This is an optimization exercise on Yosys and OpenROAD, whose aim is small area, not a production implementation. The RTL was checked by simulation tests, not by an equivalence proof against the original design. The series may have gaps, and a smaller design here may also do less where the tests do not look. The clock cells of runs 5 to 7 and 9 to 12 come from the design's own scripts or RTL, not from TritonCTS. The clock port is modelled as an ideal driver, which makes a skipped or thinned clock tree look cheaper than it is; a real chip needs a root buffer or a tree. With no activity given, the tool overestimates toggling in this design, so its power and IR-drop figures are unreliable.

[flow/design.v]
`timescale 1ns / 1ps
module led_show(
    input clk,
    input rst,  
    output reg red,
    output reg green,
    output reg blue
);
reg [2:0] red_dir;
reg [2:0] green_dir;
reg [2:0] blue_dir;
reg [25:0] counter;
wire slow_clk;
assign slow_clk = counter[20];
reg [25:0] slow_counter;
reg [31:0] six_colors_counter;
wire change_dir_clk;
assign change_dir_clk = counter[25];
reg [18:0] pw_counter;
reg [7:0] pwm_percentage_red;  
reg [7:0] pwm_percentage_green;
reg [7:0] pwm_percentage_blue;
always@(posedge clk)
begin
    counter <= counter + 1;
end
always@(posedge clk)
begin
  if (rst) begin
    pw_counter <= 0;
    pwm_percentage_red <= 50;
    pwm_percentage_green <= 0;
    pwm_percentage_blue <= 0;
    slow_counter <= 0;
    six_colors_counter <= 0;
    red <= 0;
    green <= 0;
    blue <= 0;
  end
  else begin
    pw_counter <= pw_counter + 1;
    if (pwm_percentage_red == 0) begin          
        red <= 0;
    end
    else begin
        if (pw_counter >= (pwm_percentage_red * 1000)) begin
            red <= 0;
        end        
        else begin
            red <= 1;
        end
    end
    if (pwm_percentage_green == 0) begin          
        green <= 0;
    end
    else begin
        if (pw_counter >= (pwm_percentage_green * 1000)) begin
            green <= 0;
        end        
        else begin
            green <= 1;
        end
    end
    if (pwm_percentage_blue == 0) begin          
        blue <= 0;
    end
    else begin
        if (pw_counter >= (pwm_percentage_blue * 1000)) begin
            blue <= 0;
        end        
        else begin
            blue <= 1;
        end
    end
    if (pw_counter >= 100000) begin
        pw_counter <= 0;
    end
    slow_counter <= (slow_counter + 1) % 23277;
    six_colors_counter <= six_colors_counter + 1;
    if (six_colors_counter < 698322) begin
        if (slow_counter == 23275) begin
            pwm_percentage_red <= (pwm_percentage_red == 0) ? 0 : pwm_percentage_red - 1;  
            pwm_percentage_green <= (pwm_percentage_green == 50) ? 50 : pwm_percentage_green + 1;  
            pwm_percentage_blue <= 0;
        end
    end
    else if (six_colors_counter < 1396644) begin
        if (slow_counter == 23275) begin
            pwm_percentage_red <= 0;
            pwm_percentage_green <= (pwm_percentage_green == 0) ? 0 : pwm_percentage_green - 1;
            pwm_percentage_blue <= (pwm_percentage_blue == 50) ? 50 : pwm_percentage_blue + 1;
        end
    end
    else if (six_colors_counter < 2094966) begin
        if (slow_counter == 23275) begin
            pwm_percentage_red <= (pwm_percentage_red == 50) ? 50 : pwm_percentage_red + 1;
            pwm_percentage_green <= 0;
            pwm_percentage_blue <= (pwm_percentage_blue == 0) ? 0 : pwm_percentage_blue - 1;
        end
    end
    else begin
        six_colors_counter <= 0;
    end
  end
end
endmodule
[flow/run.sh]
#!/bin/bash
# synth_recipe.tcl (not shown) runs the flow's synth.tcl, then flattens the netlist and writes it again
# the make line also repeats each setting of config.mk as NAME=value (left out here)
make -C /OpenROAD-flow-scripts/flow DESIGN_CONFIG=/design/flow/config.mk WORK_HOME=/design/flow/orfs CLKGATE_MAP_FILE= SYNTH_SCRIPT=/design/flow/synth_recipe.tcl finish
[flow/config.mk]
export PLATFORM = sky130hd
export DESIGN_NAME = led_show
export DESIGN_NICKNAME = led_show
export VERILOG_FILES = /design/flow/design.v
export SDC_FILE = /design/flow/constraint.sdc
export NUM_CORES = 4
export LEC_CHECK = 0
export CAP_MARGIN = 20
export CORE_MARGIN = 2
export CORE_UTILIZATION = 40
export SLEW_MARGIN = 20
[flow/constraint.sdc]
create_clock -name core_clock -period 20.0 [get_ports {clk}]
set_input_delay 4.0000 -clock core_clock [delete_from_list [all_inputs] [get_ports {clk}]]
set_output_delay 4.0000 -clock core_clock [all_outputs]
set_load 0.01 [all_outputs]
### The metal 4 layer, run 1

Bar = 50 um. Cells faint in the background.
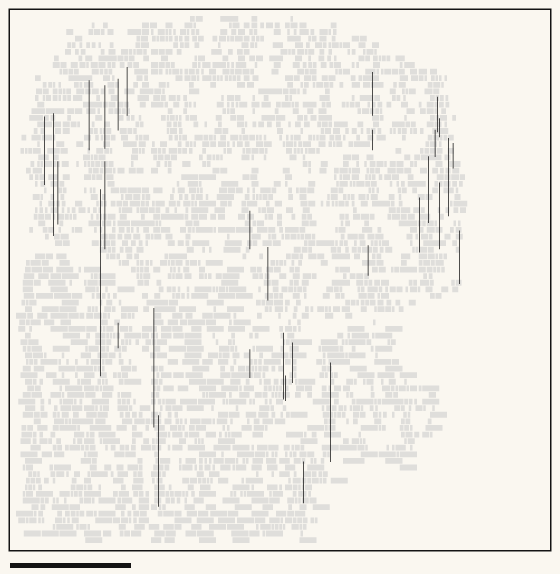
share of all routed wire	1.5%
nets with wire on the layer	27
wire length on this layer	781 um

### A small window of the routed layout, run 1

Window x 101 to 121, y 101 to 121 um. Cells in gray, sequential cells in the stronger gray; small squares are vias.
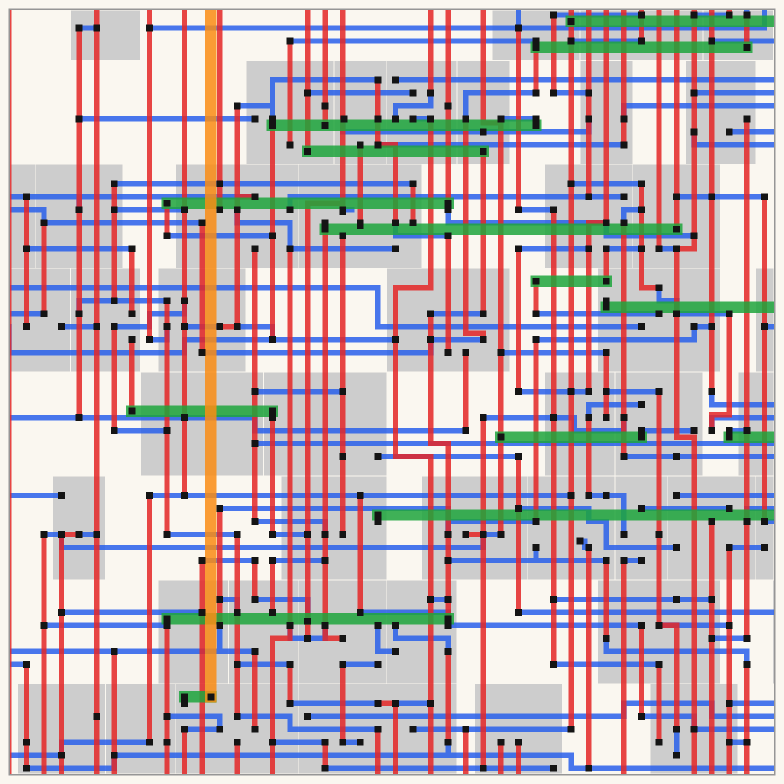
layer	color
M3	green
M1	blue
M4	orange
M2	red
cells with their middle in the window	37
sequential cells in the window	0

==> results by group, run 1 <==
Power and ir drop
  • Comb group: 0.00996 W
  • Pwr dens: 525.1 nW/um^2
  • Clock network fraction of total power: 1.6%
  • Sw frac: 60.87%
  • Leakage: 7.893 nW
  • Comb power frac: 95.0%
  • Power of the sequential group: 0.000357 W
  • Power Clock: 0.000172 W
  • P_sw: 0.006383 W
  • Internal Power: 0.004103 W
  • Top power group: combinational logic
  • Sequential power share: 3.4%
  • VDD IR max: 1.246 mV

Final layout
  • Area Overhead vs Synth: 4.478%
  • ANT cells: 0
  • Most frequent cells in the layout: 228 x nor2_1, 215 x nand2_1, 193 x ha_1, 163 x a21oi_1, 144 x xnor2_1
  • Final net count: 2694
  • Share of post-route cells with drive strength above 1: 6.727%
  • Commonest non-fill, non-tap cell in the layout: nor2_1
  • Post-Layout Cell Count: 3053
  • Fin area: 19970 um^2
  • Filler cells: 4810

Setup path
  • Startpoint types: register
  • Top delay family on crit path: compound AO/OA/AOI/OAI gates
  • Crit Path Class: reg -> reg
  • Critical Path End Type: register
  • CP most frequent cell: a21oi_2
  • Critical Path AT: 18950 ps
  • Crit-path max FO: 16
  • Bufs and invs on worst path: 0
  • Data required, critical path: 20240 ps
  • Biggest cell delay along the critical path: 630 ps
  • Slowest stage cell on the critical path: or4_4

Global routing
  • Remaining Overflow, GRT: 0
  • Gr usage total: 21.54%
  • First-pass GRT wire length: 90.65 mm
  • Initial antenna violation count: 0
  • Vias in the first global route: 17720
  • Pin count of the biggest net entering global routing: 53

Floorplan
  • Rows: 80
  • Die area: 49550 um^2
  • I/O pin cnt: 5
  • Die H: 222.6 um
  • Core footprint: 47450 um^2
  • Initial Util: 40.28%
  • Die Wd: 222.6 um

Timing
  • Final min period: 18710 ps
  • Hold WS: 457.3 ps
  • Final hold vios: 0
  • Total negative slack: 0 ps
  • Endpoints failing setup: 0
  • RSZ-0062 raised after global routing: false
  • Slew HR: 24.01%
  • Clock Skew: 16.64 ps
  • Slew Viols, Final: 0
  • Crit share post-route: 93.56%
  • Worst-Margin Slew: 1135 ps
  • Achievable frequency: 53.44 MHz

Outcome
  • Outcome: no timing/DRC/antenna violations

Drt
  • Drt wl/cell: 17.62 um
  • Vias per inst: 6.057
  • TritonRoute pass-1 iters: 6
  • Drt total wl: 53.80 mm
  • Initial drt markers: 1528
  • Post-DRT Antenna Nets: 0
  • DRC viols: 0
  • DR vias: 18490

CTS
  • CTS Hold Bufs: 0
  • Worst-skew pair later-pin latency: 360 ps
  • Worst-path clk slew: 80 ps
  • Total CTS buffers: 9
  • Clock buffer depth: 2
  • Setup bufs post-CTS: 0
  • H-tree depth: 3
  • CTS tree: yes
  • Clock sink total: 104
  • CTS Root Cell: clkbuf_16

Synthesis
  • Number of flops mapped to enable cells by yosys: 0
  • Async S/R FF share, synth: 0%
  • Synth area leader: ha_1
  • Area contributors post-synth: ha_1 13%, dfxtp_1 11%, fa_1 6.9%
  • Synth top area share: 12.63%
  • Sequential fraction of the synthesis area: 10.89%
  • Synthesized area: 19110 um^2
  • Mapped Cells: 2489
  • Main flop type after synthesis: dfxtp_1
  • Most frequent cells after synthesis: 231 x nor2_1, 216 x nand2_1, 193 x ha_1, 165 x a21oi_1, 147 x xnor2_1
  • Ys Warns: 1
  • Mapped Avg Cell Area: 7.679 um^2
  • Synth Register Bits: 104
  • Netlist cell types: 132
  • Most common cell in the netlist: nor2_1

Flow run
  • MaxCap Viol Count: 0

Place
  • Cell Area, Placed: 19590 um^2
  • IO buf count: 4
  • Post-Place Cells: 3037
  • Hpwl dp: 42.73 mm
  • Final GP Congestion: 0.9263

Worst hold path
  • Worst hold path type: reg -> reg
### Local utilization, run 1

The die is cut into 22 by 22 equal tiles; dark purple is low, yellow is high, 0 to 100% covered.
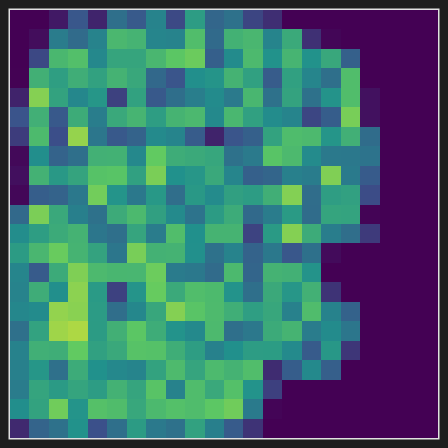
mean over tiles	39%
tiles over 75% full	5.2%
fullest tile	88%
emptiest ninth of the die	lower right
nearly empty tiles	23%

### Drive-strength map, run 1

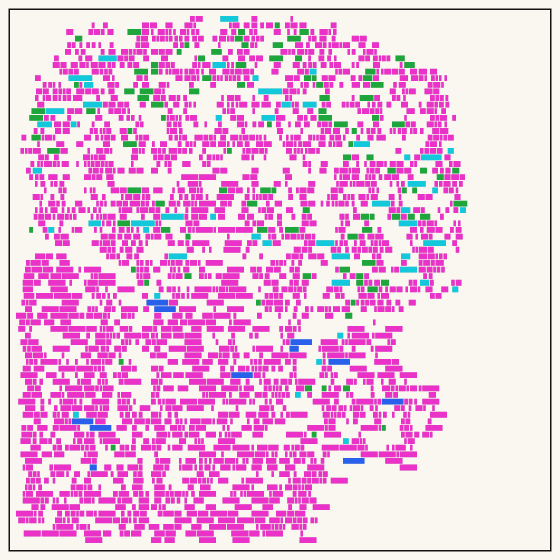
size	color	cells
x1 and smaller	magenta	2274
x3 and x4	cyan	50
x6 and larger	blue	11
x2	green	103

==> run 1: cell families (layout without fill, tap and decap cells) <==
kind of cell               Yosys count  after routing  share of synthesized area [%]
and+or+nand+nor                    871            871                          23.15
AOI/OAI and AO/OA                  757            757                          28.29
adders and majority gates          261            261                          19.65
xor gates and xnor gates           234            234                          11.08
buffers and inverters              227            164                          5.021
DFF                                104            104                          10.89
muxes                               34             34                          1.892
other                                1             13                        0.01962
==> run 1: sequential cells by signal, summed over array words and instances, names as in the netlist <==
signal,count
six_colors_counter,32
pwm_percentage_blue,8
green,1
blue,1
red,1
pw_counter,19
pwm_percentage_green,8
slow_counter,26
pwm_percentage_red,8
==> run 1: metal layers <==
| metal | global-route usage (%) | part of all wire (%) |
|---|---|---|
| met1 | 31.08 | 49 |
| met2 | 34.63 | 45 |
| met5 | 0 | 0 |
| met4 | 4.438 | 1.4 |
| met3 | 2.288 | 4.8 |
==> run 1: area by class of cell <==
| type | count | area, um^2 | area share (%) |
|---|---|---|---|
| Clock buffer | 9 | 225.2 | 1.128 |
| Clock inverter | 7 | 55.05 | 0.2757 |
| Inverter | 131 | 491.7 | 2.462 |
| Multi-Input combinational cell | 2170 | 16210 | 81.19 |
| Sequential cell | 104 | 2082 | 10.43 |
| Tap cell | 615 | 769.5 | 3.853 |
| Timing Repair Buffer | 17 | 132.6 | 0.6642 |
==> run 1: stage by stage <==
step | util [%] | setup slack (ps) | total power, W
6_report | 42.09 | 1289 | 0.01049
5_1_grt | 42.09 | 69.90 | 0.01144
4_1_cts | 41.89 | 361.0 | 0.01032
3_5_place_dp | 41.29 | 379.7 | 0.01009
3_3_place_gp | 41.29 | 1233 | 0.009998
2_1_floorplan | - | 4546 | 0.008271
==> run 1: final timing paths <==
check                                      startpoint                     to  slack [ps]  cells after the start
worst max-delay path                  slow_counter[0]        slow_counter[2]        1290                     55
worst min-delay path            six_colors_counter[0]  six_colors_counter[0]         460                      1
worst max register to register        slow_counter[0]        slow_counter[2]        1290                     55
worst min register to register  six_colors_counter[0]  six_colors_counter[0]         460                      1
==> run 1: timing repair <==
action,in CTS,in global routing
endpoints found under the setup margin,0,24
resized for setup,0,18
endpoints found under the hold margin,0,0
==> run 2: changes to the inputs <==
==> flow/design.v (replaced) <==
module led_show(
    input clk,
    input rst,  
    output red,
    output green,
    output blue
);
reg [9:0]  r;
reg [6:0]  q;
reg [14:0] s;
reg [19:0] c;
reg [1:0]  ph;
reg        pend;
reg [4:0]  up;
reg        d0f;    
reg        d0b;    
wire r_tc  = r[9] & ~r[8] & ~r[7] & r[6] & r[5] & ~r[4] & r[3] & r[2] & r[1] & ~r[0];
wire q_top = q[6] & q[5] & q[2];    
wire s_tc  = s[14] & ~s[13] & ~s[12] & s[11] & ~s[9] & ~s[8] & ~s[6] & s[5] & s[4] & s[3] & s[2] & ~s[1] & ~s[0];
wire c_tc  = ~c[19] & c[17] & c[16] & ~c[15] & c[13] & ~c[12] & ~c[11] & ~c[10] & c[9] & ~c[8] & c[7] & c[6] & ~c[5] & ~c[4] & ~c[3] & ~c[2] & ~c[1] & c[0];
wire ph3   = ph[1] & ~ph[0];
wire ev    = s_tc & ~ph3;
wire r_ld = rst | r_tc | q_top;
wire s_ld = rst | s_tc;
wire c_ld = rst | c_tc | ph3;
always @(posedge clk) begin
    r <= ~({r[8:0], r[9] ^ r[6]} | {10{r_ld}});
    s <= ~({s[13:0], s[14] ^ s[13]} | {15{s_ld}});
    c <= ~({c[18:0], c[19] ^ c[16]} | {20{c_ld}});
    if (rst) q <= 7'd100;
    else if (q_top) q <= 7'd0;
    else if (r_tc) q <= q + 7'd1;
    if (rst) ph <= 2'b10;
    else if (c_tc | ph3) ph <= {ph[0], ~ph[1]};
    if (rst) pend <= 1'b0;
    else pend <= c_tc | (pend & ~ev);
    if (rst) begin
        up <= 5'd0;
        d0f <= 1'b1;
        d0b <= 1'b0;
    end else if (ev) begin
        if (pend) begin
            up <= 5'd1;
            d0f <= 1'b0;
            d0b <= up[0];
        end else begin
            up <= up + 5'd1;
        end
    end
end
wire p0 = ph == 2'b00, p1 = ph == 2'b01, p2 = ph == 2'b11;
wire r0 = pend ? p1 : p0;
wire r1 = pend ? p2 : p1;
wire r2 = pend ? (p0 | ph3) : (p2 | ph3);
wire [5:0] d0 = d0f ? 6'd50 : {5'b01111, d0b};
wire cu = q < {2'b00, up};
wire cd = ~q[6] & ({1'b0, q[5:0]} + {2'b00, up} < {1'b0, d0});
assign red   = (r0 & cd) | (r2 & cu);
assign green = (r0 & cu) | (r1 & cd);
assign blue  = (r1 & cu) | (r2 & cd);
endmodule
--- a/flow/config.mk
+++ b/flow/config.mk
@@ -6,6 +6,9 @@
 export NUM_CORES = 4
 export LEC_CHECK = 0
-export CAP_MARGIN = 20
+export CAP_MARGIN = 0
 export CORE_MARGIN = 2
-export CORE_UTILIZATION = 40
-export SLEW_MARGIN = 20
+export CORE_UTILIZATION = 60
+export CTS_BUF_LIST = sky130_fd_sc_hd__clkbuf_4
+export CTS_CLUSTER_DIAMETER = 100
+export CTS_CLUSTER_SIZE = 30
+export SLEW_MARGIN = 0
### Finished layout with every layer on, run 2

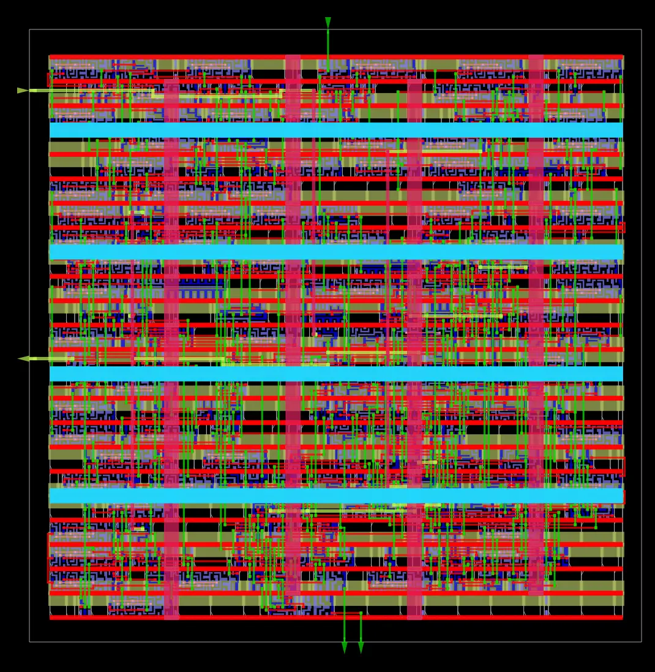
Die H: 68.36 um
die area: 4672 um^2
fin util: 67.59%
fin area: 2704 um^2

### A small window of the routed layout, run 2

Window x 24 to 44, y 24 to 44 um. Cells in gray, sequential cells in the stronger gray; small squares are vias.
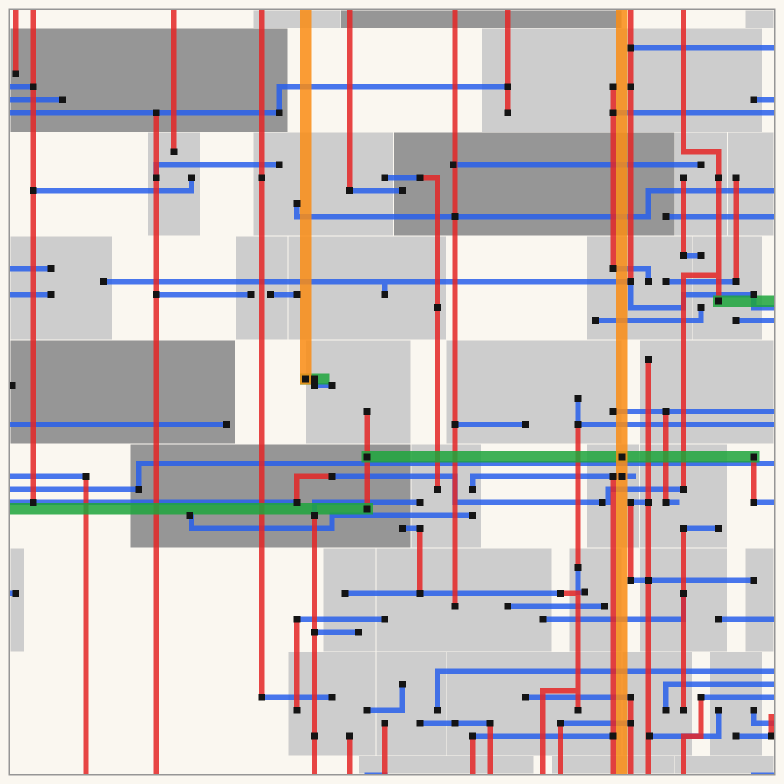
layer	color
M2	red
M1	blue
M4	orange
M3	green
sequential cells in the window	4
most frequent	inv_1 (4), dfxtp_1 (4)
cells with their middle in the window	26

### Local utilization, run 2

The die is cut into 7 by 7 equal tiles; dark purple is low, yellow is high, 0 to 100% covered.
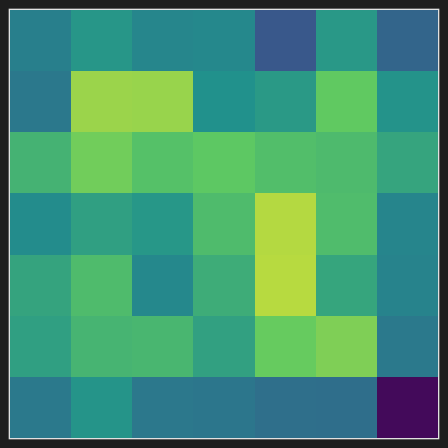
tiles over 75% full	16%
mean over tiles	56%
densest ninth of the die	center
fullest tile	89%
emptiest ninth of the die	lower right

==> run 2 against run 1 <==
Net effect: synthesized cell count is 90% lower; largest cell class is now registers; worst setup slack better by 11000 ps; still clean on timing, DRC and antenna; routed wire length is 92% lower.
==> results by group, run 2 <==
Timing
  • Total negative slack: 0 ps (unchanged)
  • Endpoints failing setup: 0 (unchanged)
  • Worst-Margin Slew: 835.0 ps (-299.6 ps)
  • Hold WS: 385.1 ps (-72.21 ps)
  • Achievable frequency: 132.3 MHz (+150%)
  • Clock Skew: 13.88 ps (-2.769 ps)
  • Crit share post-route: 37.81% (-56 points)

Final layout
  • Top reg by flops: c
  • Share of post-route cells with drive strength above 1: 9.091% (+2.4 points)
  • Area Overhead vs Synth: 8.812%
  • Registers with the most flip-flops: c: 20 flops, s: 15 flops, r: 10 flops
  • Final net count: 289 (-89%)
  • Post-Layout Cell Count: 325 (-89%)
  • Most frequent cells in the layout: 62 x dfxtp_1, 60 x nor2_1, 16 x ha_1, 13 x inv_1, 12 x a21oi_1
  • Commonest non-fill, non-tap cell in the layout: dfxtp_1

Synthesis
  • Area contributors post-synth: dfxtp_1 50%, nor2_1 9.1%, ha_1 8.1%
  • Ys Warns: 1 (unchanged)
  • Most frequent cells after synthesis: 62 x dfxtp_1, 60 x nor2_1, 16 x ha_1, 13 x inv_1, 12 x a21oi_1
  • Async S/R FF share, synth: 0% (unchanged)
  • Number of flops mapped to enable cells by yosys: 0 (unchanged)
  • Mapped Avg Cell Area: 9.521 um^2 (+24%)
  • Synthesized area: 2485 um^2 (-87%)
  • Mapped Cells: 261 (-90%)
  • Main flop type after synthesis: dfxtp_1
  • Most common cell in the netlist: dfxtp_1
  • Netlist cell types: 46 (-65%)

CTS
  • CTS tree: yes
  • Setup bufs post-CTS: 0 (unchanged)
  • Worst-skew pair later-pin latency: 410 ps (+50 ps)
  • Clock sink total: 62 (-40%)
  • Total CTS buffers: 9 (unchanged)
  • Worst-path clk slew: 100 ps (+20 ps)
  • CTS Root Cell: clkbuf_4
  • H-tree depth: 3 (unchanged)
  • Clock buffer depth: 2 (unchanged)

Power and ir drop
  • Leakage: 1.117 nW (-86%)
  • Clock network fraction of total power: 35.9% (+34 points)
  • Internal Power: 0.0001781 W (-96%)
  • Pwr dens: 88.13 nW/um^2 (-83%)
  • P_sw: 0.00006015 W (-99%)

Setup path
  • Data required, critical path: 16000 ps (-4240 ps)
  • Bufs and invs on worst path: 2 (+2)
  • Biggest cell delay along the critical path: 600 ps (-30 ps)
  • Critical Path End Type: primary output
  • Crit-path max FO: 6 (-10)
  • Crit Path Class: reg -> out
  • Critical Path AT: 3560 ps (-15390 ps)

Global routing
  • Vias in the first global route: 1534 (-91%)
  • Pin count of the biggest net entering global routing: 21 (-60%)
  • Gr usage total: 20.33% (-1.2 points)

Floorplan
  • Rows: 23 (-71%)
  • I/O pin cnt: 5 (unchanged)

Drt
  • TritonRoute pass-1 iters: 4 (-2)
  • Drt total wl: 4.171 mm (-92%)
  • Vias per inst: 5.366 (-11%)
  • DRC viols: 0 (unchanged)
  • Post-DRT Antenna Nets: 0 (unchanged)
  • DR vias: 1744 (-91%)

Place
  • Final GP Congestion: 0.8033 (-13%)
  • Hpwl dp: 2.942 mm (-93%)

Outcome
  • Outcome: no timing/DRC/antenna violations

Worst hold path
  • Worst hold path type: reg -> reg
## run 2: cell types whose count changed in the layout (fill, tap and decap cells not counted), sizes merged, moves of 119 or more
cell	previous run	this run
inv	133	14
a21oi	173	12
o21ai	153	9
xnor2	154	4
nand2	217	10
nor2	234	62
ha	193	16
## run 2: per-layer routing
metal | GRT usage, % | vias up | share of wire, %
met4 | 12.75 | 0 | 2.4
met5 | 0 | - | 0
met3 | 5.428 | 9 | 2.9
li1 | - | 926 | -
met1 | 26.19 | 784 | 51
met2 | 30.10 | 25 | 44
## run 2: through the flow
step	area, um^2	setup slack [ps]
after floorplan	2485	13550
after global placement	2567	12950
after detailed placement	2567	12930
after CTS	2704	12450
after global routing	2704	12180
final	2704	12440
## run 2: kinds of logic after synthesis
family	Yosys count	share of synthesized area (%)
buffers and inverters	20	3.071
XOR/XNOR	9	3.172
AO/OA/AOI/OAI	41	11.18
multiplexers	2	0.8057
flip-flops	62	49.95
AND/OR/NAND/NOR	110	22.96
adder cells (fa/ha/maj)	17	8.862
## run 2: layout make-up
| type | count | area (um^2) |
|---|---|---|
| Inverter | 13 | 48.80 |
| Fill cell | 324 | 1296 |
| Tap cell | 50 | 62.56 |
| Clock buffer | 10 | 75.07 |
| Sequential cell | 62 | 1241 |
| Timing Repair Buffer | 5 | 47.55 |
| Clock inverter | 6 | 61.31 |
| Multi-Input combinational cell | 179 | 1167 |
## run 2: power groups by stage
stage / clock, W / combinational, W / sequential, W
2_1_floorplan: 0 / 0.0000124 / 0.000139
3_3_place_gp: 0 / 0.0000149 / 0.000141
3_5_place_dp: 0 / 0.0000152 / 0.000141
4_1_cts: 0.0000871 / 0.0000154 / 0.000138
5_1_grt: 0.0000910 / 0.0000175 / 0.000139
6_report: 0.0000855 / 0.0000151 / 0.000138
## run 2: worst paths after layout
path / start / endpoint / slack, ps / cells after the start
worst max-delay path: up[1] / red / 12440 / 12
worst min register to register: s[7] / s[8] / 390 / 1
worst max register to register: s[12] / d0b / 18230 / 6
worst min-delay path: s[7] / s[8] / 390 / 1
==> run 3: changes to the inputs <==
--- a/flow/config.mk
+++ b/flow/config.mk
@@ -9,6 +9,6 @@
 export CORE_MARGIN = 2
 export CORE_UTILIZATION = 60
-export CTS_BUF_LIST = sky130_fd_sc_hd__clkbuf_4
-export CTS_CLUSTER_DIAMETER = 100
-export CTS_CLUSTER_SIZE = 30
+export CTS_BUF_LIST = sky130_fd_sc_hd__clkbuf_8
+export CTS_CLUSTER_DIAMETER = 500
+export CTS_CLUSTER_SIZE = 64
 export SLEW_MARGIN = 0
### Finished layout with every layer on, run 3

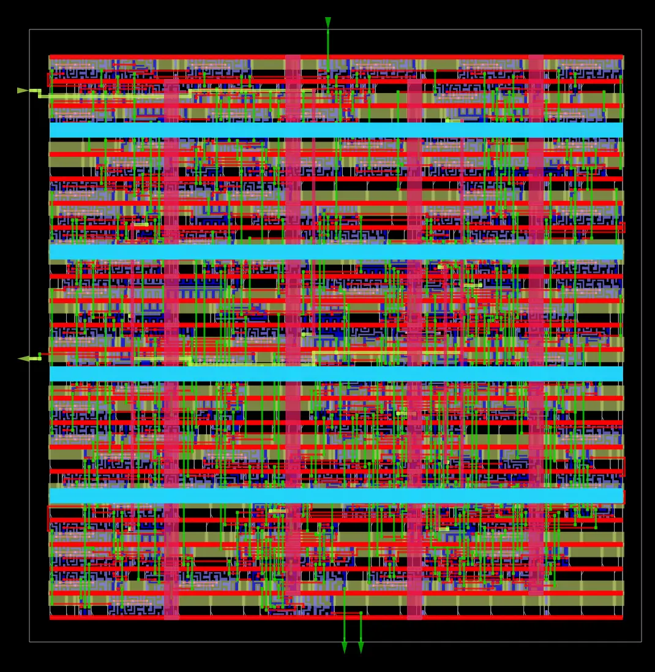
Die Wd: 68.36 um
fin area: 2766 um^2

### Local utilization, run 3

The die is cut into 7 by 7 equal tiles; dark purple is low, yellow is high, 0 to 100% covered.
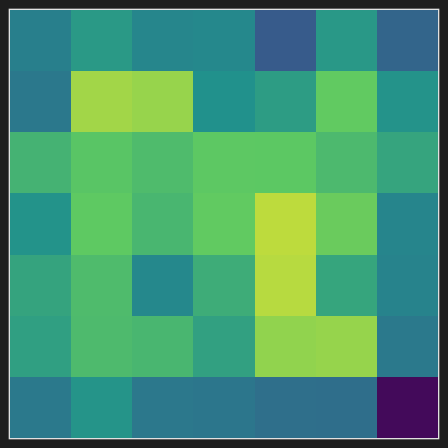
emptiest ninth of the die	lower right
mean over tiles	58%
tiles over 75% full	18%

### A small window of the routed layout, run 3

Window x 24 to 44, y 24 to 44 um. Cells in gray, sequential cells in the stronger gray; small squares are vias.
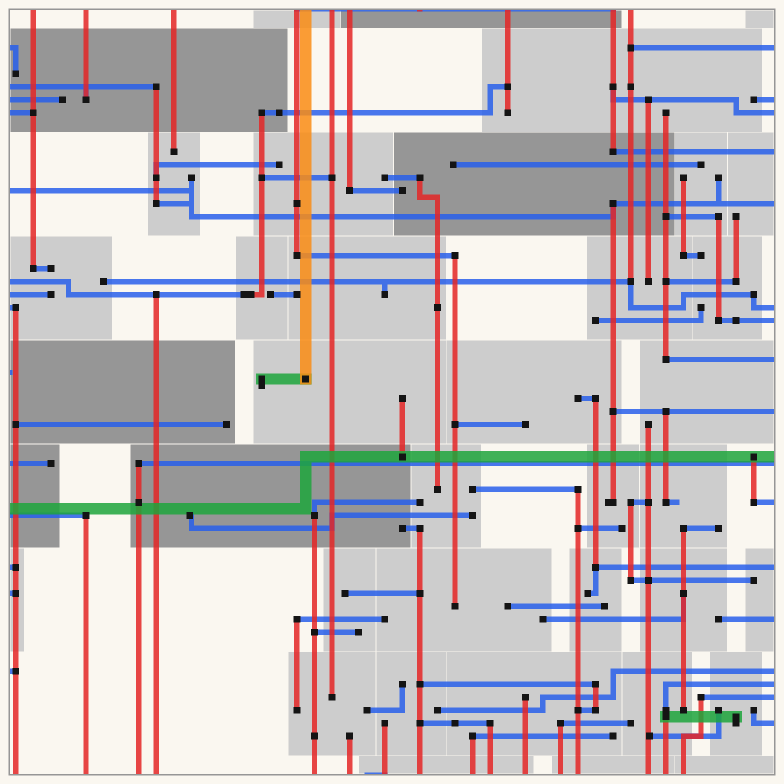
layer	color
M2	red
M3	green
M4	orange
M1	blue
cells with their middle in the window	26
most frequent	inv_1 (4), dfxtp_1 (4)
sequential cells in the window	4

==> run 3 against run 2 <==
Net effect: still clean on timing, DRC and antenna; fmax up 1.1%; register-to-register slack about the same; sequential cell count unchanged; utilization increased by 1.6 points; largest cell class unchanged; highest routed layer unchanged.
==> results by group, run 3 <==
Synthesis
  • Number of flops mapped to enable cells by yosys: 0 (unchanged)
  • Async S/R FF share, synth: 0% (unchanged)
  • Area contributors post-synth: dfxtp_1 50%, nor2_1 9.1%, ha_1 8.1%
  • Most common cell in the netlist: dfxtp_1
  • Synthesized area: 2485 um^2 (unchanged)
  • Synth area leader: dfxtp_1
  • Ys Warns: 1 (unchanged)
  • Netlist cell types: 46 (unchanged)
  • Mapped Avg Cell Area: 9.521 um^2 (unchanged)
  • Most frequent cells after synthesis: 62 x dfxtp_1, 60 x nor2_1, 16 x ha_1, 13 x inv_1, 12 x a21oi_1

Floorplan
  • Die area: 4672 um^2 (unchanged)
  • Rows: 23 (unchanged)
  • I/O pin cnt: 5 (unchanged)

CTS
  • Setup bufs post-CTS: 0 (unchanged)
  • H-tree depth: 3 (unchanged)
  • Worst-path clk slew: 70 ps (-30 ps)
  • CTS Root Cell: clkbuf_8
  • Worst-skew pair later-pin latency: 340 ps (-70 ps)
  • Clock buffer depth: 2 (unchanged)
  • Total CTS buffers: 9 (unchanged)
  • Clock sink total: 62 (unchanged)
  • CTS tree: yes

Setup path
  • Bufs and invs on worst path: 2 (unchanged)
  • Reg-to-Reg Start: s[12]
  • Worst Setup SP: up[1]
  • Critical Path End Type: primary output
  • Biggest cell delay along the critical path: 560 ps (-40 ps)
  • Crit Path Class: reg -> out
  • Data required, critical path: 16000 ps (about the same)
  • Critical Path AT: 3480 ps (-80 ps)
  • Crit-path max FO: 6 (unchanged)

Timing
  • Slew Viols, Final: 0
  • Hold WS: 380.7 ps (-4.404 ps)
  • Crit share post-route: 37.39% (-0.42 points)
  • Worst-Margin Slew: 916.8 ps (+81.76 ps)
  • Clock Skew: 6.127 ps (-7.748 ps)
  • Endpoints failing setup: 0 (unchanged)

Final layout
  • Registers with the most flip-flops: c: 20 flops, s: 15 flops, r: 10 flops
  • Share of post-route cells with drive strength above 1: 9.091% (unchanged)
  • Top reg by flops: c
  • Commonest non-fill, non-tap cell in the layout: dfxtp_1
  • Post-Layout Cell Count: 325 (unchanged)
  • Fin util: 69.16% (+1.6 points)
  • Most frequent cells in the layout: 62 x dfxtp_1, 60 x nor2_1, 16 x ha_1, 14 x inv_1, 12 x a21oi_1
  • Final net count: 289 (unchanged)

Power and ir drop
  • Pwr dens: 94.75 nW/um^2 (+7.5%)
  • Leakage: 1.147 nW (+2.7%)

Global routing
  • Gr usage total: 20.99% (+0.65 points)
  • Pin count of the biggest net entering global routing: 21 (unchanged)
  • Vias in the first global route: 1604 (+4.6%)

Drt
  • Vias per inst: 5.391 (+0.46%)
  • TritonRoute pass-1 iters: 4 (unchanged)
  • Drt total wl: 4.219 mm (+1.2%)
  • DRC viols: 0 (unchanged)
  • DR vias: 1752 (+0.46%)
  • Post-DRT Antenna Nets: 0 (unchanged)

Place
  • Hpwl dp: 2.942 mm (unchanged)
  • Final GP Congestion: 0.8033 (unchanged)

Worst hold path
  • Worst hold path type: reg -> reg

Outcome
  • Outcome: no timing/DRC/antenna violations
run 3: cell types whose count changed in the layout (fill, tap and decap cells not counted):
cell      change
inv_1         +1
clkbuf_8     +10
clkbuf_4     -10
clkinv_1      -1
run 3: power by group:
| part | internal (W) | switching [W] |
|---|---|---|
| clock network | 0.0000607 | 0.0000485 |
| logic | 0.00000693 | 0.00000823 |
| registers | 0.000132 | 0.00000584 |
run 3: final timing paths:
check / to / slack, ps / depth (start not counted)
worst max-delay path: blue / 12520 / 13
worst min-delay path: s[11] / 380 / 1
worst max register to register: d0b / 18240 / 6
worst min register to register: s[11] / 380 / 1
run 3: per-stage QoR:
stage / power [W] / setup slack (ps) / instance area [um^2]
floorplan: 0.0001510 / 13550 / 2485
global placement: 0.0001555 / 12950 / 2567
detailed placement: 0.0001558 / 12930 / 2567
CTS: 0.0002649 / 12510 / 2766
global route: 0.0002724 / 12240 / 2766
finish: 0.0002621 / 12520 / 2766
run 3: cell type report:
class                      count  area [um^2]
clock buffer                  10        137.6
tap                           50        62.56
multi-input combinational    179         1167
sequential                    62         1241
fill                         311         1234
timing repair buffer           5        47.55
clock inverter                 6        61.31
inverter                      13        48.80
run 3: routing by layer:
layer	share of wire [%]	vias up	global-route usage, %
met5	0	-	0
li1	-	919	-
met2	45	16	31.80
met1	50	805	25.85
met4	3.1	0	14.50
met3	2.0	12	5.592
run 3: cell families after synthesis:
logic type               share of synthesized area [%]
XOR/XNOR                                         3.172
adder cells (fa/ha/maj)                          8.862
buffers and inverters                            3.071
multiplexers                                    0.8057
flip-flops                                       49.95
AO/OA/AOI/OAI                                    11.18
AND/OR/NAND/NOR                                  22.96
==> run 4: changes to the inputs <==
==> flow/config.mk (replaced) <==
export PLATFORM = sky130hd
export DESIGN_NAME = led_show
export DESIGN_NICKNAME = led_show
export VERILOG_FILES = /design/flow/design.v
export SDC_FILE = /design/flow/constraint.sdc
export NUM_CORES = 4
export LEC_CHECK = 0
export CAP_MARGIN = 20
export CORE_MARGIN = 2
export CORE_UTILIZATION = 40
export SLEW_MARGIN = 20
### Finished layout with every layer on, run 4

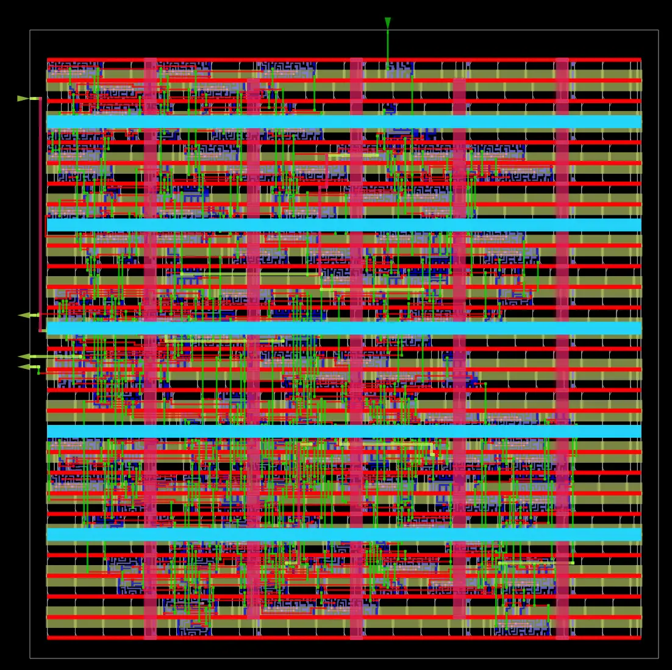
Die H: 82.82 um
I/O pin cnt: 5
Die Wd: 82.82 um

### Drive-strength map, run 4

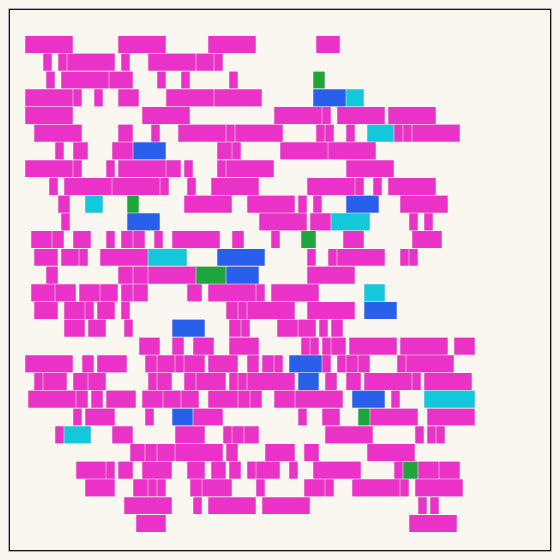
size	color	cells
x6 and larger	blue	12
x1 and smaller	magenta	249
x3 and x4	cyan	8
x2	green	6

### Power grid, run 4

Bar = 20 um. Pins as bars on the die edge. Tap cells in gray.
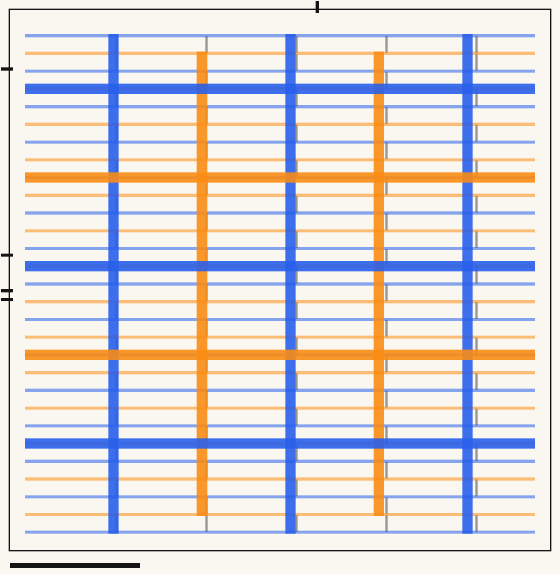
net	color
VDD	orange
VSS	blue
met5 straps	5
met4 straps	5
tap cells	75
signal pins	5
met1 rails	29

==> run 4 against run 3 <==
Net effect: still clean on timing, DRC and antenna; cell count increased by 7.7%; global-route usage decreased by 7.2 points; combinational power barely moved; die area rose by 47%; clock power shrank 13%; first-iteration DRC count down 8.6%; critical path depth unchanged; routed wire length up 2.6%; synthesized cell count stayed put; fmax shrank 0.13%; utilization decreased by 23 points; largest cell class unchanged.
==> results by group, run 4 <==
Outcome
  • Outcome: no timing/DRC/antenna violations

Synthesis
  • Mapped Cells: 261
  • Netlist cell types: 46 (unchanged)
  • Sequential fraction of the synthesis area: 49.95%
  • Most frequent cells after synthesis: 62 x dfxtp_1, 60 x nor2_1, 16 x ha_1, 13 x inv_1, 12 x a21oi_1
  • Synth top area share: 49.95%
  • Ys Warns: 1 (unchanged)
  • Number of flops mapped to enable cells by yosys: 0 (unchanged)
  • Synth area leader: dfxtp_1
  • Mapped Avg Cell Area: 9.521 um^2 (unchanged)
  • Main flop type after synthesis: dfxtp_1
  • Synth Register Bits: 62
  • Synthesized area: 2485 um^2 (unchanged)
  • Area contributors post-synth: dfxtp_1 50%, nor2_1 9.1%, ha_1 8.1%
  • Most common cell in the netlist: dfxtp_1
  • Async S/R FF share, synth: 0% (unchanged)

Power and ir drop
  • Comb power frac: 6.1% (+0.3 points)
  • VDD IR max: 0.04357 mV
  • Leakage: 1.129 nW (-1.6%)
  • P_sw: 0.00006412 W (+2.5%)
  • Internal Power: 0.0001841 W (-7.7%)
  • Sequential power share: 55.5% (+2.9 points)
  • Pwr dens: 89.56 nW/um^2 (-5.5%)
  • Clock network fraction of total power: 38.4% (-3.3 points)
  • Sw frac: 25.83% (+2.0 points)

Drt
  • Initial drt markers: 96
  • Post-DRT Antenna Nets: 0 (unchanged)
  • DR vias: 1743 (-0.51%)
  • DRC viols: 0 (unchanged)
  • Drt wl/cell: 12.37 um
  • Drt total wl: 4.329 mm (+2.6%)
  • TritonRoute pass-1 iters: 4 (unchanged)
  • Vias per inst: 4.980 (-7.6%)

CTS
  • H-tree depth: 3 (unchanged)
  • Worst-path clk slew: 70 ps (about the same)
  • Clock sink total: 62 (unchanged)
  • Clock buffer depth: 2 (unchanged)
  • CTS Root Cell: clkbuf_8
  • Worst-skew pair later-pin latency: 340 ps (about the same)
  • Setup bufs post-CTS: 0 (unchanged)
  • CTS Hold Bufs: 0
  • Post-cts sizing count: 0
  • CTS tree: yes
  • Total CTS buffers: 9 (unchanged)

Final layout
  • Post-Layout Cell Count: 350 (+7.7%)
  • Filler cells: 593 (+91%)
  • Largest register FFs: 20
  • Final net count: 289 (unchanged)
  • Area Overhead vs Synth: 11.53%
  • Top reg by flops: c
  • ANT cells: 0
  • FF+latch area: 1241 um^2 (unchanged)
  • Commonest non-fill, non-tap cell in the layout: dfxtp_1
  • Area of the multi-input gates: 1167 um^2 (unchanged)
  • Registers with the most flip-flops: c: 20 flops, s: 15 flops, r: 10 flops
  • Most frequent cells in the layout: 62 x dfxtp_1, 60 x nor2_1, 16 x ha_1, 13 x inv_1, 12 x a21oi_1
  • Fin area: 2771 um^2 (+0.18%)
  • Share of post-route cells with drive strength above 1: 9.455% (+0.36 points)

Global routing
  • First-pass GRT wire length: 7.590 mm
  • Pin count of the biggest net entering global routing: 21 (unchanged)
  • Gr usage total: 13.75% (-7.2 points)
  • Vias in the first global route: 1689 (+5.3%)
  • Initial antenna violation count: 0
  • Remaining Overflow, GRT: 0

Place
  • Hpwl dp: 3.029 mm (+3.0%)
  • IO buf count: 4
  • Cell Area, Placed: 2599 um^2 (+1.2%)
  • Post-Place Cells: 334
  • Final GP Congestion: 0.7868 (-2.1%)

Worst hold path
  • Hold path depth: 1 (unchanged)
  • Worst hold path type: reg -> reg

Setup path
  • Crit-path max FO: 6 (unchanged)
  • Reg2reg path depth: 6 (unchanged)
  • Critical Path End Type: primary output
  • Critical Path AT: 3490 ps (about the same)
  • Data required, critical path: 16000 ps (about the same)
  • Crit Path Class: reg -> out
  • Startpoint types: register

Timing
  • Final hold vios: 0
  • Slew Viols, Final: 0 (unchanged)
  • Endpoints failing setup: 0 (unchanged)
  • Clock Skew: 10.47 ps (+4.340 ps)
  • Slew HR: 47.66%
  • Total negative slack: 0 ps
  • RSZ-0062 raised after global routing: false
  • Achievable frequency: 133.6 MHz
  • Crit share post-route: 37.44% (+0.050 points)
  • Worst-Margin Slew: 765.3 ps (-151.4 ps)
  • Final min period: 7487 ps

Floorplan
  • Initial Util: 41.72%
  • Core footprint: 5956 um^2
  • Rows: 28 (+22%)
  • Die area: 6858 um^2 (+47%)

Flow run
  • MaxCap Viol Count: 0
[run 4: metrics by stage]
step,util [%],setup slack (ps),hold slack (ps),power [W]
2_1_floorplan,-,13550,368.2,0.0001510
3_3_place_gp,43.63,12940,369.8,0.0001557
3_5_place_dp,43.63,12910,377.1,0.0001560
4_1_cts,46.53,12510,387.7,0.0002513
5_1_grt,46.53,12270,407.0,0.0002602
6_report,46.53,12510,384.6,0.0002482
[run 4: logic make-up after synthesis]
kind of cell,after synthesis,share of synthesized area [%]
simple gates,110,22.96
fa+ha+maj,17,8.862
compound gates,41,11.18
flops,62,49.95
buf+inv,20,3.071
mux,2,0.8057
xor+xnor,9,3.172
[run 4: path summary, 6_finish.rpt]
path	from	end	slack [ps]
worst max-delay path	up[1]	green	12510
worst min register to register	c[18]	c[19]	380
worst min-delay path	c[18]	c[19]	380
worst max register to register	s[12]	d0b	18240
[run 4: cell type report]
cell class	count	share of cell area, %
flip-flops and latches	62	44.79
multi-input cells	179	42.12
clock buffers	9	4.470
well taps	75	3.386
clock inverters	7	1.761
inverters	13	1.761
repair buffers	5	1.716
[run 4: layer usage]
| layer | GRT usage [%] | vias up | routed length [um] |
|---|---|---|---|
| met5 | 0 | - | 0 |
| met4 | 5.812 | 0 | 62 |
| met3 | 4.274 | 6 | 126 |
| met2 | 20.45 | 16 | 1905 |
| met1 | 18.48 | 810 | 2234 |
| li1 | - | 911 | - |
[run 4: power groups by stage]
stage	clock [W]	combinational, W	sequential [W]
after floorplan	0	0.0000124	0.000139
after global placement	0	0.0000151	0.000141
after detailed placement	0	0.0000154	0.000141
after CTS	0.0000981	0.0000155	0.000138
after global routing	0.000104	0.0000176	0.000139
final	0.0000953	0.0000151	0.000138
[run 4: worst max-delay path, cell delays in order (launching register included)]
cell and delay [ps]:
dfxtp_1 450, inv_1 70, ha_1 280, nand2b_1 150
a21oi_1 140, nor2_1 80, xor2_1 140, ha_1 290
a21o_1 170, o21ai_0 260, o2111ai_1 200, o211ai_1 240
a22o_1 150, clkdlybuf4s50_1 530
==> run 5: changes to the inputs <==
==> flow/flow/run.sh (new file) <==
#!/bin/bash
# Own layout flow: the standard ORFS flow (standard.sh) with
#  - synthesis through flow/synth.tcl: synth_recipe.tcl unchanged, but ABC maps
#    with the area-oriented flow/abc_area.script, and adders are left to ABC
#    (no ha/fa extraction);
#  - port buffers of the smallest buffer (buf_1);
#  - a one-level clock tree built by flow/cts_pre.tcl (a few clkbuf cells fed
#    by the clock port, one per group of nearby flip-flops) in place of
#    TritonCTS's H-tree.
# Each tool's full output is in orfs/logs/ (ORFS's per-step logs) and make.log.
set -euo pipefail
W=$PWD
F=$W/flow
bash "$W/standard.sh" \
  "SYNTH_SCRIPT=$F/synth.tcl" \
  "ADDER_MAP_FILE=" \
  "BUFFER_PORTS_ARGS=-buffer_cell sky130_fd_sc_hd__buf_1" \
  "PRE_CTS_TCL=$F/cts_pre.tcl" \
  finish > "$W/make.log" 2>&1
==> flow/flow/abc_area.script (new file) <==
strash
&get -n
&st
&dch -f
&nf -R 1000
&put
topo
==> flow/flow/cts_pre.tcl (new file) <==
# Clock tree: split the clock port's flip-flops into NGROUP groups of
# neighbours (quarters: halves by x, then by y; else slices by x) and give each group one
# clock buffer at its centre, driven by the clock port. TritonCTS is then
# skipped; the rest of ORFS's CTS step (legalisation, timing repair) runs.
set own_buf sky130_fd_sc_hd__clkbuf_8
set own_ngroup 3
set block [ord::get_db_block]
set master [[ord::get_db] findMaster $own_buf]
set clknet [[$block findBTerm clk] getNet]
proc own_x {it} { return [lindex [[$it getInst] getLocation] 0] }
proc own_y {it} { return [lindex [[$it getInst] getLocation] 1] }
proc own_slices {items key n} {
  set s [lsort -command [list apply [list {k a b} {expr {[$k $a] - [$k $b]}}] $key] $items]
  set m [llength $s]
  set out {}
  for {set g 0} {$g < $n} {incr g} {
    lappend out [lrange $s [expr {$g * $m / $n}] [expr {($g + 1) * $m / $n - 1}]]
  }
  return $out
}
set sinks [$clknet getITerms]
if { $own_ngroup == 4 } {
  set groups {}
  foreach half [own_slices $sinks own_x 2] {
    lappend groups {*}[own_slices $half own_y 2]
  }
} else {
  set groups [own_slices $sinks own_x $own_ngroup]
}
set gi 0
foreach grp $groups {
  set inst [odb::dbInst_create $block $master "clkbuf_own_$gi"]
  set net [odb::dbNet_create $block "clknet_own_$gi"]
  $net setSigType CLOCK
  set sx 0
  set sy 0
  foreach it $grp {
    $it disconnect
    $it connect $net
    set sx [expr {$sx + [own_x $it]}]
    set sy [expr {$sy + [own_y $it]}]
  }
  set k [llength $grp]
  $inst setLocation [expr {$sx / $k}] [expr {$sy / $k}]
  $inst setPlacementStatus PLACED
  [$inst findITerm A] connect $clknet
  [$inst findITerm X] connect $net
  incr gi
}
puts "own clock tree: $gi x $own_buf for [llength $sinks] sinks"
set_propagated_clock [all_clocks]
proc clock_tree_synthesis {args} {
  puts "clock_tree_synthesis skipped: clock tree built by cts_pre.tcl"
}
==> flow/flow/synth.tcl (new file) <==
# synth_recipe.tcl (the standard synthesis) with ABC's mapping script swapped
# for flow/abc_area.script. Registers are mapped before ABC runs, so they
# are the standard synthesis's.
set ::own_abc_script [file join [file dirname [file normalize [info script]]] abc_area.script]
proc abc {args} {
  set i [lsearch -exact $args -script]
  if { $i >= 0 } {
    lset args [expr { $i + 1 }] $::own_abc_script
  }
  yosys abc {*}$args
}
source [file join [file dirname [file dirname $::own_abc_script]] synth_recipe.tcl]
==> flow/standard.sh (new file) <==
#!/bin/bash
# synth_recipe.tcl (not shown) runs the flow's synth.tcl, then flattens the netlist and writes it again
# the make line also repeats each setting of config.mk as NAME=value (left out here)
make -C /OpenROAD-flow-scripts/flow DESIGN_CONFIG=/design/flow/config.mk WORK_HOME=/design/flow/orfs CLKGATE_MAP_FILE= SYNTH_SCRIPT=/design/flow/synth_recipe.tcl "${@:-finish}"
removed: flow/run.sh
### Drive-strength map, run 5

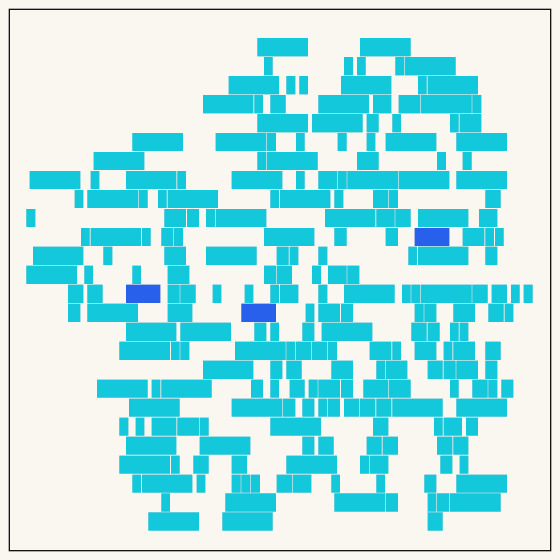
size	color	cells
x1 and smaller	cyan	240
x6 and larger	blue	3

### Local utilization, run 5

The die is cut into 8 by 8 equal tiles; dark purple is low, yellow is high, 0 to 100% covered.
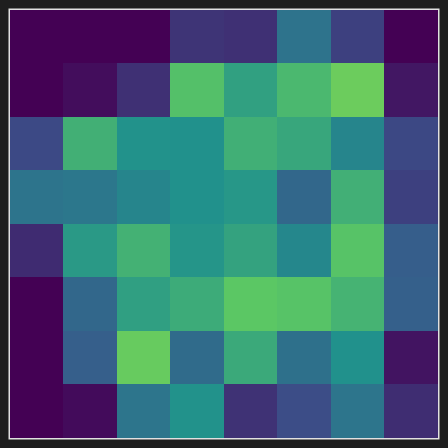
densest ninth of the die	center
fullest tile	77%
mean over tiles	37%
tiles over 75% full	3.1%

### A small window of the routed layout, run 5

Window x 29 to 49, y 29 to 49 um. Cells in gray, sequential cells in the stronger gray; small squares are vias.
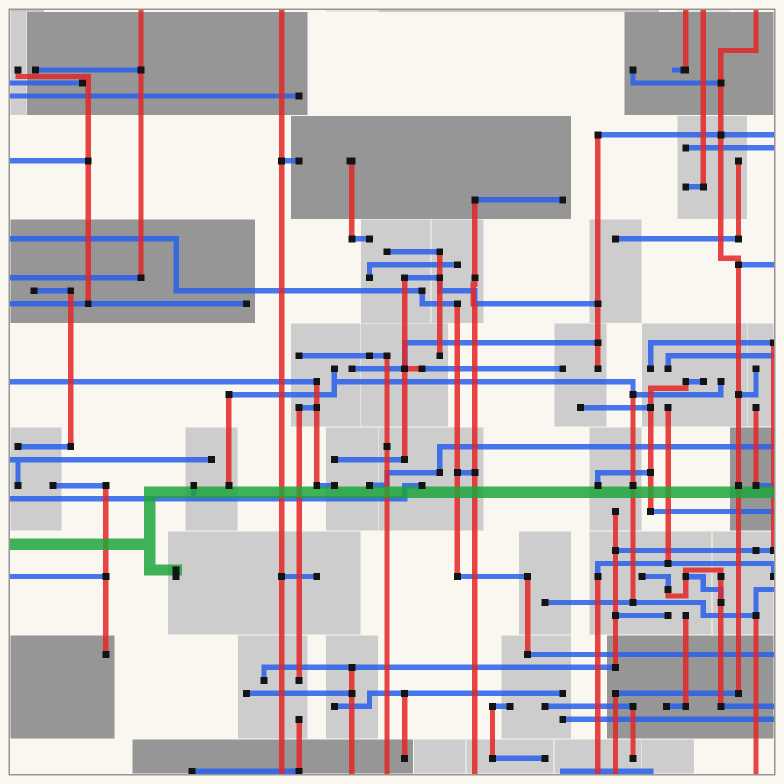
layer	color
M3	green
M2	red
M1	blue
sequential cells in the window	5
most frequent	dfxtp_1 (5)
netlist names of flops here include	s (2), up (2)
cells with their middle in the window	25

==> run 5 against run 4 <==
Net effect: utilization shrank 1.8 points; synthesized cell count down 9.6%; area after synthesis decreased by 13%; critical endpoint is now blue; largest power group unchanged.
==> results by group, run 5 <==
Timing
  • Final hold vios: 0 (unchanged)
  • Endpoints failing setup: 0 (unchanged)
  • Slew HR: 54.07% (+6.4 points)
  • Achievable frequency: 154.1 MHz (+15%)
  • Total negative slack: 0 ps (unchanged)
  • Slew Viols, Final: 0 (unchanged)
  • RSZ-0062 raised after global routing: false
  • Worst-Margin Slew: 679.3 ps (-86.01 ps)
  • Clock Skew: 14.89 ps (+4.421 ps)

Global routing
  • First-pass GRT wire length: 6.141 mm (-19%)
  • Initial antenna violation count: 0 (unchanged)
  • Pin count of the biggest net entering global routing: 22 (+4.8%)
  • Vias in the first global route: 1402 (-17%)

Final layout
  • Final net count: 247 (-15%)
  • Registers with the most flip-flops: c: 20 flops, s: 15 flops, r: 10 flops
  • Top reg by flops: c
  • ANT cells: 0 (unchanged)
  • Most frequent cells in the layout: 62 x dfxtp_1, 58 x nor2_1, 16 x nand2_1, 10 x nor3_1, 9 x o21ai_0
  • Share of post-route cells with drive strength above 1: 1.235% (-8.2 points)
  • Largest register FFs: 20 (unchanged)
  • Commonest non-fill, non-tap cell in the layout: dfxtp_1
  • Fin util: 44.74% (-1.8 points)

Synthesis
  • Synth area leader: dfxtp_1
  • Mapped Avg Cell Area: 9.135 um^2 (-4.1%)
  • Main flop type after synthesis: dfxtp_1
  • Synth Register Bits: 62 (unchanged)
  • Number of flops mapped to enable cells by yosys: 0 (unchanged)
  • Synthesized area: 2156 um^2 (-13%)
  • Sequential fraction of the synthesis area: 57.57% (+7.6 points)
  • Netlist cell types: 35 (-24%)
  • Async S/R FF share, synth: 0% (unchanged)

CTS
  • Setup bufs post-CTS: 0 (unchanged)
  • CTS Hold Bufs: 0 (unchanged)
  • Post-cts sizing count: 0 (unchanged)
  • Worst-path clk slew: 110 ps (+40 ps)

Drt
  • TritonRoute pass-1 iters: 4 (unchanged)
  • Post-DRT Antenna Nets: 0 (unchanged)
  • DRC viols: 0 (unchanged)
  • Drt wl/cell: 11.08 um (-10%)
  • Drt total wl: 3.467 mm (-20%)

Worst hold path
  • Hold path depth: 1 (unchanged)
  • Hold Startpoint: s[7]
  • Worst hold path type: reg -> reg

Floorplan
  • Die H: 77.42 um (-6.5%)
  • Initial Util: 41.94% (+0.22 points)
  • Die Wd: 77.42 um (-6.5%)
  • Core footprint: 5140 um^2 (-14%)

Setup path
  • Crit-path max FO: 6 (unchanged)
  • Critical Path AT: 2490 ps (-1000 ps)
  • Reg2reg path depth: 7 (+1)
  • R2R setup slack: 17530 ps (-710 ps)
  • Biggest cell delay along the critical path: 420 ps (-110 ps)
  • Data required, critical path: 16000 ps (about the same)
  • FF-to-FF End: q[6]
  • Critical Path End Type: primary output
  • Reg-to-Reg Start: r[8]

Power and ir drop
  • VDD IR max: 0.04916 mV (+13%)
  • Leakage: 0.8757 nW (-22%)

Place
  • IO buf count: 4 (unchanged)
  • Hpwl dp: 2.507 mm (-17%)
  • Final GP Congestion: 0.7729 (-1.8%)
  • Cell Area, Placed: 2258 um^2 (-13%)

Outcome
  • Outcome: no timing/DRC/antenna violations

Flow run
  • MaxCap Viol Count: 0 (unchanged)
==> run 5: changes by cell type after synthesis, sizes merged, moves of 4 or more <==
cell	previous run	this run
ha	16	0
inv	13	0
nor3	2	10
clkinv	0	7
clkbuf	6	0
nand2	10	16
a21oi	12	7
nor2b	3	8
o211ai	6	1
nor2	62	58
nor4b	0	4
==> run 5: area by class of cell <==
class	count	area (um^2)
Buffer	3	41.29
Fill cell	546	2840
Inverter	7	26.28
Multi-Input combinational cell	167	888.4
Sequential cell	62	1241
Tap cell	70	87.58
Timing Repair Buffer	4	15.01
==> run 5: worst max-delay path by stage <==
| stage | start | endpoint | slack, ps | cells past startpoint |
|---|---|---|---|---|
| floorplan | up[1] | blue | 13910 | 9 |
| global placement | up[1] | blue | 13760 | 10 |
| detailed placement | up[1] | blue | 13730 | 10 |
| CTS | up[1] | blue | 13510 | 10 |
| global route | up[1] | blue | 13300 | 10 |
| finish | up[1] | blue | 13510 | 10 |
==> run 5: power breakdown <==
group          switching (W)  internal [W]
Clock              0.0000291     0.0000141
Combinational     0.00000810    0.00000634
Sequential        0.00000646      0.000133
==> run 5: kinds of logic (layout without fill, tap and decap cells) <==
group	Yosys count	count (layout)	synth area share [%]
AND/OR/NAND/NOR	128	128	28.79
flip-flops	62	62	57.57
XOR/XNOR	8	8	3.250
adder cells (fa/ha/maj)	1	1	0.4643
buffers and inverters	7	14	1.219
AO/OA/AOI/OAI	30	30	8.706
==> run 5: metrics by stage <==
stage	power (W)	instances	hold WS [ps]
after floorplan	0.0001523	236	368.2
after global placement	0.0001567	310	368.8
after detailed placement	0.0001571	310	371.4
after CTS	0.0002004	313	389.5
after global routing	0.0002074	313	393.9
final	0.0001971	313	387.2
==> run 5: per-layer routing <==
layer  global-route usage, %  vias up  wire length (um)
met1                   17.31      671              1877
li1                        -      823                 -
met5                       0        -                 0
met3                  0.9302        2                68
met4                   1.071        0                31
met2                   19.91       10              1489
==> run 5: worst reg2reg max path, delay by kind of cell (launching register included) <==
kind	cells	cell delay (ps)
AO/OA/AOI/OAI	1	60
flip-flops	1	320
AND/OR/NAND/NOR	6	2010
==> run 6: changes to the inputs <==
--- a/flow/flow/cts_pre.tcl
+++ b/flow/flow/cts_pre.tcl
@@ -4,5 +4,5 @@
 # skipped; the rest of ORFS's CTS step (legalisation, timing repair) runs.
 set own_buf sky130_fd_sc_hd__clkbuf_8
-set own_ngroup 3
+set own_ngroup 4
 set block [ord::get_db_block]
 set master [[ord::get_db] findMaster $own_buf]
### Power grid, run 6

Bar = 20 um. Pins as bars on the die edge. Tap cells in gray.
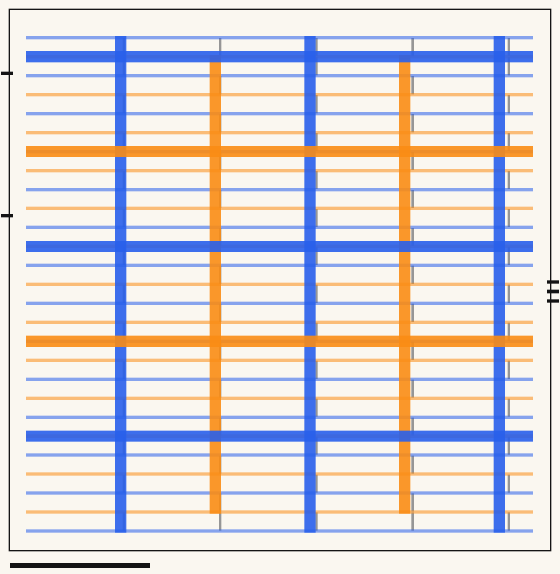
net	color
VDD	orange
VSS	blue
rows	26
tap cells	70
met4 straps	5
met5 straps	5
met1 rails	27

### Local utilization, run 6

The die is cut into 8 by 8 equal tiles; dark purple is low, yellow is high, 0 to 100% covered.
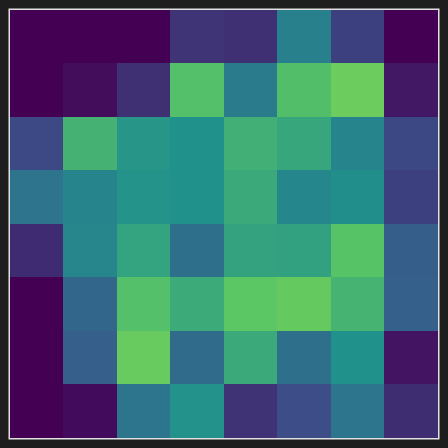
emptiest ninth of the die	upper left
mean over tiles	37%
tiles over 75% full	4.7%

### A small window of the routed layout, run 6

Window x 29 to 49, y 29 to 49 um. Cells in gray, sequential cells in the stronger gray; small squares are vias.
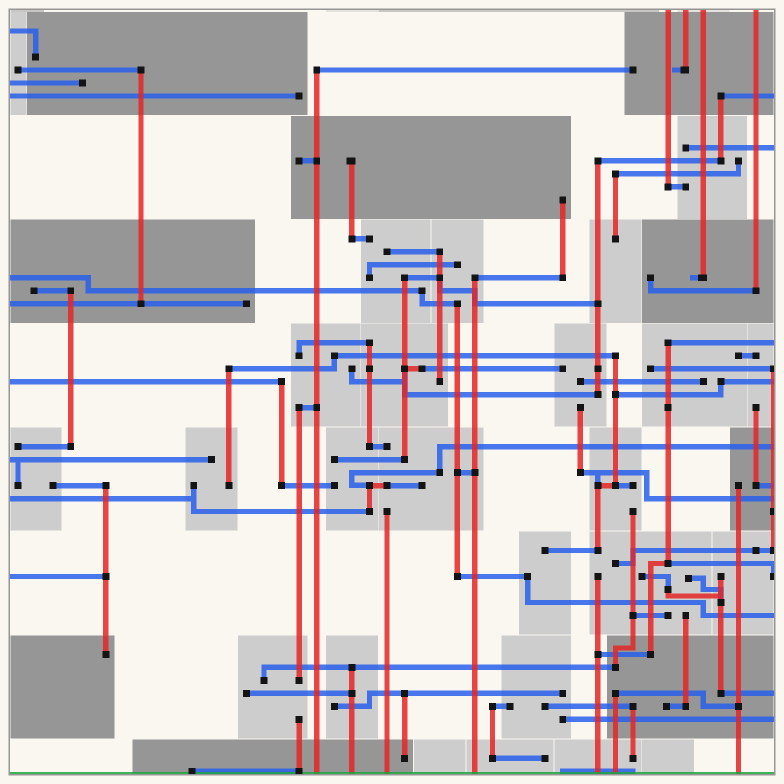
layer	color
M3	green
M1	blue
M2	red
sequential cells in the window	5
most frequent	dfxtp_1 (5)
cells with their middle in the window	24
netlist names of flops here include	s (2), up (2)

==> run 6 against run 5 <==
Net effect: still clean on timing, DRC and antenna; via count increased by 1.3%; routed wire length is 2.7% higher; total power up 2.9%; hold slack worse by 1.8 ps; cell area rose by 0.60%; combinational power barely moved; synthesized cell count unchanged; first-iteration DRC count grew 4.3%; sequential share of layout area fell by 0.32 points; critical path type unchanged.
==> results by group, run 6 <==
Drt
  • Drt wl/cell: 11.33 um (+2.3%)
  • Post-DRT Antenna Nets: 0 (unchanged)
  • Initial drt markers: 49
  • TritonRoute pass-1 iters: 4 (unchanged)
  • DRC viols: 0 (unchanged)
  • Drt total wl: 3.559 mm (+2.7%)

Global routing
  • First-pass GRT wire length: 6.237 mm (+1.6%)
  • Pin count of the biggest net entering global routing: 21 (-4.5%)
  • Gr usage total: 12.01%
  • Initial antenna violation count: 0 (unchanged)
  • Vias in the first global route: 1408 (+0.43%)

CTS
  • Worst-skew pair later-pin latency: 160 ps
  • CTS Hold Bufs: 0 (unchanged)
  • Post-cts sizing count: 0 (unchanged)
  • Setup bufs post-CTS: 0 (unchanged)
  • Worst-path clk slew: 90 ps (-20 ps)

Synthesis
  • Main flop type after synthesis: dfxtp_1
  • Synth Register Bits: 62 (unchanged)
  • Synthesized area: 2156 um^2 (unchanged)
  • Mapped Avg Cell Area: 9.135 um^2 (unchanged)
  • Number of flops mapped to enable cells by yosys: 0 (unchanged)
  • Synth area leader: dfxtp_1
  • Async S/R FF share, synth: 0% (unchanged)
  • Netlist cell types: 35 (unchanged)
  • Sequential fraction of the synthesis area: 57.57% (unchanged)

Timing
  • RSZ-0062 raised after global routing: false
  • Slew Viols, Final: 0 (unchanged)
  • Total negative slack: 0 ps (unchanged)
  • Slew HR: 55.01% (+0.94 points)
  • Hold WS: 385.4 ps (-1.823 ps)
  • Achievable frequency: 154.8 MHz (+0.48%)
  • Endpoints failing setup: 0 (unchanged)
  • Worst-Margin Slew: 665.4 ps (-13.91 ps)
  • Clock Skew: 14.70 ps (-0.1860 ps)
  • Final hold vios: 0 (unchanged)

Place
  • IO buf count: 4 (unchanged)
  • Final GP Congestion: 0.7729 (unchanged)
  • Hpwl dp: 2.507 mm (unchanged)
  • Post-Place Cells: 310 (unchanged)

Final layout
  • Registers with the most flip-flops: c: 20 flops, s: 15 flops, r: 10 flops
  • Largest register FFs: 20 (unchanged)
  • ANT cells: 0 (unchanged)
  • Top reg by flops: c
  • Share of post-route cells with drive strength above 1: 1.639% (+0.40 points)
  • Most frequent cells in the layout: 62 x dfxtp_1, 58 x nor2_1, 16 x nand2_1, 10 x nor3_1, 9 x o21ai_0
  • Area Overhead vs Synth: 7.313%
  • Filler cells: 550 (+0.73%)
  • Final net count: 248 (+0.40%)
  • Post-Layout Cell Count: 314 (+0.32%)
  • Commonest non-fill, non-tap cell in the layout: dfxtp_1

Floorplan
  • Core footprint: 5140 um^2 (unchanged)
  • Die Wd: 77.42 um (unchanged)
  • Rows: 26
  • Die H: 77.42 um (unchanged)
  • Initial Util: 41.94% (unchanged)

Worst hold path
  • Worst hold path type: reg -> reg

Setup path
  • Crit-path max FO: 6 (unchanged)
  • Critical Path End Type: primary output
  • Critical Path AT: 2460 ps (-30 ps)
  • Data required, critical path: 16000 ps (about the same)

Power and ir drop
  • Pwr dens: 87.62 nW/um^2
  • VDD IR max: 0.04475 mV (-9.0%)
  • Total power: 0.0002027 W (+2.9%)
  • Leakage: 0.8829 nW (+0.82%)

Outcome
  • Outcome: no timing/DRC/antenna violations

Flow run
  • MaxCap Viol Count: 0 (unchanged)
run 6: layout make-up:
class	instances	area (um^2)	share of cell area, %
timing repair buffer	4	15.01	0.6490
tap	70	87.58	3.786
multi-input combinational	167	888.4	38.40
inverter	7	26.28	1.136
buffer	4	55.05	2.380
sequential	62	1241	53.65
run 6: cell families after synthesis:
| group | synth area share (%) |
|---|---|
| AO/OA/AOI/OAI | 8.706 |
| XOR/XNOR | 3.250 |
| adder cells (fa/ha/maj) | 0.4643 |
| buffers and inverters | 1.219 |
| flip-flops | 57.57 |
| AND/OR/NAND/NOR | 28.79 |
run 6: metrics by stage:
step                      utilization, %  cell area, um^2
after CTS                          45.01             2313
after floorplan                        -             2156
after detailed placement           43.94             2258
after global routing               45.01             2313
final                              45.01             2313
after global placement             43.94             2258
run 6: routing by layer:
layer / up-vias / track usage (%) / wire (um)
met2: 8 / 19.57 / 1528
li1: 825 / - / -
met5: - / 0 / 0
met1: 686 / 17.91 / 1895
met4: 0 / 1.071 / 42
met3: 6 / 1.395 / 93
run 6: final timing paths:
path	startpoint	end	slack (ps)	cells after the start
setup / recovery	up[1]	blue	13540	10
hold / removal	s[7]	s[8]	390	1
hold reg to reg	s[7]	s[8]	390	1
setup reg to reg	r[8]	q[6]	17530	7
run 6: critical path, stage by stage, from the launching register on:
cell and delay, ps:
dfxtp_1 360, xnor2_1 270, o21ai_0 190, maj3_1 420
nand2b_1 110, a21oi_1 70, a221oi_1 210, nor2_1 70
a211o_1 300, o22ai_1 150, buf_1 170
run 6: power by group:
| group | total, W | internal, W | switching [W] | leakage, nW |
|---|---|---|---|---|
| clock network | 0.0000487 | 0.0000185 | 0.0000302 | 0.0288 |
| registers | 0.000140 | 0.000133 | 0.00000652 | 0.513 |
| logic | 0.0000145 | 0.00000634 | 0.00000813 | 0.341 |
==> run 7: changes to the inputs <==
--- a/flow/flow/cts_pre.tcl
+++ b/flow/flow/cts_pre.tcl
@@ -3,6 +3,6 @@
 # clock buffer at its centre, driven by the clock port. TritonCTS is then
 # skipped; the rest of ORFS's CTS step (legalisation, timing repair) runs.
-set own_buf sky130_fd_sc_hd__clkbuf_8
-set own_ngroup 4
+set own_buf sky130_fd_sc_hd__clkbuf_16
+set own_ngroup 2
 set block [ord::get_db_block]
 set master [[ord::get_db] findMaster $own_buf]
### Drive-strength map, run 7

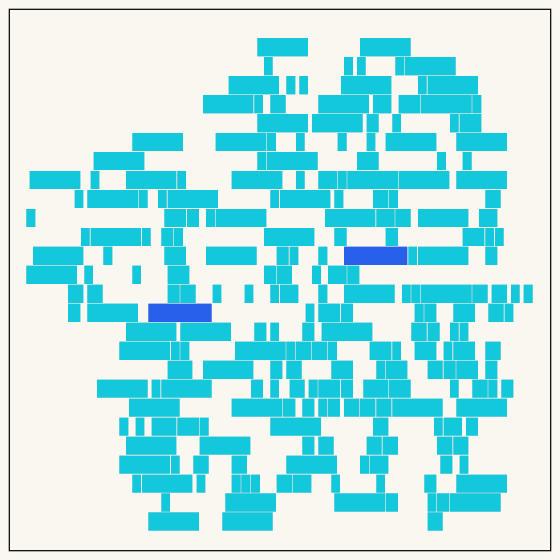
size	color	cells
x6 and larger	blue	2
x1 and smaller	cyan	240

### Local utilization, run 7

The die is cut into 8 by 8 equal tiles; dark purple is low, yellow is high, 0 to 100% covered.
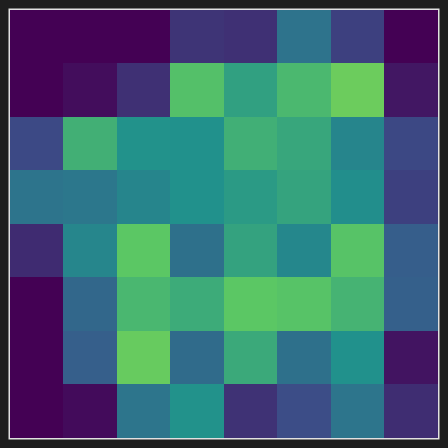
nearly empty tiles	13%
densest ninth of the die	center
fullest tile	77%

### A small window of the routed layout, run 7

Window x 29 to 49, y 29 to 49 um. Cells in gray, sequential cells in the stronger gray; small squares are vias.
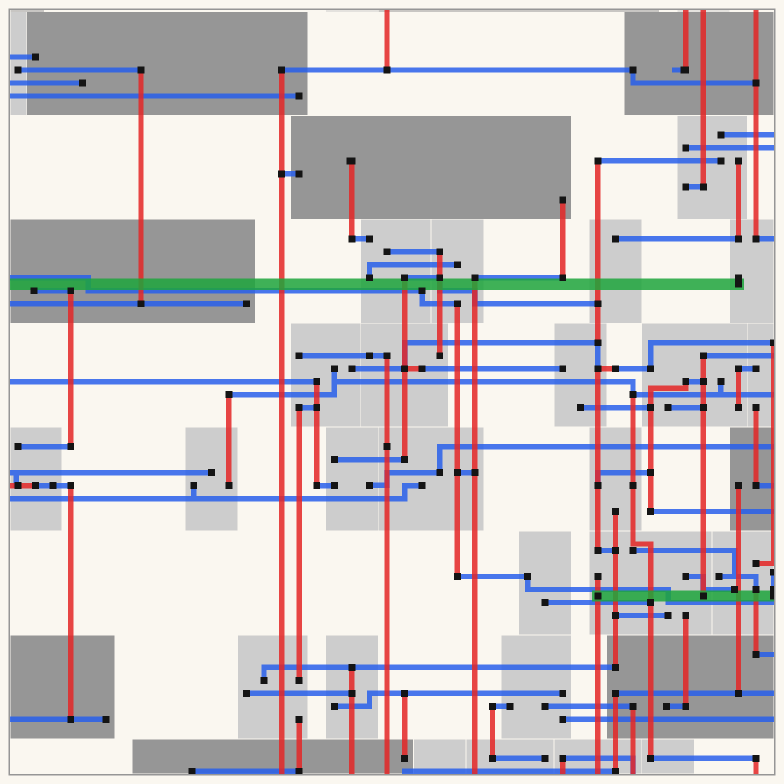
layer	color
M2	red
M1	blue
M3	green
sequential cells in the window	5
cells with their middle in the window	24
netlist names of flops here include	s (2), up (2)
most frequent	dfxtp_1 (5)

==> run 7 against run 6 <==
Net effect: combinational power is essentially flat; total power fell by 0.14%; largest power group unchanged; clock power is essentially flat.
==> results by group, run 7 <==
Synthesis
  • Synth area leader: dfxtp_1
  • Ys Warns: 1
  • Mapped Avg Cell Area: 9.135 um^2 (unchanged)
  • Sequential fraction of the synthesis area: 57.57% (unchanged)
  • Mapped Cells: 236
  • Netlist cell types: 35 (unchanged)
  • Main flop type after synthesis: dfxtp_1
  • Synthesized area: 2156 um^2 (unchanged)
  • Synth Register Bits: 62 (unchanged)
  • Number of flops mapped to enable cells by yosys: 0 (unchanged)
  • Most frequent cells after synthesis: 62 x dfxtp_1, 58 x nor2_1, 16 x nand2_1, 10 x nor3_1, 9 x o21ai_0
  • Async S/R FF share, synth: 0% (unchanged)
  • Synth top area share: 57.57%

Final layout
  • Fin area: 2308 um^2 (-0.22%)
  • Final net count: 246 (-0.81%)
  • Largest register FFs: 20 (unchanged)
  • Top reg by flops: c
  • Commonest non-fill, non-tap cell in the layout: dfxtp_1
  • Registers with the most flip-flops: c: 20 flops, s: 15 flops, r: 10 flops
  • Fin util: 44.91% (-0.097 points)
  • Share of post-route cells with drive strength above 1: 0.8264% (-0.81 points)
  • Area Overhead vs Synth: 7.080%
  • ANT cells: 0 (unchanged)
  • Most frequent cells in the layout: 62 x dfxtp_1, 58 x nor2_1, 16 x nand2_1, 10 x nor3_1, 9 x o21ai_0

Timing
  • Worst-Margin Slew: 679.7 ps (+14.25 ps)
  • Slew Viols, Final: 0 (unchanged)
  • Clock Skew: 10.47 ps (-4.228 ps)
  • Slew HR: 54.05% (-0.96 points)
  • Post-route setup slack: 13520 ps
  • Final min period: 6480 ps
  • Final hold vios: 0 (unchanged)
  • Total negative slack: 0 ps (unchanged)
  • Achievable frequency: 154.3 MHz (-0.31%)
  • Hold WS: 387.3 ps (+1.853 ps)
  • Crit share post-route: 32.40%
  • RSZ-0062 raised after global routing: false
  • Endpoints failing setup: 0 (unchanged)

Drt
  • DRC viols: 0 (unchanged)
  • Post-DRT Antenna Nets: 0 (unchanged)
  • TritonRoute pass-1 iters: 4 (unchanged)
  • Initial drt markers: 51 (+4.1%)
  • Drt wl/cell: 11.19 um (-1.3%)
  • Drt total wl: 3.492 mm (-1.9%)
  • Vias per inst: 4.837

CTS
  • Setup bufs post-CTS: 0 (unchanged)
  • Post-cts sizing count: 0 (unchanged)
  • CTS Hold Bufs: 0 (unchanged)
  • Worst-skew pair later-pin latency: 170 ps (about the same)
  • Worst-path clk slew: 110 ps (+20 ps)

Floorplan
  • Die area: 5993 um^2
  • Core footprint: 5140 um^2 (unchanged)
  • Initial Util: 41.94% (unchanged)
  • Die H: 77.42 um (unchanged)
  • Rows: 26 (unchanged)
  • Die Wd: 77.42 um (unchanged)

Place
  • IO buf count: 4 (unchanged)
  • Hpwl dp: 2.507 mm (unchanged)
  • Cell Area, Placed: 2258 um^2 (unchanged)
  • Final GP Congestion: 0.7729 (unchanged)

Global routing
  • Gr usage total: 11.82% (-0.20 points)
  • Vias in the first global route: 1400 (-0.57%)
  • Initial antenna violation count: 0 (unchanged)
  • Remaining Overflow, GRT: 0
  • Pin count of the biggest net entering global routing: 32 (+52%)
  • First-pass GRT wire length: 6.147 mm (-1.4%)

Power and ir drop
  • Pwr dens: 87.69 nW/um^2 (about the same)
  • Leakage: 0.8788 nW (-0.47%)
  • VDD IR max: 0.05064 mV (+13%)

Flow run
  • MaxCap Viol Count: 0 (unchanged)

Setup path
  • Crit path cell chain: xnor2_1 -> o21ai_0 -> maj3_1 -> nand2b_1 -> a21oi_1 -> a221oi_1 -> nor2_1 -> a211o_1 -> o22ai_1 -> buf_1
  • Data required, critical path: 16000 ps (about the same)
  • Critical Path End Type: primary output
  • Critical Path AT: 2480 ps (+20 ps)
  • Crit-path max FO: 6 (unchanged)
  • Biggest cell delay along the critical path: 420 ps (about the same)
  • Top delay family on crit path: compound AO/OA/AOI/OAI gates
  • Bufs and invs on worst path: 1 (unchanged)
  • Slowest stage cell on the critical path: maj3_1

Worst hold path
  • Worst hold path type: reg -> reg

Outcome
  • Outcome: no timing/DRC/antenna violations
[run 7: cell counts after synthesis]
No cell type changed its count.
[run 7: path summary, 6_finish.rpt]
kind,start,endpoint,slack [ps],cells after the start
setup / recovery,up[1],blue,13520,10
hold / removal,s[7],s[8],390,1
setup reg to reg,r[8],q[6],17500,7
hold reg to reg,s[7],s[8],390,1
[run 7: stage by stage]
step | std cells | power, W
2_1_floorplan | 236 | 0.0001523
3_3_place_gp | 310 | 0.0001567
3_5_place_dp | 310 | 0.0001571
4_1_cts | 312 | 0.0002051
5_1_grt | 312 | 0.0002118
6_report | 312 | 0.0002024
[run 7: area by class of cell]
class	count	area (um^2)
tap	70	87.58
buffer	2	50.05
fill	551	2831
inverter	7	26.28
sequential	62	1241
timing repair buffer	4	15.01
multi-input combinational	167	888.4
[run 7: cells by family (layout without fill, tap and decap cells)]
group	Yosys count	after routing	synth area share (%)
compound gates	30	30	8.706
fa+ha+maj	1	1	0.4643
xor+xnor	8	8	3.250
simple gates	128	128	28.79
flops	62	62	57.57
buf+inv	7	13	1.219
[run 7: layer usage]
layer / track usage (%) / share of wire [%] / up-vias
met5: 0 / 0 / -
met4: 0.8929 / 0.92 / 0
met3: 0.6977 / 1.9 / 3
met2: 20.09 / 43 / 11
met1: 17.39 / 55 / 675
li1: - / - / 820
[run 7: power breakdown]
part	switching [W]	internal (W)	leakage, nW
clock network	0.0000298	0.0000186	0.0246
registers	0.00000652	0.000133	0.513
logic	0.00000812	0.00000634	0.341
total	0.0000444	0.000158	0.879
==> run 8: changes to the inputs <==
--- a/flow/flow/run.sh
+++ b/flow/flow/run.sh
@@ -2,6 +2,6 @@
 # Own layout flow: the standard ORFS flow (standard.sh) with
 #  - synthesis through flow/synth.tcl: synth_recipe.tcl unchanged, but ABC maps
-#    with the area-oriented flow/abc_area.script, and adders are left to ABC
-#    (no ha/fa extraction);
+#    with several area-oriented scripts and the smallest result is kept, and
+#    adders are left to ABC (no ha/fa extraction);
 #  - port buffers of the smallest buffer (buf_1);
 #  - a one-level clock tree built by flow/cts_pre.tcl (a few clkbuf cells fed
==> flow/flow/synth.tcl (replaced) <==
# synth_recipe.tcl (the standard synthesis) with ABC's mapping changed: each
# ABC script below maps the same logic, and the smallest result (by the
# liberty cell area) is kept. Registers are mapped before ABC runs, so they
# are the standard synthesis's.
set ::own_dir [file dirname [file normalize [info script]]]
set ::own_abc_scripts {
  "strash; &get -n; &st; &dch -f; &nf -R 1000; &put; topo"
  "strash; &get -n; &st; &dch; &nf -R 1000; &put; topo"
  "strash; dch -f; amap; topo"
  "strash; dch -f; map -a; topo"
  "strash; dch -f; map -a; amap; topo"
  "strash; dc2; dch -f; amap; topo"
  "strash; dc2; dch -f; map -a; topo"
  "strash; ifraig; dch -f; map -a; topo"
  "strash; balance; rewrite; refactor; balance; rewrite -z; refactor -z; rewrite -z; balance; dch -f; map -a; topo"
  "strash; balance; rewrite; refactor; balance; rewrite -z; refactor -z; rewrite -z; balance; dch -f; amap; topo"
  "strash; dch -f; map -a; strash; dch -f; map -a; topo"
  "strash; &get -n; &st; &dch -f; &nf -R 1000 -E 100; &put; topo"
}
proc own_area {} {
  set st [tee -q -s result.string stat {*}$::lib_args]
  if { ![regexp {Chip area for module '[^']*': ([0-9.]+)} $st -> area] } {
    error "no area in stat output"
  }
  return $area
}
proc abc {args} {
  set i [lsearch -exact $args -script]
  if { $i < 0 } {
    yosys abc {*}$args
    return
  }
  yosys design -save own_pre_abc
  set best -1
  set best_area 0
  set n 0
  foreach body $::own_abc_scripts {
    set f [file join [pwd] "own_abc_$n.script"]
    set fh [open $f w]
    puts $fh [join [split $body ";"] "\n"]
    close $fh
    yosys design -load own_pre_abc
    lset args [expr { $i + 1 }] $f
    if { [catch { yosys abc {*}$args } err] } {
      puts "own abc script $n failed: $err"
    } else {
      yosys opt_clean -purge
      set area [own_area]
      puts "own abc script $n: area $area"
      if { $best < 0 || $area < $best_area } {
        set best $n
        set best_area $area
        yosys design -save own_best
      }
    }
    incr n
  }
  if { $best < 0 } {
    error "every ABC script failed"
  }
  yosys design -load own_best
  puts "own abc: kept script $best, area $best_area"
}
source [file join [file dirname $::own_dir] synth_recipe.tcl]
removed: flow/flow/abc_area.script
==> run 8 against run 7 <==
Net effect: the flow now stops in synthesis.
==> results by group, run 8 <==
Synthesis
  • Ys Warns: 1 (unchanged)

Outcome
  • Outcome: aborted with a tool error
  • Stopped at: synthesis
  • Tool error: ERROR: TCL interpreter returned an error: couldn't open "/OpenROAD-flow-scripts/flow/own_abc_0.script": read-only file system
==> run 9: changes to the inputs <==
--- a/flow/flow/synth.tcl
+++ b/flow/flow/synth.tcl
@@ -36,5 +36,5 @@
   set n 0
   foreach body $::own_abc_scripts {
-    set f [file join [pwd] "own_abc_$n.script"]
+    set f [file join $::env(OBJECTS_DIR) "own_abc_$n.script"]
     set fh [open $f w]
     puts $fh [join [split $body ";"] "\n"]
### A small window of the routed layout, run 9

Window x 28 to 48, y 28 to 48 um. Cells in gray, sequential cells in the stronger gray; small squares are vias.
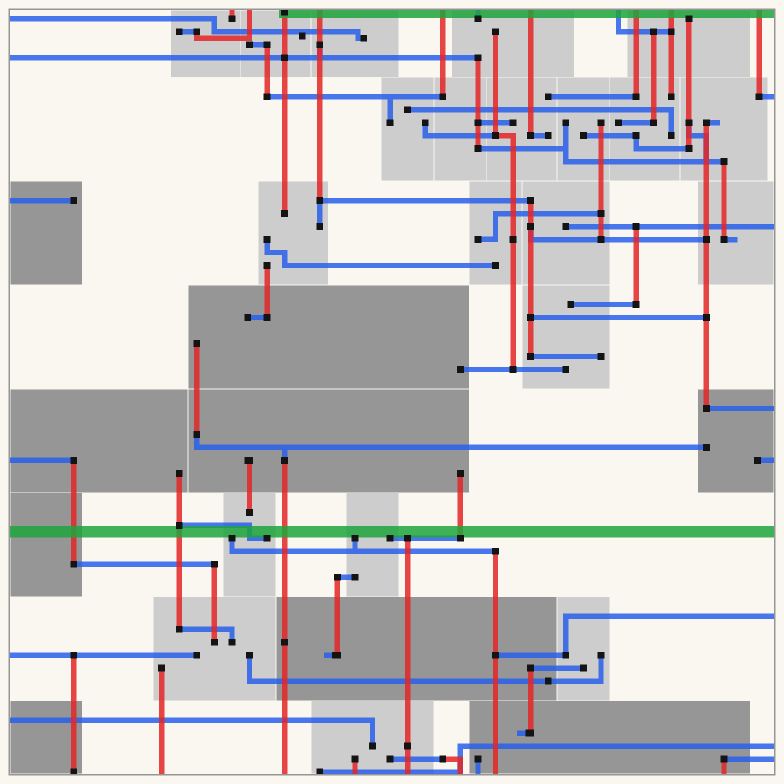
layer	color
M1	blue
M3	green
M2	red
netlist names of flops here include	c (4), up (1)
sequential cells in the window	5
cells with their middle in the window	26
most frequent	dfxtp_1 (5), nor2_1 (4)

### Power grid, run 9

Bar = 20 um. Pins as bars on the die edge. Tap cells in gray.
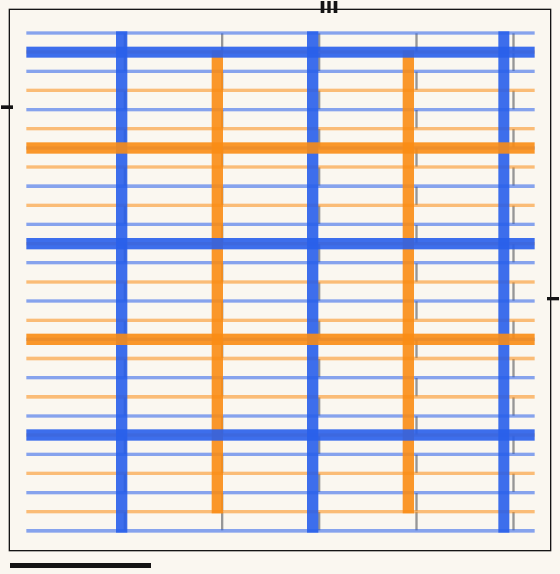
net	color
VDD	orange
VSS	blue
met1 rails	27
met4 straps	5
met5 straps	5
rows	26
signal pins	5

### Local utilization, run 9

The die is cut into 8 by 8 equal tiles; dark purple is low, yellow is high, 0 to 100% covered.
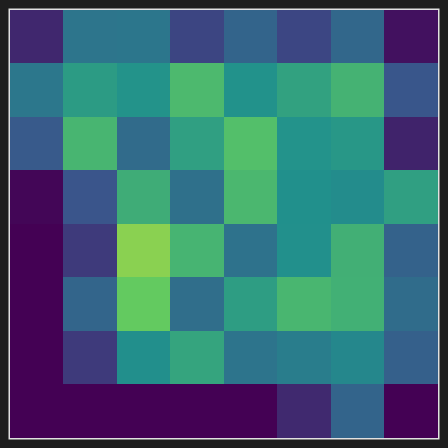
fullest tile	82%
mean over tiles	37%
densest ninth of the die	center
tiles over 75% full	3.1%
nearly empty tiles	16%

==> run 9 against run 8 <==
Net effect: now clean on timing, DRC and antenna.
==> results by group, run 9 <==
Power and ir drop
  • Leakage: 0.8699 nW
  • Comb power frac: 7.1%
  • Internal Power: 0.0001576 W
  • VDD IR max: 0.05323 mV
  • P_sw: 0.00004317 W
  • Pwr dens: 88.57 nW/um^2
  • Sw frac: 21.50%
  • Sequential power share: 69.3%
  • Clock network fraction of total power: 23.6%

Drt
  • Initial drt markers: 71
  • TritonRoute pass-1 iters: 4
  • Drt total wl: 3.383 mm
  • Vias per inst: 4.866
  • Post-DRT Antenna Nets: 0
  • DRC viols: 0
  • Drt wl/cell: 11.02 um
  • DR vias: 1494

CTS
  • Worst-skew pair later-pin latency: 170 ps
  • Worst-path clk slew: 110 ps
  • Setup bufs post-CTS: 0
  • Post-cts sizing count: 0
  • CTS Hold Bufs: 0

Global routing
  • Remaining Overflow, GRT: 0
  • Vias in the first global route: 1366
  • Pin count of the biggest net entering global routing: 32
  • Gr usage total: 11.81%
  • Initial antenna violation count: 0
  • First-pass GRT wire length: 6.092 mm

Final layout
  • ANT cells: 0
  • Fin area: 2267 um^2
  • Area Overhead vs Synth: 7.219%
  • Post-Layout Cell Count: 307
  • FF+latch area: 1241 um^2
  • Commonest non-fill, non-tap cell in the layout: dfxtp_1
  • Top reg by flops: c
  • Filler cells: 526
  • Largest register FFs: 20
  • Final net count: 241
  • Registers with the most flip-flops: c: 20 flops, s: 15 flops, r: 10 flops
  • Area of the multi-input gates: 850.8 um^2
  • Most frequent cells in the layout: 62 x dfxtp_1, 59 x nor2_1, 21 x nand2_1, 10 x nor3_1
  • Share of post-route cells with drive strength above 1: 0.8439%

Setup path
  • Critical Path End Type: primary output
  • Startpoint types: register
  • Crit Path Class: reg -> out
  • Crit-path max FO: 5
  • Data required, critical path: 16000 ps
  • Critical Path AT: 2500 ps

Synthesis
  • Mapped Cells: 231
  • Ys Warns: 1 (unchanged)
  • Async S/R FF share, synth: 0%
  • Synthesized area: 2115 um^2
  • Synth top area share: 58.70%
  • Number of flops mapped to enable cells by yosys: 0
  • Main flop type after synthesis: dfxtp_1
  • Sequential fraction of the synthesis area: 58.70%
  • Most common cell in the netlist: dfxtp_1
  • Mapped Avg Cell Area: 9.154 um^2
  • Synth area leader: dfxtp_1
  • Area contributors post-synth: dfxtp_1 59%, nor2_1 10%, nand2_1 3.7%
  • Synth Register Bits: 62
  • Netlist cell types: 32
  • Most frequent cells after synthesis: 62 x dfxtp_1, 59 x nor2_1, 21 x nand2_1, 10 x nor3_1

Timing
  • Crit share post-route: 32.49%
  • Final min period: 6497 ps
  • Worst-Margin Slew: 878.2 ps
  • Achievable frequency: 153.9 MHz
  • Clock Skew: 6.337 ps
  • Final hold vios: 0
  • Endpoints failing setup: 0
  • Total negative slack: 0 ps
  • Slew Viols, Final: 0
  • Slew HR: 40.63%
  • RSZ-0062 raised after global routing: false

Floorplan
  • Die Wd: 76.71 um
  • Die H: 76.71 um
  • Die area: 5884 um^2
  • Core footprint: 5107 um^2
  • I/O pin cnt: 5
  • Initial Util: 41.40%
  • Rows: 26

Place
  • Cell Area, Placed: 2217 um^2
  • Hpwl dp: 2.531 mm
  • Post-Place Cells: 305
  • Final GP Congestion: 0.8482
  • IO buf count: 4

Flow run
  • MaxCap Viol Count: 0

Worst hold path
  • Worst hold path type: reg -> reg

Outcome
  • Outcome: no timing/DRC/antenna violations
[run 9: cell families after synthesis]
| kind of cell | Yosys count | share of synthesized area (%) |
|---|---|---|
| fa+ha+maj | 1 | 0.4734 |
| buf+inv | 6 | 1.065 |
| flops | 62 | 58.70 |
| xor+xnor | 9 | 3.728 |
| compound gates | 25 | 7.633 |
| simple gates | 128 | 28.40 |
[run 9: area by class of cell]
class / instances / area share (%)
buffer: 2 / 2.208
inverter: 6 / 0.9934
multi-input combinational: 163 / 37.53
sequential: 62 / 54.75
tap: 70 / 3.863
timing repair buffer: 4 / 0.6623
[run 9: critical path: stages, from the launching register on]
cell      delay (ps)
dfxtp_1          360
xnor2_1          270
o21ai_0          200
maj3_1           410
nand2b_1         110
a21oi_1           70
a221oi_1         210
nor2_1            70
a211o_1          310
o22ai_1          160
buf_1            170
[run 9: final timing paths]
check                           slack (ps)  cells past startpoint    end  startpoint
worst max-delay path                 13500                     10   blue       up[1]
worst min-delay path                   390                      1  c[15]       c[14]
worst max register to register       17480                      8   q[5]        r[8]
worst min register to register         390                      1  c[15]       c[14]
[run 9: routing by layer]
layer / track usage, % / vias to the layer above / part of all wire (%)
met5: 0 / - / 0
met4: 1.091 / 0 / 0.83
met3: 0.9412 / 4 / 3.4
met2: 19.21 / 15 / 42
met1: 17.80 / 687 / 54
li1: - / 788 / -
[run 9: power by group through the flow]
| stage | logic [W] | clock network (W) | registers [W] |
|---|---|---|---|
| final | 0.0000142 | 0.0000475 | 0.000139 |
| after global routing | 0.0000166 | 0.0000530 | 0.000141 |
| after CTS | 0.0000145 | 0.0000494 | 0.000139 |
| after detailed placement | 0.0000145 | 0 | 0.000142 |
| after global placement | 0.0000140 | 0 | 0.000142 |
| after floorplan | 0.0000114 | 0 | 0.000140 |
[run 9: per-stage QoR]
| step | power (W) | hold WS, ps | worst slack, ps | utilization (%) |
|---|---|---|---|---|
| 2_1_floorplan | 0.0001517 | 368.2 | 13920 | - |
| 5_1_grt | 0.0002101 | 399.2 | 13330 | 44.39 |
| 4_1_cts | 0.0002032 | 393.1 | 13500 | 44.39 |
| 3_3_place_gp | 0.0001560 | 369.3 | 13780 | 43.41 |
| 6_report | 0.0002008 | 389.3 | 13500 | 44.39 |
| 3_5_place_dp | 0.0001566 | 376.9 | 13710 | 43.41 |
==> run 10: changes to the inputs <==
--- a/flow/flow/cts_pre.tcl
+++ b/flow/flow/cts_pre.tcl
@@ -3,6 +3,6 @@
 # clock buffer at its centre, driven by the clock port. TritonCTS is then
 # skipped; the rest of ORFS's CTS step (legalisation, timing repair) runs.
-set own_buf sky130_fd_sc_hd__clkbuf_16
-set own_ngroup 2
+set own_buf sky130_fd_sc_hd__clkbuf_8
+set own_ngroup 3
 set block [ord::get_db_block]
 set master [[ord::get_db] findMaster $own_buf]
--- a/flow/config.mk
+++ b/flow/config.mk
@@ -9,3 +9,4 @@
 export CORE_MARGIN = 2
 export CORE_UTILIZATION = 40
+export PLACE_DENSITY = 0.85
 export SLEW_MARGIN = 20
### A small window of the routed layout, run 10

Window x 28 to 48, y 28 to 48 um. Cells in gray, sequential cells in the stronger gray; small squares are vias.
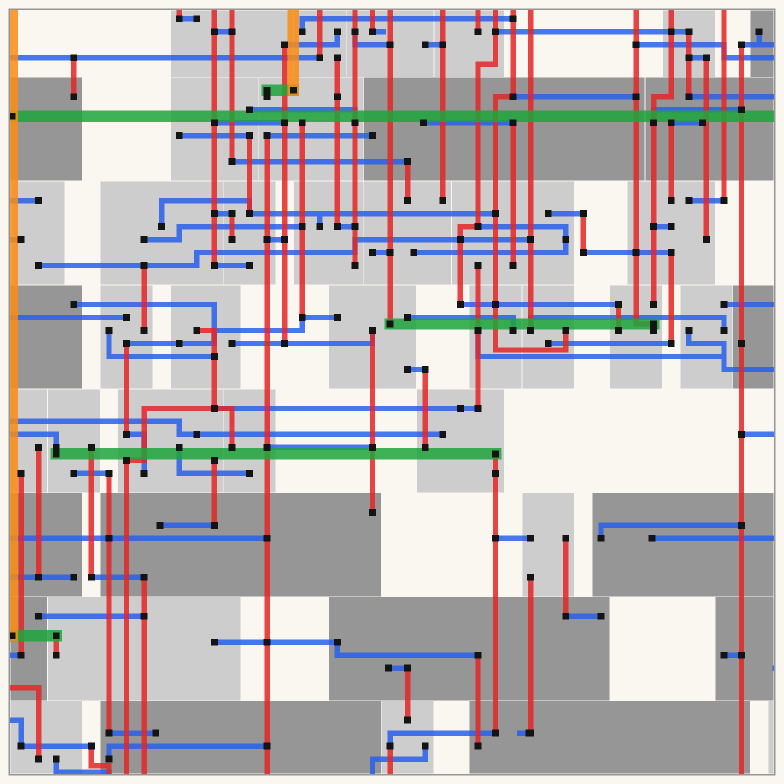
layer	color
M1	blue
M3	green
M4	orange
M2	red
cells with their middle in the window	36
most frequent	nor2_1 (6), nand2_1 (6), dfxtp_1 (6)
sequential cells in the window	6
netlist names of flops here include	c (3)

### Power grid, run 10

Bar = 20 um. Pins as bars on the die edge. Tap cells in gray.
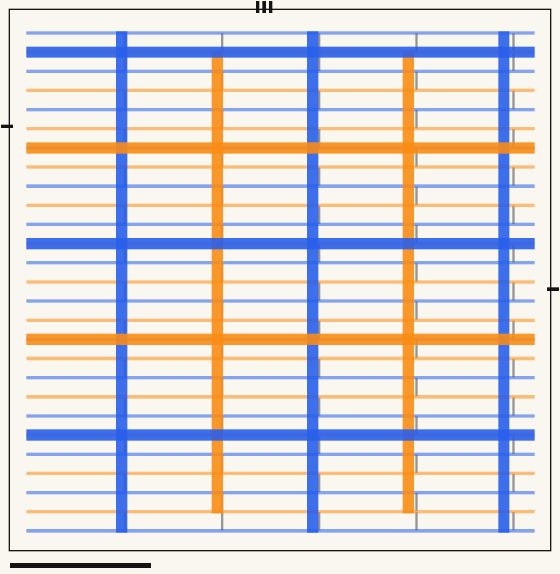
net	color
VDD	orange
VSS	blue
met1 rails	27
tap cells	70
rows	26
signal pins	5
met5 straps	5

### Drive-strength map, run 10

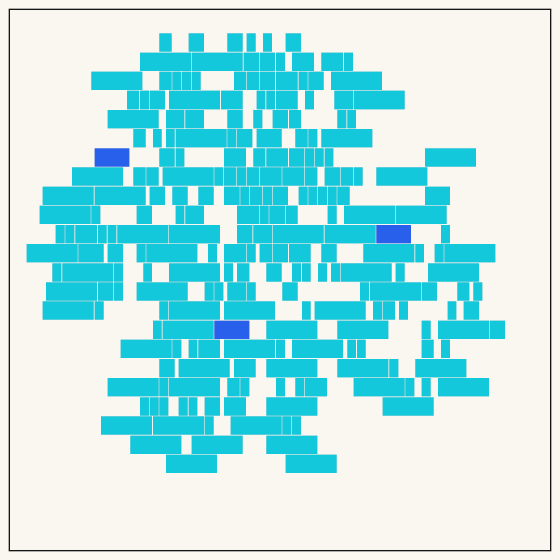
size	color	cells
x6 and larger	blue	3
x1 and smaller	cyan	235

==> run 10 against run 9 <==
Net effect: still clean; routed wire length shrank 3.1%; fmax is essentially flat; synthesized cell count is the same; worst setup slack gained 3.0 ps; sequential share of layout area grew 0.21 points; area after synthesis is the same; total power shrank 2.8%; utilization shrank 0.17 points; via count grew 1.0%; largest cell class unchanged.
==> results by group, run 10 <==
Timing
  • Slew Viols, Final: 0 (unchanged)
  • Crit share post-route: 32.47% (about the same)
  • Clock Skew: 7.152 ps (+0.8153 ps)
  • Achievable frequency: 154.0 MHz (about the same)
  • Worst-Margin Slew: 743.0 ps (-135.2 ps)

Synthesis
  • Main flop type after synthesis: dfxtp_1
  • Most common cell in the netlist: dfxtp_1
  • Synth area leader: dfxtp_1
  • Area contributors post-synth: dfxtp_1 59%, nor2_1 10%, nand2_1 3.7%
  • Synth Register Bits: 62 (unchanged)
  • Mapped Avg Cell Area: 9.154 um^2 (unchanged)

Final layout
  • Largest register FFs: 20 (unchanged)
  • Top reg by flops: c
  • Commonest non-fill, non-tap cell in the layout: dfxtp_1
  • Filler cells: 494 (-6.1%)
  • Fin area: 2258 um^2 (-0.39%)

Drt
  • Initial drt markers: 114 (+61%)
  • DR vias: 1509 (+1.0%)
  • Top routing layer in use: met4
  • DRC viols: 0 (unchanged)
  • Vias per inst: 4.899 (+0.68%)
  • Post-DRT Antenna Nets: 0 (unchanged)

Place
  • Hpwl dp: 2.473 mm (-2.3%)
  • Post-Place Cells: 305 (unchanged)
  • IO buf count: 4 (unchanged)
  • Cell Area, Placed: 2217 um^2 (unchanged)

Floorplan
  • Die Wd: 76.71 um (unchanged)
  • Rows: 26 (unchanged)
  • Initial Util: 41.40% (unchanged)
  • Die area: 5884 um^2 (unchanged)
  • I/O pin cnt: 5 (unchanged)

Power and ir drop
  • Leakage: 0.8669 nW (-0.35%)
  • VDD IR max: 0.05321 mV (about the same)

Outcome
  • Outcome: no timing/DRC/antenna violations

Worst hold path
  • Hold Startpoint: s[10]

Setup path
  • Critical Path End Type: primary output
  • Data required, critical path: 16000 ps (about the same)
  • R2R setup slack: 17510 ps (+30 ps)
  • Crit-path max FO: 5 (unchanged)

Global routing
  • First-pass GRT wire length: 6.016 mm (-1.2%)
  • Gr usage total: 11.61% (-0.21 points)
  • Remaining Overflow, GRT: 0 (unchanged)

CTS
  • Setup bufs post-CTS: 0 (unchanged)
  • Post-cts sizing count: 0 (unchanged)
==> run 10: cell counts after synthesis <==
No cell type changed its count.
==> run 10: per-layer routing <==
layer / GRT usage [%] / up-vias
li1: - / 789
met1: 14.50 / 688
met2: 21.93 / 27
met3: 0.9412 / 5
met4: 2.000 / 0
met5: 0 / -
==> run 10: final cells by class <==
class / count / area, um^2 / area share, %
plain buffers: 3 / 41.29 / 1.828
inverters: 6 / 22.52 / 0.9972
multi-input cells: 163 / 850.8 / 37.67
flip-flops and latches: 62 / 1241 / 54.96
well taps: 70 / 87.58 / 3.878
repair buffers: 4 / 15.01 / 0.6648
==> run 10: worst max path at each step <==
stage / startpoint / end / slack [ps] / cells after the start
finish: up[1] / red / 13510 / 10
global route: up[1] / blue / 13260 / 10
CTS: up[1] / blue / 13510 / 10
detailed placement: up[1] / blue / 13720 / 10
global placement: up[1] / blue / 13800 / 10
floorplan: up[1] / blue / 13920 / 9
==> run 10: report_power, final <==
group	leakage, nW	internal, W	switching (W)	total, W
Combinational	0.332	0.00000603	0.00000805	0.0000141
Clock	0.0216	0.0000140	0.0000279	0.0000419
Sequential	0.513	0.000133	0.00000623	0.000139
==> run 10: cells by family after synthesis <==
kind of cell	Yosys count	share of synthesized area, %
and+or+nand+nor	128	28.40
DFF	62	58.70
AOI/OAI and AO/OA	25	7.633
xor gates and xnor gates	9	3.728
buffers and inverters	6	1.065
adders and majority gates	1	0.4734
==> run 10: per-stage QoR <==
| step | worst slack [ps] | util, % | hold slack [ps] |
|---|---|---|---|
| global placement | 13800 | 43.41 | 369.7 |
| global route | 13260 | 44.22 | 408.8 |
| CTS | 13510 | 44.22 | 391.5 |
| detailed placement | 13720 | 43.41 | 373.4 |
| finish | 13510 | 44.22 | 390.9 |
| floorplan | 13920 | - | 368.2 |
==> run 10: critical path: stages, from the launching register on <==
cell and delay, ps:
dfxtp_1 370, xnor2_1 270, o21ai_0 200, maj3_1 410, nand2b_1 110, a21oi_1 80, a221oi_1 200, nor2_1 60
a211o_1 300, o22ai_1 140, buf_1 180
==> run 11: changes to the inputs <==
--- a/flow/config.mk
+++ b/flow/config.mk
@@ -9,4 +9,4 @@
 export CORE_MARGIN = 2
 export CORE_UTILIZATION = 40
-export PLACE_DENSITY = 0.85
+export PLACE_DENSITY = 0.95
 export SLEW_MARGIN = 20
### Drive-strength map, run 11

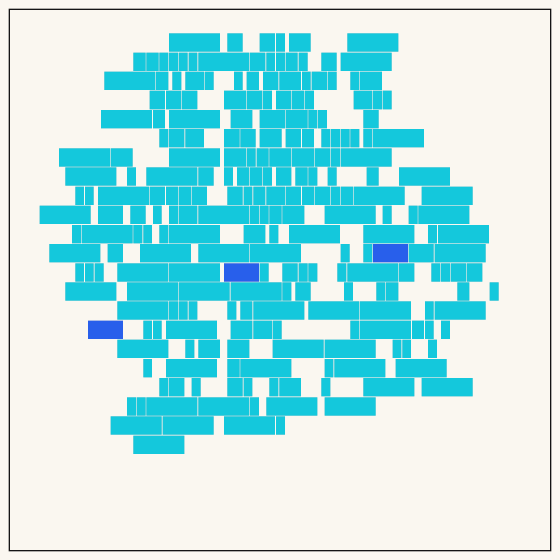
size	color	cells
x1 and smaller	cyan	235
x6 and larger	blue	3

### A small window of the routed layout, run 11

Window x 28 to 48, y 28 to 48 um. Cells in gray, sequential cells in the stronger gray; small squares are vias.
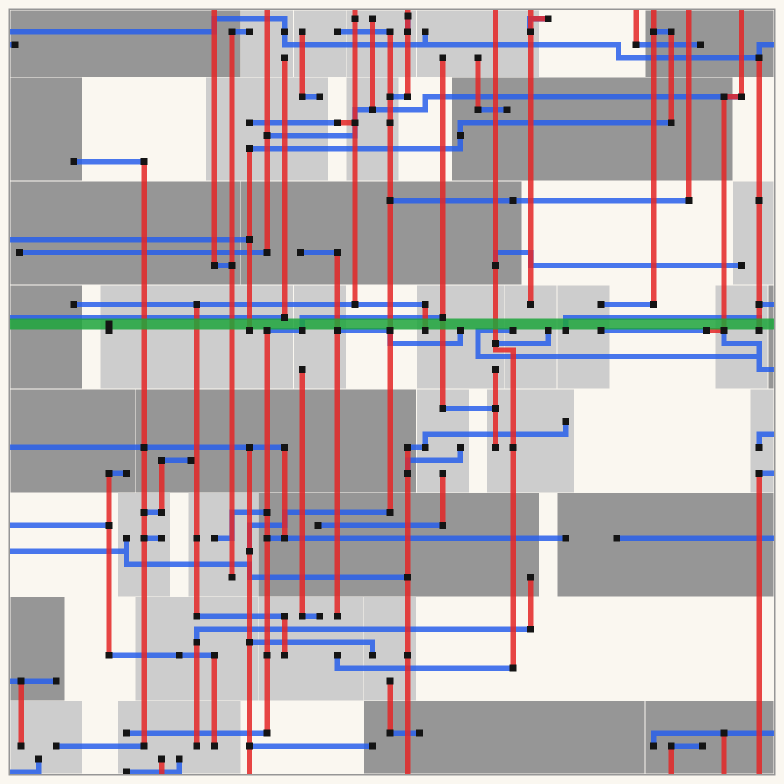
layer	color
M2	red
M1	blue
M3	green
most frequent	dfxtp_1 (8), nor2_1 (5), nand2_1 (5)
cells with their middle in the window	30
netlist names of flops here include	c (3)
sequential cells in the window	8

### Power grid, run 11

Bar = 20 um. Pins as bars on the die edge. Tap cells in gray.
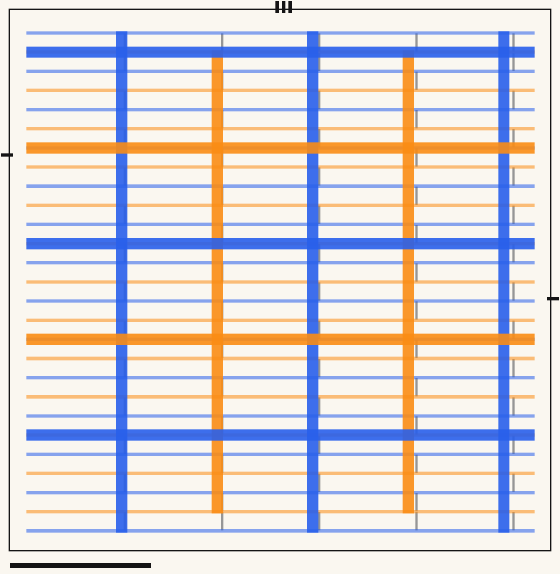
net	color
VDD	orange
VSS	blue
rows	26
met4 straps	5
tap cells	70
met1 rails	27
met5 straps	5

==> run 11 against run 10 <==
Net effect: still clean on timing, DRC and antenna; sequential cell count is the same; die area is the same; clock power is essentially flat; synthesized cell count is the same; largest cell class unchanged.
==> results by group, run 11 <==
Global routing
  • First-pass GRT wire length: 5.940 mm (-1.3%)
  • Gr usage total: 11.49% (-0.11 points)
  • Remaining Overflow, GRT: 0 (unchanged)

CTS
  • Setup bufs post-CTS: 0 (unchanged)
  • Post-cts sizing count: 0 (unchanged)

Power and ir drop
  • VDD IR max: 0.05789 mV (+8.8%)
  • P_sw: 0.00004245 W (+0.65%)
  • Clock network fraction of total power: 21.5% (about the same)
  • Sequential power share: 71.3% (about the same)
  • Leakage: 0.8669 nW (unchanged)
  • Internal Power: 0.0001531 W (about the same)
  • Sw frac: 21.71% (+0.11 points)
  • Comb power frac: 7.2% (about the same)

Setup path
  • Critical Path AT: 2570 ps
  • Worst Setup SP: up[1]
  • Crit-path max FO: 5 (unchanged)
  • Data required, critical path: 16000 ps (about the same)
  • R2R setup slack: 17590 ps (+80 ps)
  • Crit path to: blue
  • Critical Path End Type: primary output

Place
  • IO buf count: 4 (unchanged)
  • Hpwl dp: 2.546 mm (+3.0%)
  • Placement Setup Slack: 13680 ps (-42.20 ps)
  • Post-Place Cells: 305 (unchanged)
  • Cell Area, Placed: 2217 um^2 (unchanged)

Synthesis
  • Mapped Avg Cell Area: 9.154 um^2 (unchanged)
  • Async S/R FF share, synth: 0%
  • Synth Register Bits: 62 (unchanged)
  • Ys Warns: 1
  • Most common cell in the netlist: dfxtp_1
  • Synth area leader: dfxtp_1
  • Area contributors post-synth: dfxtp_1 59%, nor2_1 10%, nand2_1 3.7%
  • Main flop type after synthesis: dfxtp_1

Timing
  • Slew HR: 49.20%
  • Post-route setup slack: 13430 ps (-78.20 ps)
  • Achievable frequency: 152.2 MHz (-1.2%)
  • Slew Viols, Final: 0 (unchanged)
  • Worst-Margin Slew: 751.4 ps (+8.427 ps)
  • Clock Skew: 12.31 ps (+5.158 ps)
  • Crit share post-route: 32.86% (+0.39 points)

Final layout
  • Filler cells: 488 (-1.2%)
  • Commonest non-fill, non-tap cell in the layout: dfxtp_1
  • Share of post-route cells with drive strength above 1: 1.261%
  • Fin area: 2258 um^2 (unchanged)
  • FF+latch area: 1241 um^2 (unchanged)
  • Area of the multi-input gates: 850.8 um^2 (unchanged)
  • Top reg by flops: c

Floorplan
  • I/O pin cnt: 5 (unchanged)
  • Die Wd: 76.71 um (unchanged)
  • Die area: 5884 um^2 (unchanged)
  • Initial Util: 41.40% (unchanged)
  • Rows: 26 (unchanged)

Drt
  • DR vias: 1528 (+1.3%)
  • Post-DRT Antenna Nets: 0 (unchanged)
  • Vias per inst: 4.961 (+1.3%)
  • Initial drt markers: 55 (-52%)
  • TritonRoute pass-1 iters: 4
  • DRC viols: 0 (unchanged)

Outcome
  • Outcome: no timing/DRC/antenna violations
## run 11: worst min-delay path by stage
stage / start / end / slack (ps)
detailed placement: c[18] / c[19] / 370
global route: c[18] / c[19] / 410
CTS: c[18] / c[19] / 390
finish: c[18] / c[19] / 390
floorplan: c[14] / c[15] / 370
global placement: s[10] / s[11] / 370
## run 11: worst max-delay path, stage by stage, from the launching register on
cell and delay, ps:
dfxtp_1 370, xnor2_1 280, o21ai_0 200, maj3_1 410, nand2b_1 120, a21oi_1 80
a221oi_1 250, nor2_1 70, a211o_1 300, o22ai_1 150, buf_1 170
## run 11: power by group through the flow
stage	Sequential [W]	Combinational (W)	Clock (W)
CTS	0.000139	0.0000142	0.0000436
finish	0.000139	0.0000140	0.0000421
global placement	0.000142	0.0000134	0
floorplan	0.000140	0.0000114	0
detailed placement	0.000142	0.0000142	0
global route	0.000141	0.0000161	0.0000473
## run 11: layer usage
| metal | wire [um] | GRT usage [%] | up-vias |
|---|---|---|---|
| li1 | - | - | 793 |
| met1 | 1615 | 14.60 | 705 |
| met2 | 1653 | 21.23 | 23 |
| met3 | 105 | 0.9412 | 7 |
| met4 | 42 | 2.364 | 0 |
| met5 | 0 | 0 | - |
## run 11: logic make-up after synthesis
| kind of cell | count (synthesis) | synth area share [%] |
|---|---|---|
| AOI/OAI and AO/OA | 25 | 7.633 |
| and+or+nand+nor | 128 | 28.40 |
| DFF | 62 | 58.70 |
| xor gates and xnor gates | 9 | 3.728 |
| buffers and inverters | 6 | 1.065 |
| adders and majority gates | 1 | 0.4734 |
## run 11: cell type report
type                    instances  share of cell area, %
well taps                      70                  3.878
multi-input cells             163                  37.67
inverters                       6                 0.9972
flip-flops and latches         62                  54.96
plain buffers                   3                  1.828
repair buffers                  4                 0.6648
## run 11: stage by stage
| step | utilization, % | hold slack, ps |
|---|---|---|
| after floorplan | - | 368.2 |
| after global placement | 43.41 | 369.3 |
| after detailed placement | 43.41 | 371.5 |
| after CTS | 44.22 | 392.2 |
| after global routing | 44.22 | 406.6 |
| final | 44.22 | 392.5 |
==> run 12: changes to the inputs <==
==> flow/design.v (replaced) <==
module led_show(
    input clk,
    input rst,  
    output red,
    output green,
    output blue
);
reg [9:0]  r;
reg [6:0]  q;
reg [14:0] s;
reg [19:0] c;
reg [1:0]  ph;
reg        pend;
reg [4:0]  up;
reg        d0f;    
reg        d0b;    
wire r_tc  = r[9] & ~r[8] & r[7] & ~r[6] & r[5] & ~r[4] & ~r[2] & r[1];
wire q_top = q[6] & q[5] & q[2];    
wire s_tc  = ~s[14] & s[13] & ~s[12] & s[11] & ~s[10] & s[9] & ~s[8] & s[7] & s[5] & s[3] & s[1];
wire c_tc  = ~c[19] & ~c[18] & c[17] & c[16] & ~c[15] & c[14] & c[13] & ~c[12] & ~c[11] & ~c[10] & c[9] & ~c[8] & ~c[7] & c[5] & c[4] & c[3];
wire ph3   = ph[1] & ~ph[0];
wire ev    = s_tc & ~ph3;
always @(posedge clk) begin
    if (rst | r_tc | q_top) r <= 10'd691;
    else r <= ~{r[8:0], r[9] ^ r[6]};
    if (rst | s_tc) s <= 15'd9555;
    else s <= ~{s[13:0], s[14] ^ s[13]};
    if (rst | c_tc | ph3) c <= 20'd864461;
    else c <= ~{c[18:0], c[19] ^ c[16]};
    if (rst) q <= 7'd100;
    else if (q_top) q <= 7'd0;
    else if (r_tc) q <= q + 7'd1;
    if (rst) ph <= 2'b10;
    else if (c_tc | ph3) ph <= {ph[0], ~ph[1]};
    if (rst) pend <= 1'b0;
    else pend <= c_tc | (pend & ~ev);
    if (rst) begin
        up <= 5'd0;
        d0f <= 1'b1;
    end else if (ev) begin
        if (pend) begin
            up <= 5'd1;
            d0f <= 1'b0;
            d0b <= up[0];
        end else begin
            up <= up + 5'd1;
        end
    end
end
wire p0 = ph == 2'b00, p1 = ph == 2'b01, p2 = ph == 2'b11;
wire r0 = pend ? p1 : p0;
wire r1 = pend ? p2 : p1;
wire r2 = pend ? (p0 | ph3) : (p2 | ph3);
wire [7:0] qu = {1'b0, q} + {3'b000, up};
wire cu = q < {2'b00, up};
wire cd = d0f ? (qu < 8'd50) : (qu < {7'b0001111, d0b});
assign red   = (r0 & cd) | (r2 & cu);
assign green = (r0 & cu) | (r1 & cd);
assign blue  = (r1 & cu) | (r2 & cd);
endmodule
--- a/flow/flow/synth.tcl
+++ b/flow/flow/synth.tcl
@@ -17,4 +17,23 @@
   "strash; dch -f; map -a; strash; dch -f; map -a; topo"
   "strash; &get -n; &st; &dch -f; &nf -R 1000 -E 100; &put; topo"
+  "strash; &get -n; &st; &dch -f; &nf -R 1000 -p; &put; topo"
+  "strash; &get -n; &st; &dch -f; &nf -R 1000 -F 8 -A 4; &put; topo"
+  "strash; &get -n; &st; &dch -f; &nf -R 1000 -Q 10; &put; topo"
+  "strash; &get -n; &st; &dch -f; &nf -R 1000 -C 32; &put; topo"
+  "strash; &get -n; &st; &dch -f; &nf -R 1000 -k; &put; topo"
+  "strash; &get -n; &st; &syn2; &dch -f; &nf -R 1000; &put; topo"
+  "strash; &get -n; &st; &synch2; &nf -R 1000; &put; topo"
+  "strash; &get -n; &st; &syn3; &dch -f; &nf -R 1000; &put; topo"
+  "strash; &get -n; &st; &b; &dch -f; &nf -R 1000; &put; topo"
+  "strash; dch; amap; topo"
+  "strash; dch; map -a; topo"
+  "strash; dc2; dc2; dch -f; map -a; topo"
+  "strash; dc2; dc2; dch -f; amap; topo"
+  "strash; rewrite; refactor; rewrite -z; dch -f; map -a; topo"
+  "strash; rewrite; refactor; rewrite -z; dch -f; amap; topo"
+  "strash; dch -f; map -a -B 0; topo"
+  "strash; &get -n; &st; &dch -f -r; &nf -R 1000; &put; topo"
+  "strash; &get -n; &st; &dc2; &dch -f; &nf -R 1000; &put; topo"
+  "strash; dc2; dch -f; map -a; strash; dch -f; amap; topo"
 }
 proc own_area {} {
--- a/flow/config.mk
+++ b/flow/config.mk
@@ -9,4 +9,4 @@
 export CORE_MARGIN = 2
 export CORE_UTILIZATION = 40
-export PLACE_DENSITY = 0.95
+export PLACE_DENSITY = 0.85
 export SLEW_MARGIN = 20
### A small window of the routed layout, run 12

Window x 28 to 48, y 28 to 48 um. Cells in gray, sequential cells in the stronger gray; small squares are vias.
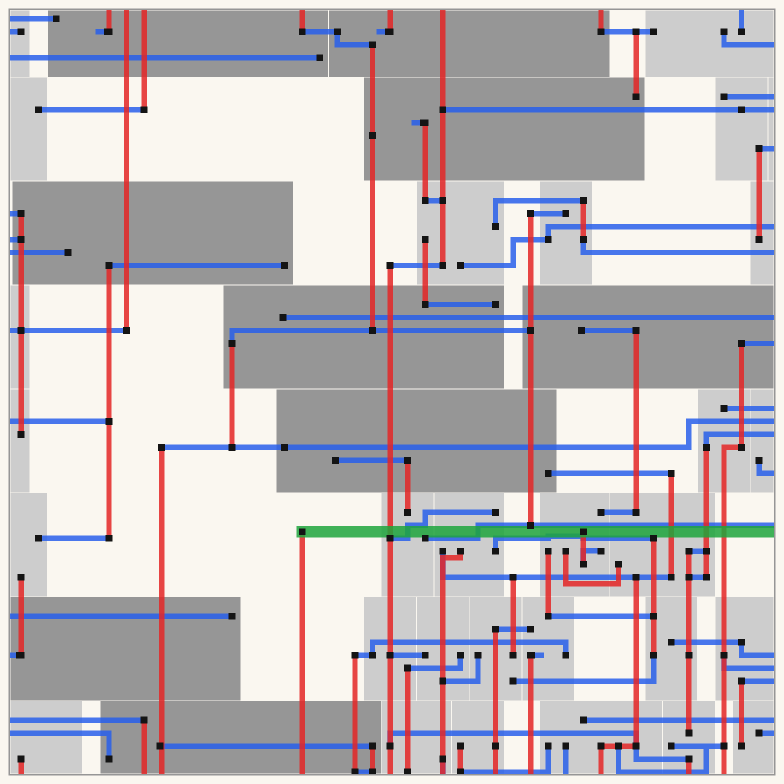
layer	color
M1	blue
M3	green
M2	red
sequential cells in the window	9
cells with their middle in the window	32
netlist names of flops here include	c (3), q (3), r (3)
most frequent	dfxtp_1 (9), nor2_1 (6), nand2_1 (4)

### Drive-strength map, run 12

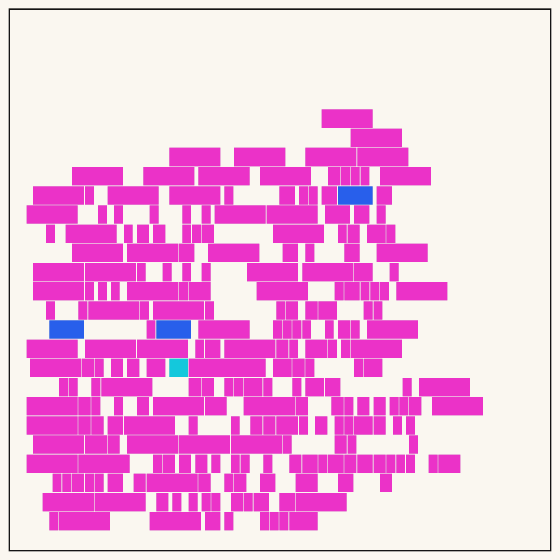
size	color	cells
x6 and larger	blue	3
x1 and smaller	magenta	245
x3 and x4	cyan	1

### Power grid, run 12

Bar = 20 um. Pins as bars on the die edge. Tap cells in gray.
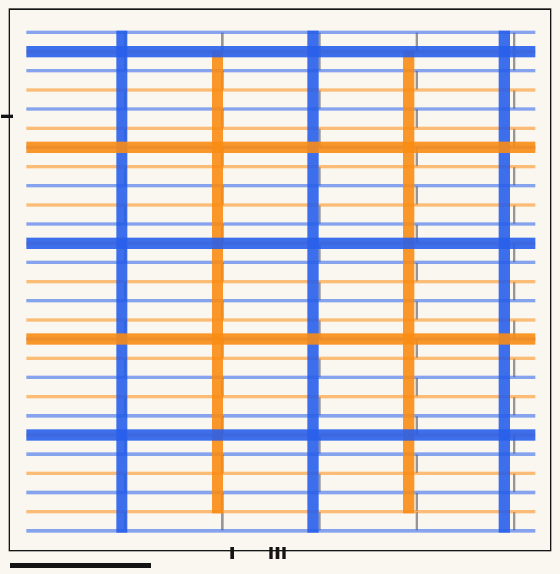
net	color
VDD	orange
VSS	blue
met1 rails	27
met4 straps	5

==> run 12 against run 11 <==
Net effect: via count rose by 4.6%; synthesized cell count rose by 4.3%; combinational power rose by 4%; clock power rose by 1%; sequential power fell by 4%; largest power group unchanged; sequential cell count did not move; die area fell by 0.22%; utilization barely moved; first-iteration DRC count rose by 82%; still clean on timing, DRC and antenna; sequential share of layout area rose by 0.38 points; critical path depth did not move; register-to-register slack barely moved.
==> results by group, run 12 <==
Floorplan
  • I/O pin cnt: 5 (unchanged)
  • Die area: 5871 um^2 (-0.22%)
  • Die Wd: 76.62 um (-0.11%)
  • Initial Util: 41.30% (-0.098 points)
  • Rows: 26 (unchanged)

Timing
  • Crit share post-route: 33.01% (+0.15 points)
  • Slew HR: 48.73% (-0.47 points)
  • Slew Viols, Final: 0 (unchanged)
  • Achievable frequency: 151.5 MHz (-0.46%)
  • Clock Skew: 19.10 ps (+6.793 ps)

Synthesis
  • Synth area leader: dfxtp_1
  • Area contributors post-synth: dfxtp_1 58%, nor2_1 9.1%, nand2_1 5.0%
  • Async S/R FF share, synth: 0% (unchanged)
  • Most common cell in the netlist: dfxtp_1
  • Synth Register Bits: 62 (unchanged)
  • Mapped Cells: 241
  • Ys Warns: 1 (unchanged)
  • Main flop type after synthesis: dfxtp_1

Setup path
  • Data required, critical path: 16000 ps (about the same)
  • Biggest cell delay along the critical path: 530 ps (+120 ps)
  • Critical Path End Type: primary output
  • Slowest stage cell on the critical path: o311ai_0
  • Crit-path max FO: 6 (+1)
  • Reg2reg path depth: 11
  • Critical Path AT: 2600 ps (+30 ps)

CTS
  • Setup bufs post-CTS: 0 (unchanged)
  • Post-cts sizing count: 0 (unchanged)

Final layout
  • Top reg by flops: c
  • Fin util: 44.27% (+0.049 points)
  • Commonest non-fill, non-tap cell in the layout: dfxtp_1
  • Filler cells: 507 (+3.9%)
  • Share of post-route cells with drive strength above 1: 1.606% (+0.35 points)

Place
  • IO buf count: 4 (unchanged)
  • Hpwl dp: 2.678 mm (+5.2%)
  • Cell Area, Placed: 2220 um^2 (+0.11%)

Outcome
  • Outcome: no timing/DRC/antenna violations

Global routing
  • Gr usage total: 12.32% (+0.83 points)
  • First-pass GRT wire length: 6.299 mm (+6.0%)
  • Remaining Overflow, GRT: 0 (unchanged)

Power and ir drop
  • VDD IR max: 0.08903 mV (+54%)
  • Leakage: 0.7925 nW (-8.6%)

Drt
  • Vias per inst: 5.009 (+0.97%)
  • Drt wl/cell: 11.07 um
  • DRC viols: 0 (unchanged)
  • Initial drt markers: 100 (+82%)
  • TritonRoute pass-1 iters: 4 (unchanged)
  • Post-DRT Antenna Nets: 0 (unchanged)
  • DR vias: 1598 (+4.6%)
[run 12: cell count changes after synthesis, sizes merged, moves of 4 or more]
cell and delta:
o21ai +8, and2 -4, nor2b -6, clkinv +13, nand3 +9, xnor2 -4
xor2 -4, and3 -4, nand2 +7, o22ai +4, nand2b -4, nor2 -8
[run 12: power breakdown]
part           switching (W)  leakage [nW]  internal [W]
Clock              0.0000287        0.0216     0.0000141
Sequential        0.00000398         0.510      0.000130
Combinational     0.00000908         0.261    0.00000544
Total              0.0000417         0.792      0.000150
[run 12: worst paths after layout]
kind                            startpoint     to  slack [ps]
worst min register to register        c[2]   c[3]         370
worst min-delay path                  c[2]   c[3]         370
worst max register to register        r[4]   q[5]       17580
worst max-delay path                 up[1]  green       13400
[run 12: cell families after synthesis]
group	share of synthesized area [%]
AO/OA/AOI/OAI	13.46
XOR/XNOR	0.4153
buffers and inverters	3.381
flip-flops	59.31
AND/OR/NAND/NOR	23.43
[run 12: final cells by class]
class                           instances  area, um^2  share of cell area (%)
Sequential cell                        62        1251                   55.34
Inverter                               19       71.32                   3.154
Timing Repair Buffer                    5       22.52                  0.9961
Multi-Input combinational cell        160       787.0                   34.81
Tap cell                               70       87.58                   3.874
Buffer                                  3       41.29                   1.826
[run 12: critical path: cells and delay by family, from the launching register on]
family	cells	cell delay, ps
AOI/OAI and AO/OA	7	1680
buffers and inverters	2	310
DFF	1	350
and+or+nand+nor	1	90
[run 12: stage by stage]
| stage | std cells | power, W | hold slack (ps) | setup WS, ps |
|---|---|---|---|---|
| after floorplan | 241 | 0.0001472 | 343.4 | 14010 |
| after global placement | 316 | 0.0001509 | 346.1 | 13760 |
| after detailed placement | 316 | 0.0001516 | 352.4 | 13650 |
| after CTS | 319 | 0.0001929 | 378.4 | 13420 |
| after global routing | 319 | 0.0001998 | 388.3 | 13000 |
| final | 319 | 0.0001914 | 374.8 | 13400 |
[run 12: metal layers]
metal | GRT usage [%] | share of wire (%) | routed length, um | up-vias
li1 | - | - | - | 854
met1 | 15.66 | 48 | 1685 | 723
met2 | 23.27 | 48 | 1703 | 16
met3 | 1.185 | 2.7 | 97 | 5
met4 | 1.273 | 1.2 | 44 | 0
met5 | 0 | 0 | 0 | -

==> layout pictures side by side <==
Drive-strength map.
(a)
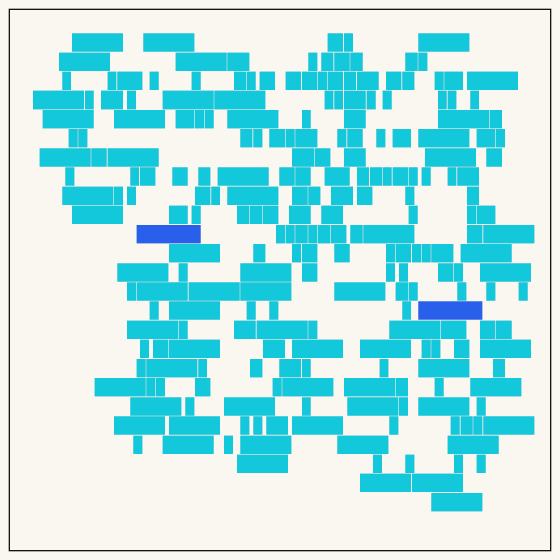
(b)
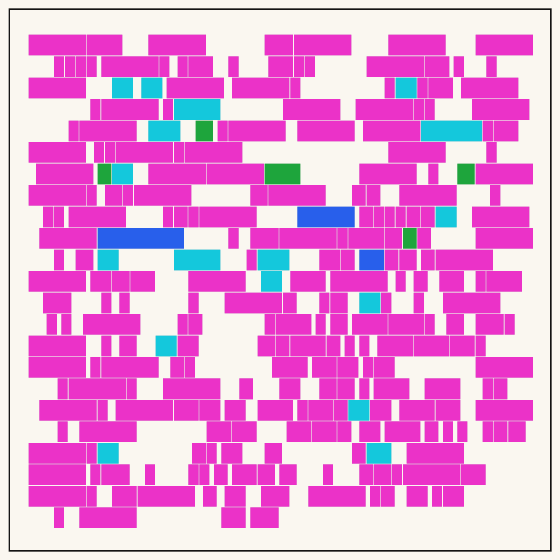
(c)
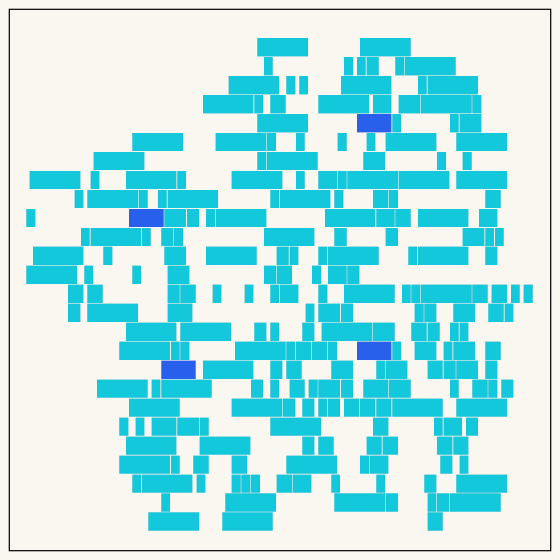
- run 6 = (c)
- run 2 = (b)
- run 9 = (a)

[what the ideal ports hide]
How much do the figures lean on ideal ports? The routed layouts below were timed once more, with nothing changed but the port constraints. Step 1 assumes that a clkbuf_16 drives the clock port and a buf_2 every other input. Step 2, shift: input delay + t, output delay - t, t = (earliest + latest rising clock arrival at the registers) / 2. This alone moves slack from input paths to output paths. Slacks: ideal / step 1 / step 2; pairs: ideal / step 1.
run	t, ns	setup WS [ns]	hold slack, ns	slew at the worst register clock pin (ns)	worst slew at a driven data input, ns
run 1	0.412	1.289 / 1.289 / 1.289	0.457 / 0.457 / 0.457	0.08 / 0.08	0.03
run 2	0.424	12.439 / 12.414 / 12.838	0.385 / 0.385 / 0.385	0.11 / 0.11	0.03
run 3	0.360	12.523 / 12.495 / 12.855	0.381 / 0.381 / 0.381	0.07 / 0.07	0.03
run 4	0.357	12.513 / 12.486 / 12.843	0.385 / 0.385 / 0.385	0.07 / 0.07	0.03
run 5	0.213	13.509 / 13.463 / 13.677	0.387 / 0.387 / 0.387	0.12 / 0.12	0.03
run 6	0.205	13.540 / 13.486 / 13.690	0.385 / 0.385 / 0.385	0.10 / 0.10	0.03
run 7	0.213	13.520 / 13.473 / 13.687	0.387 / 0.387 / 0.387	0.11 / 0.11	0.03
run 9	0.212	13.503 / 13.456 / 13.669	0.389 / 0.389 / 0.389	0.11 / 0.11	0.03
run 10	0.207	13.506 / 13.463 / 13.669	0.391 / 0.391 / 0.391	0.11 / 0.11	0.03
run 11	0.205	13.428 / 13.387 / 13.592	0.393 / 0.393 / 0.393	0.12 / 0.12	0.03
run 12	0.208	13.398 / 13.355 / 13.563	0.375 / 0.375 / 0.375	0.12 / 0.12	0.03
After both steps setup and hold are still met in every run listed.
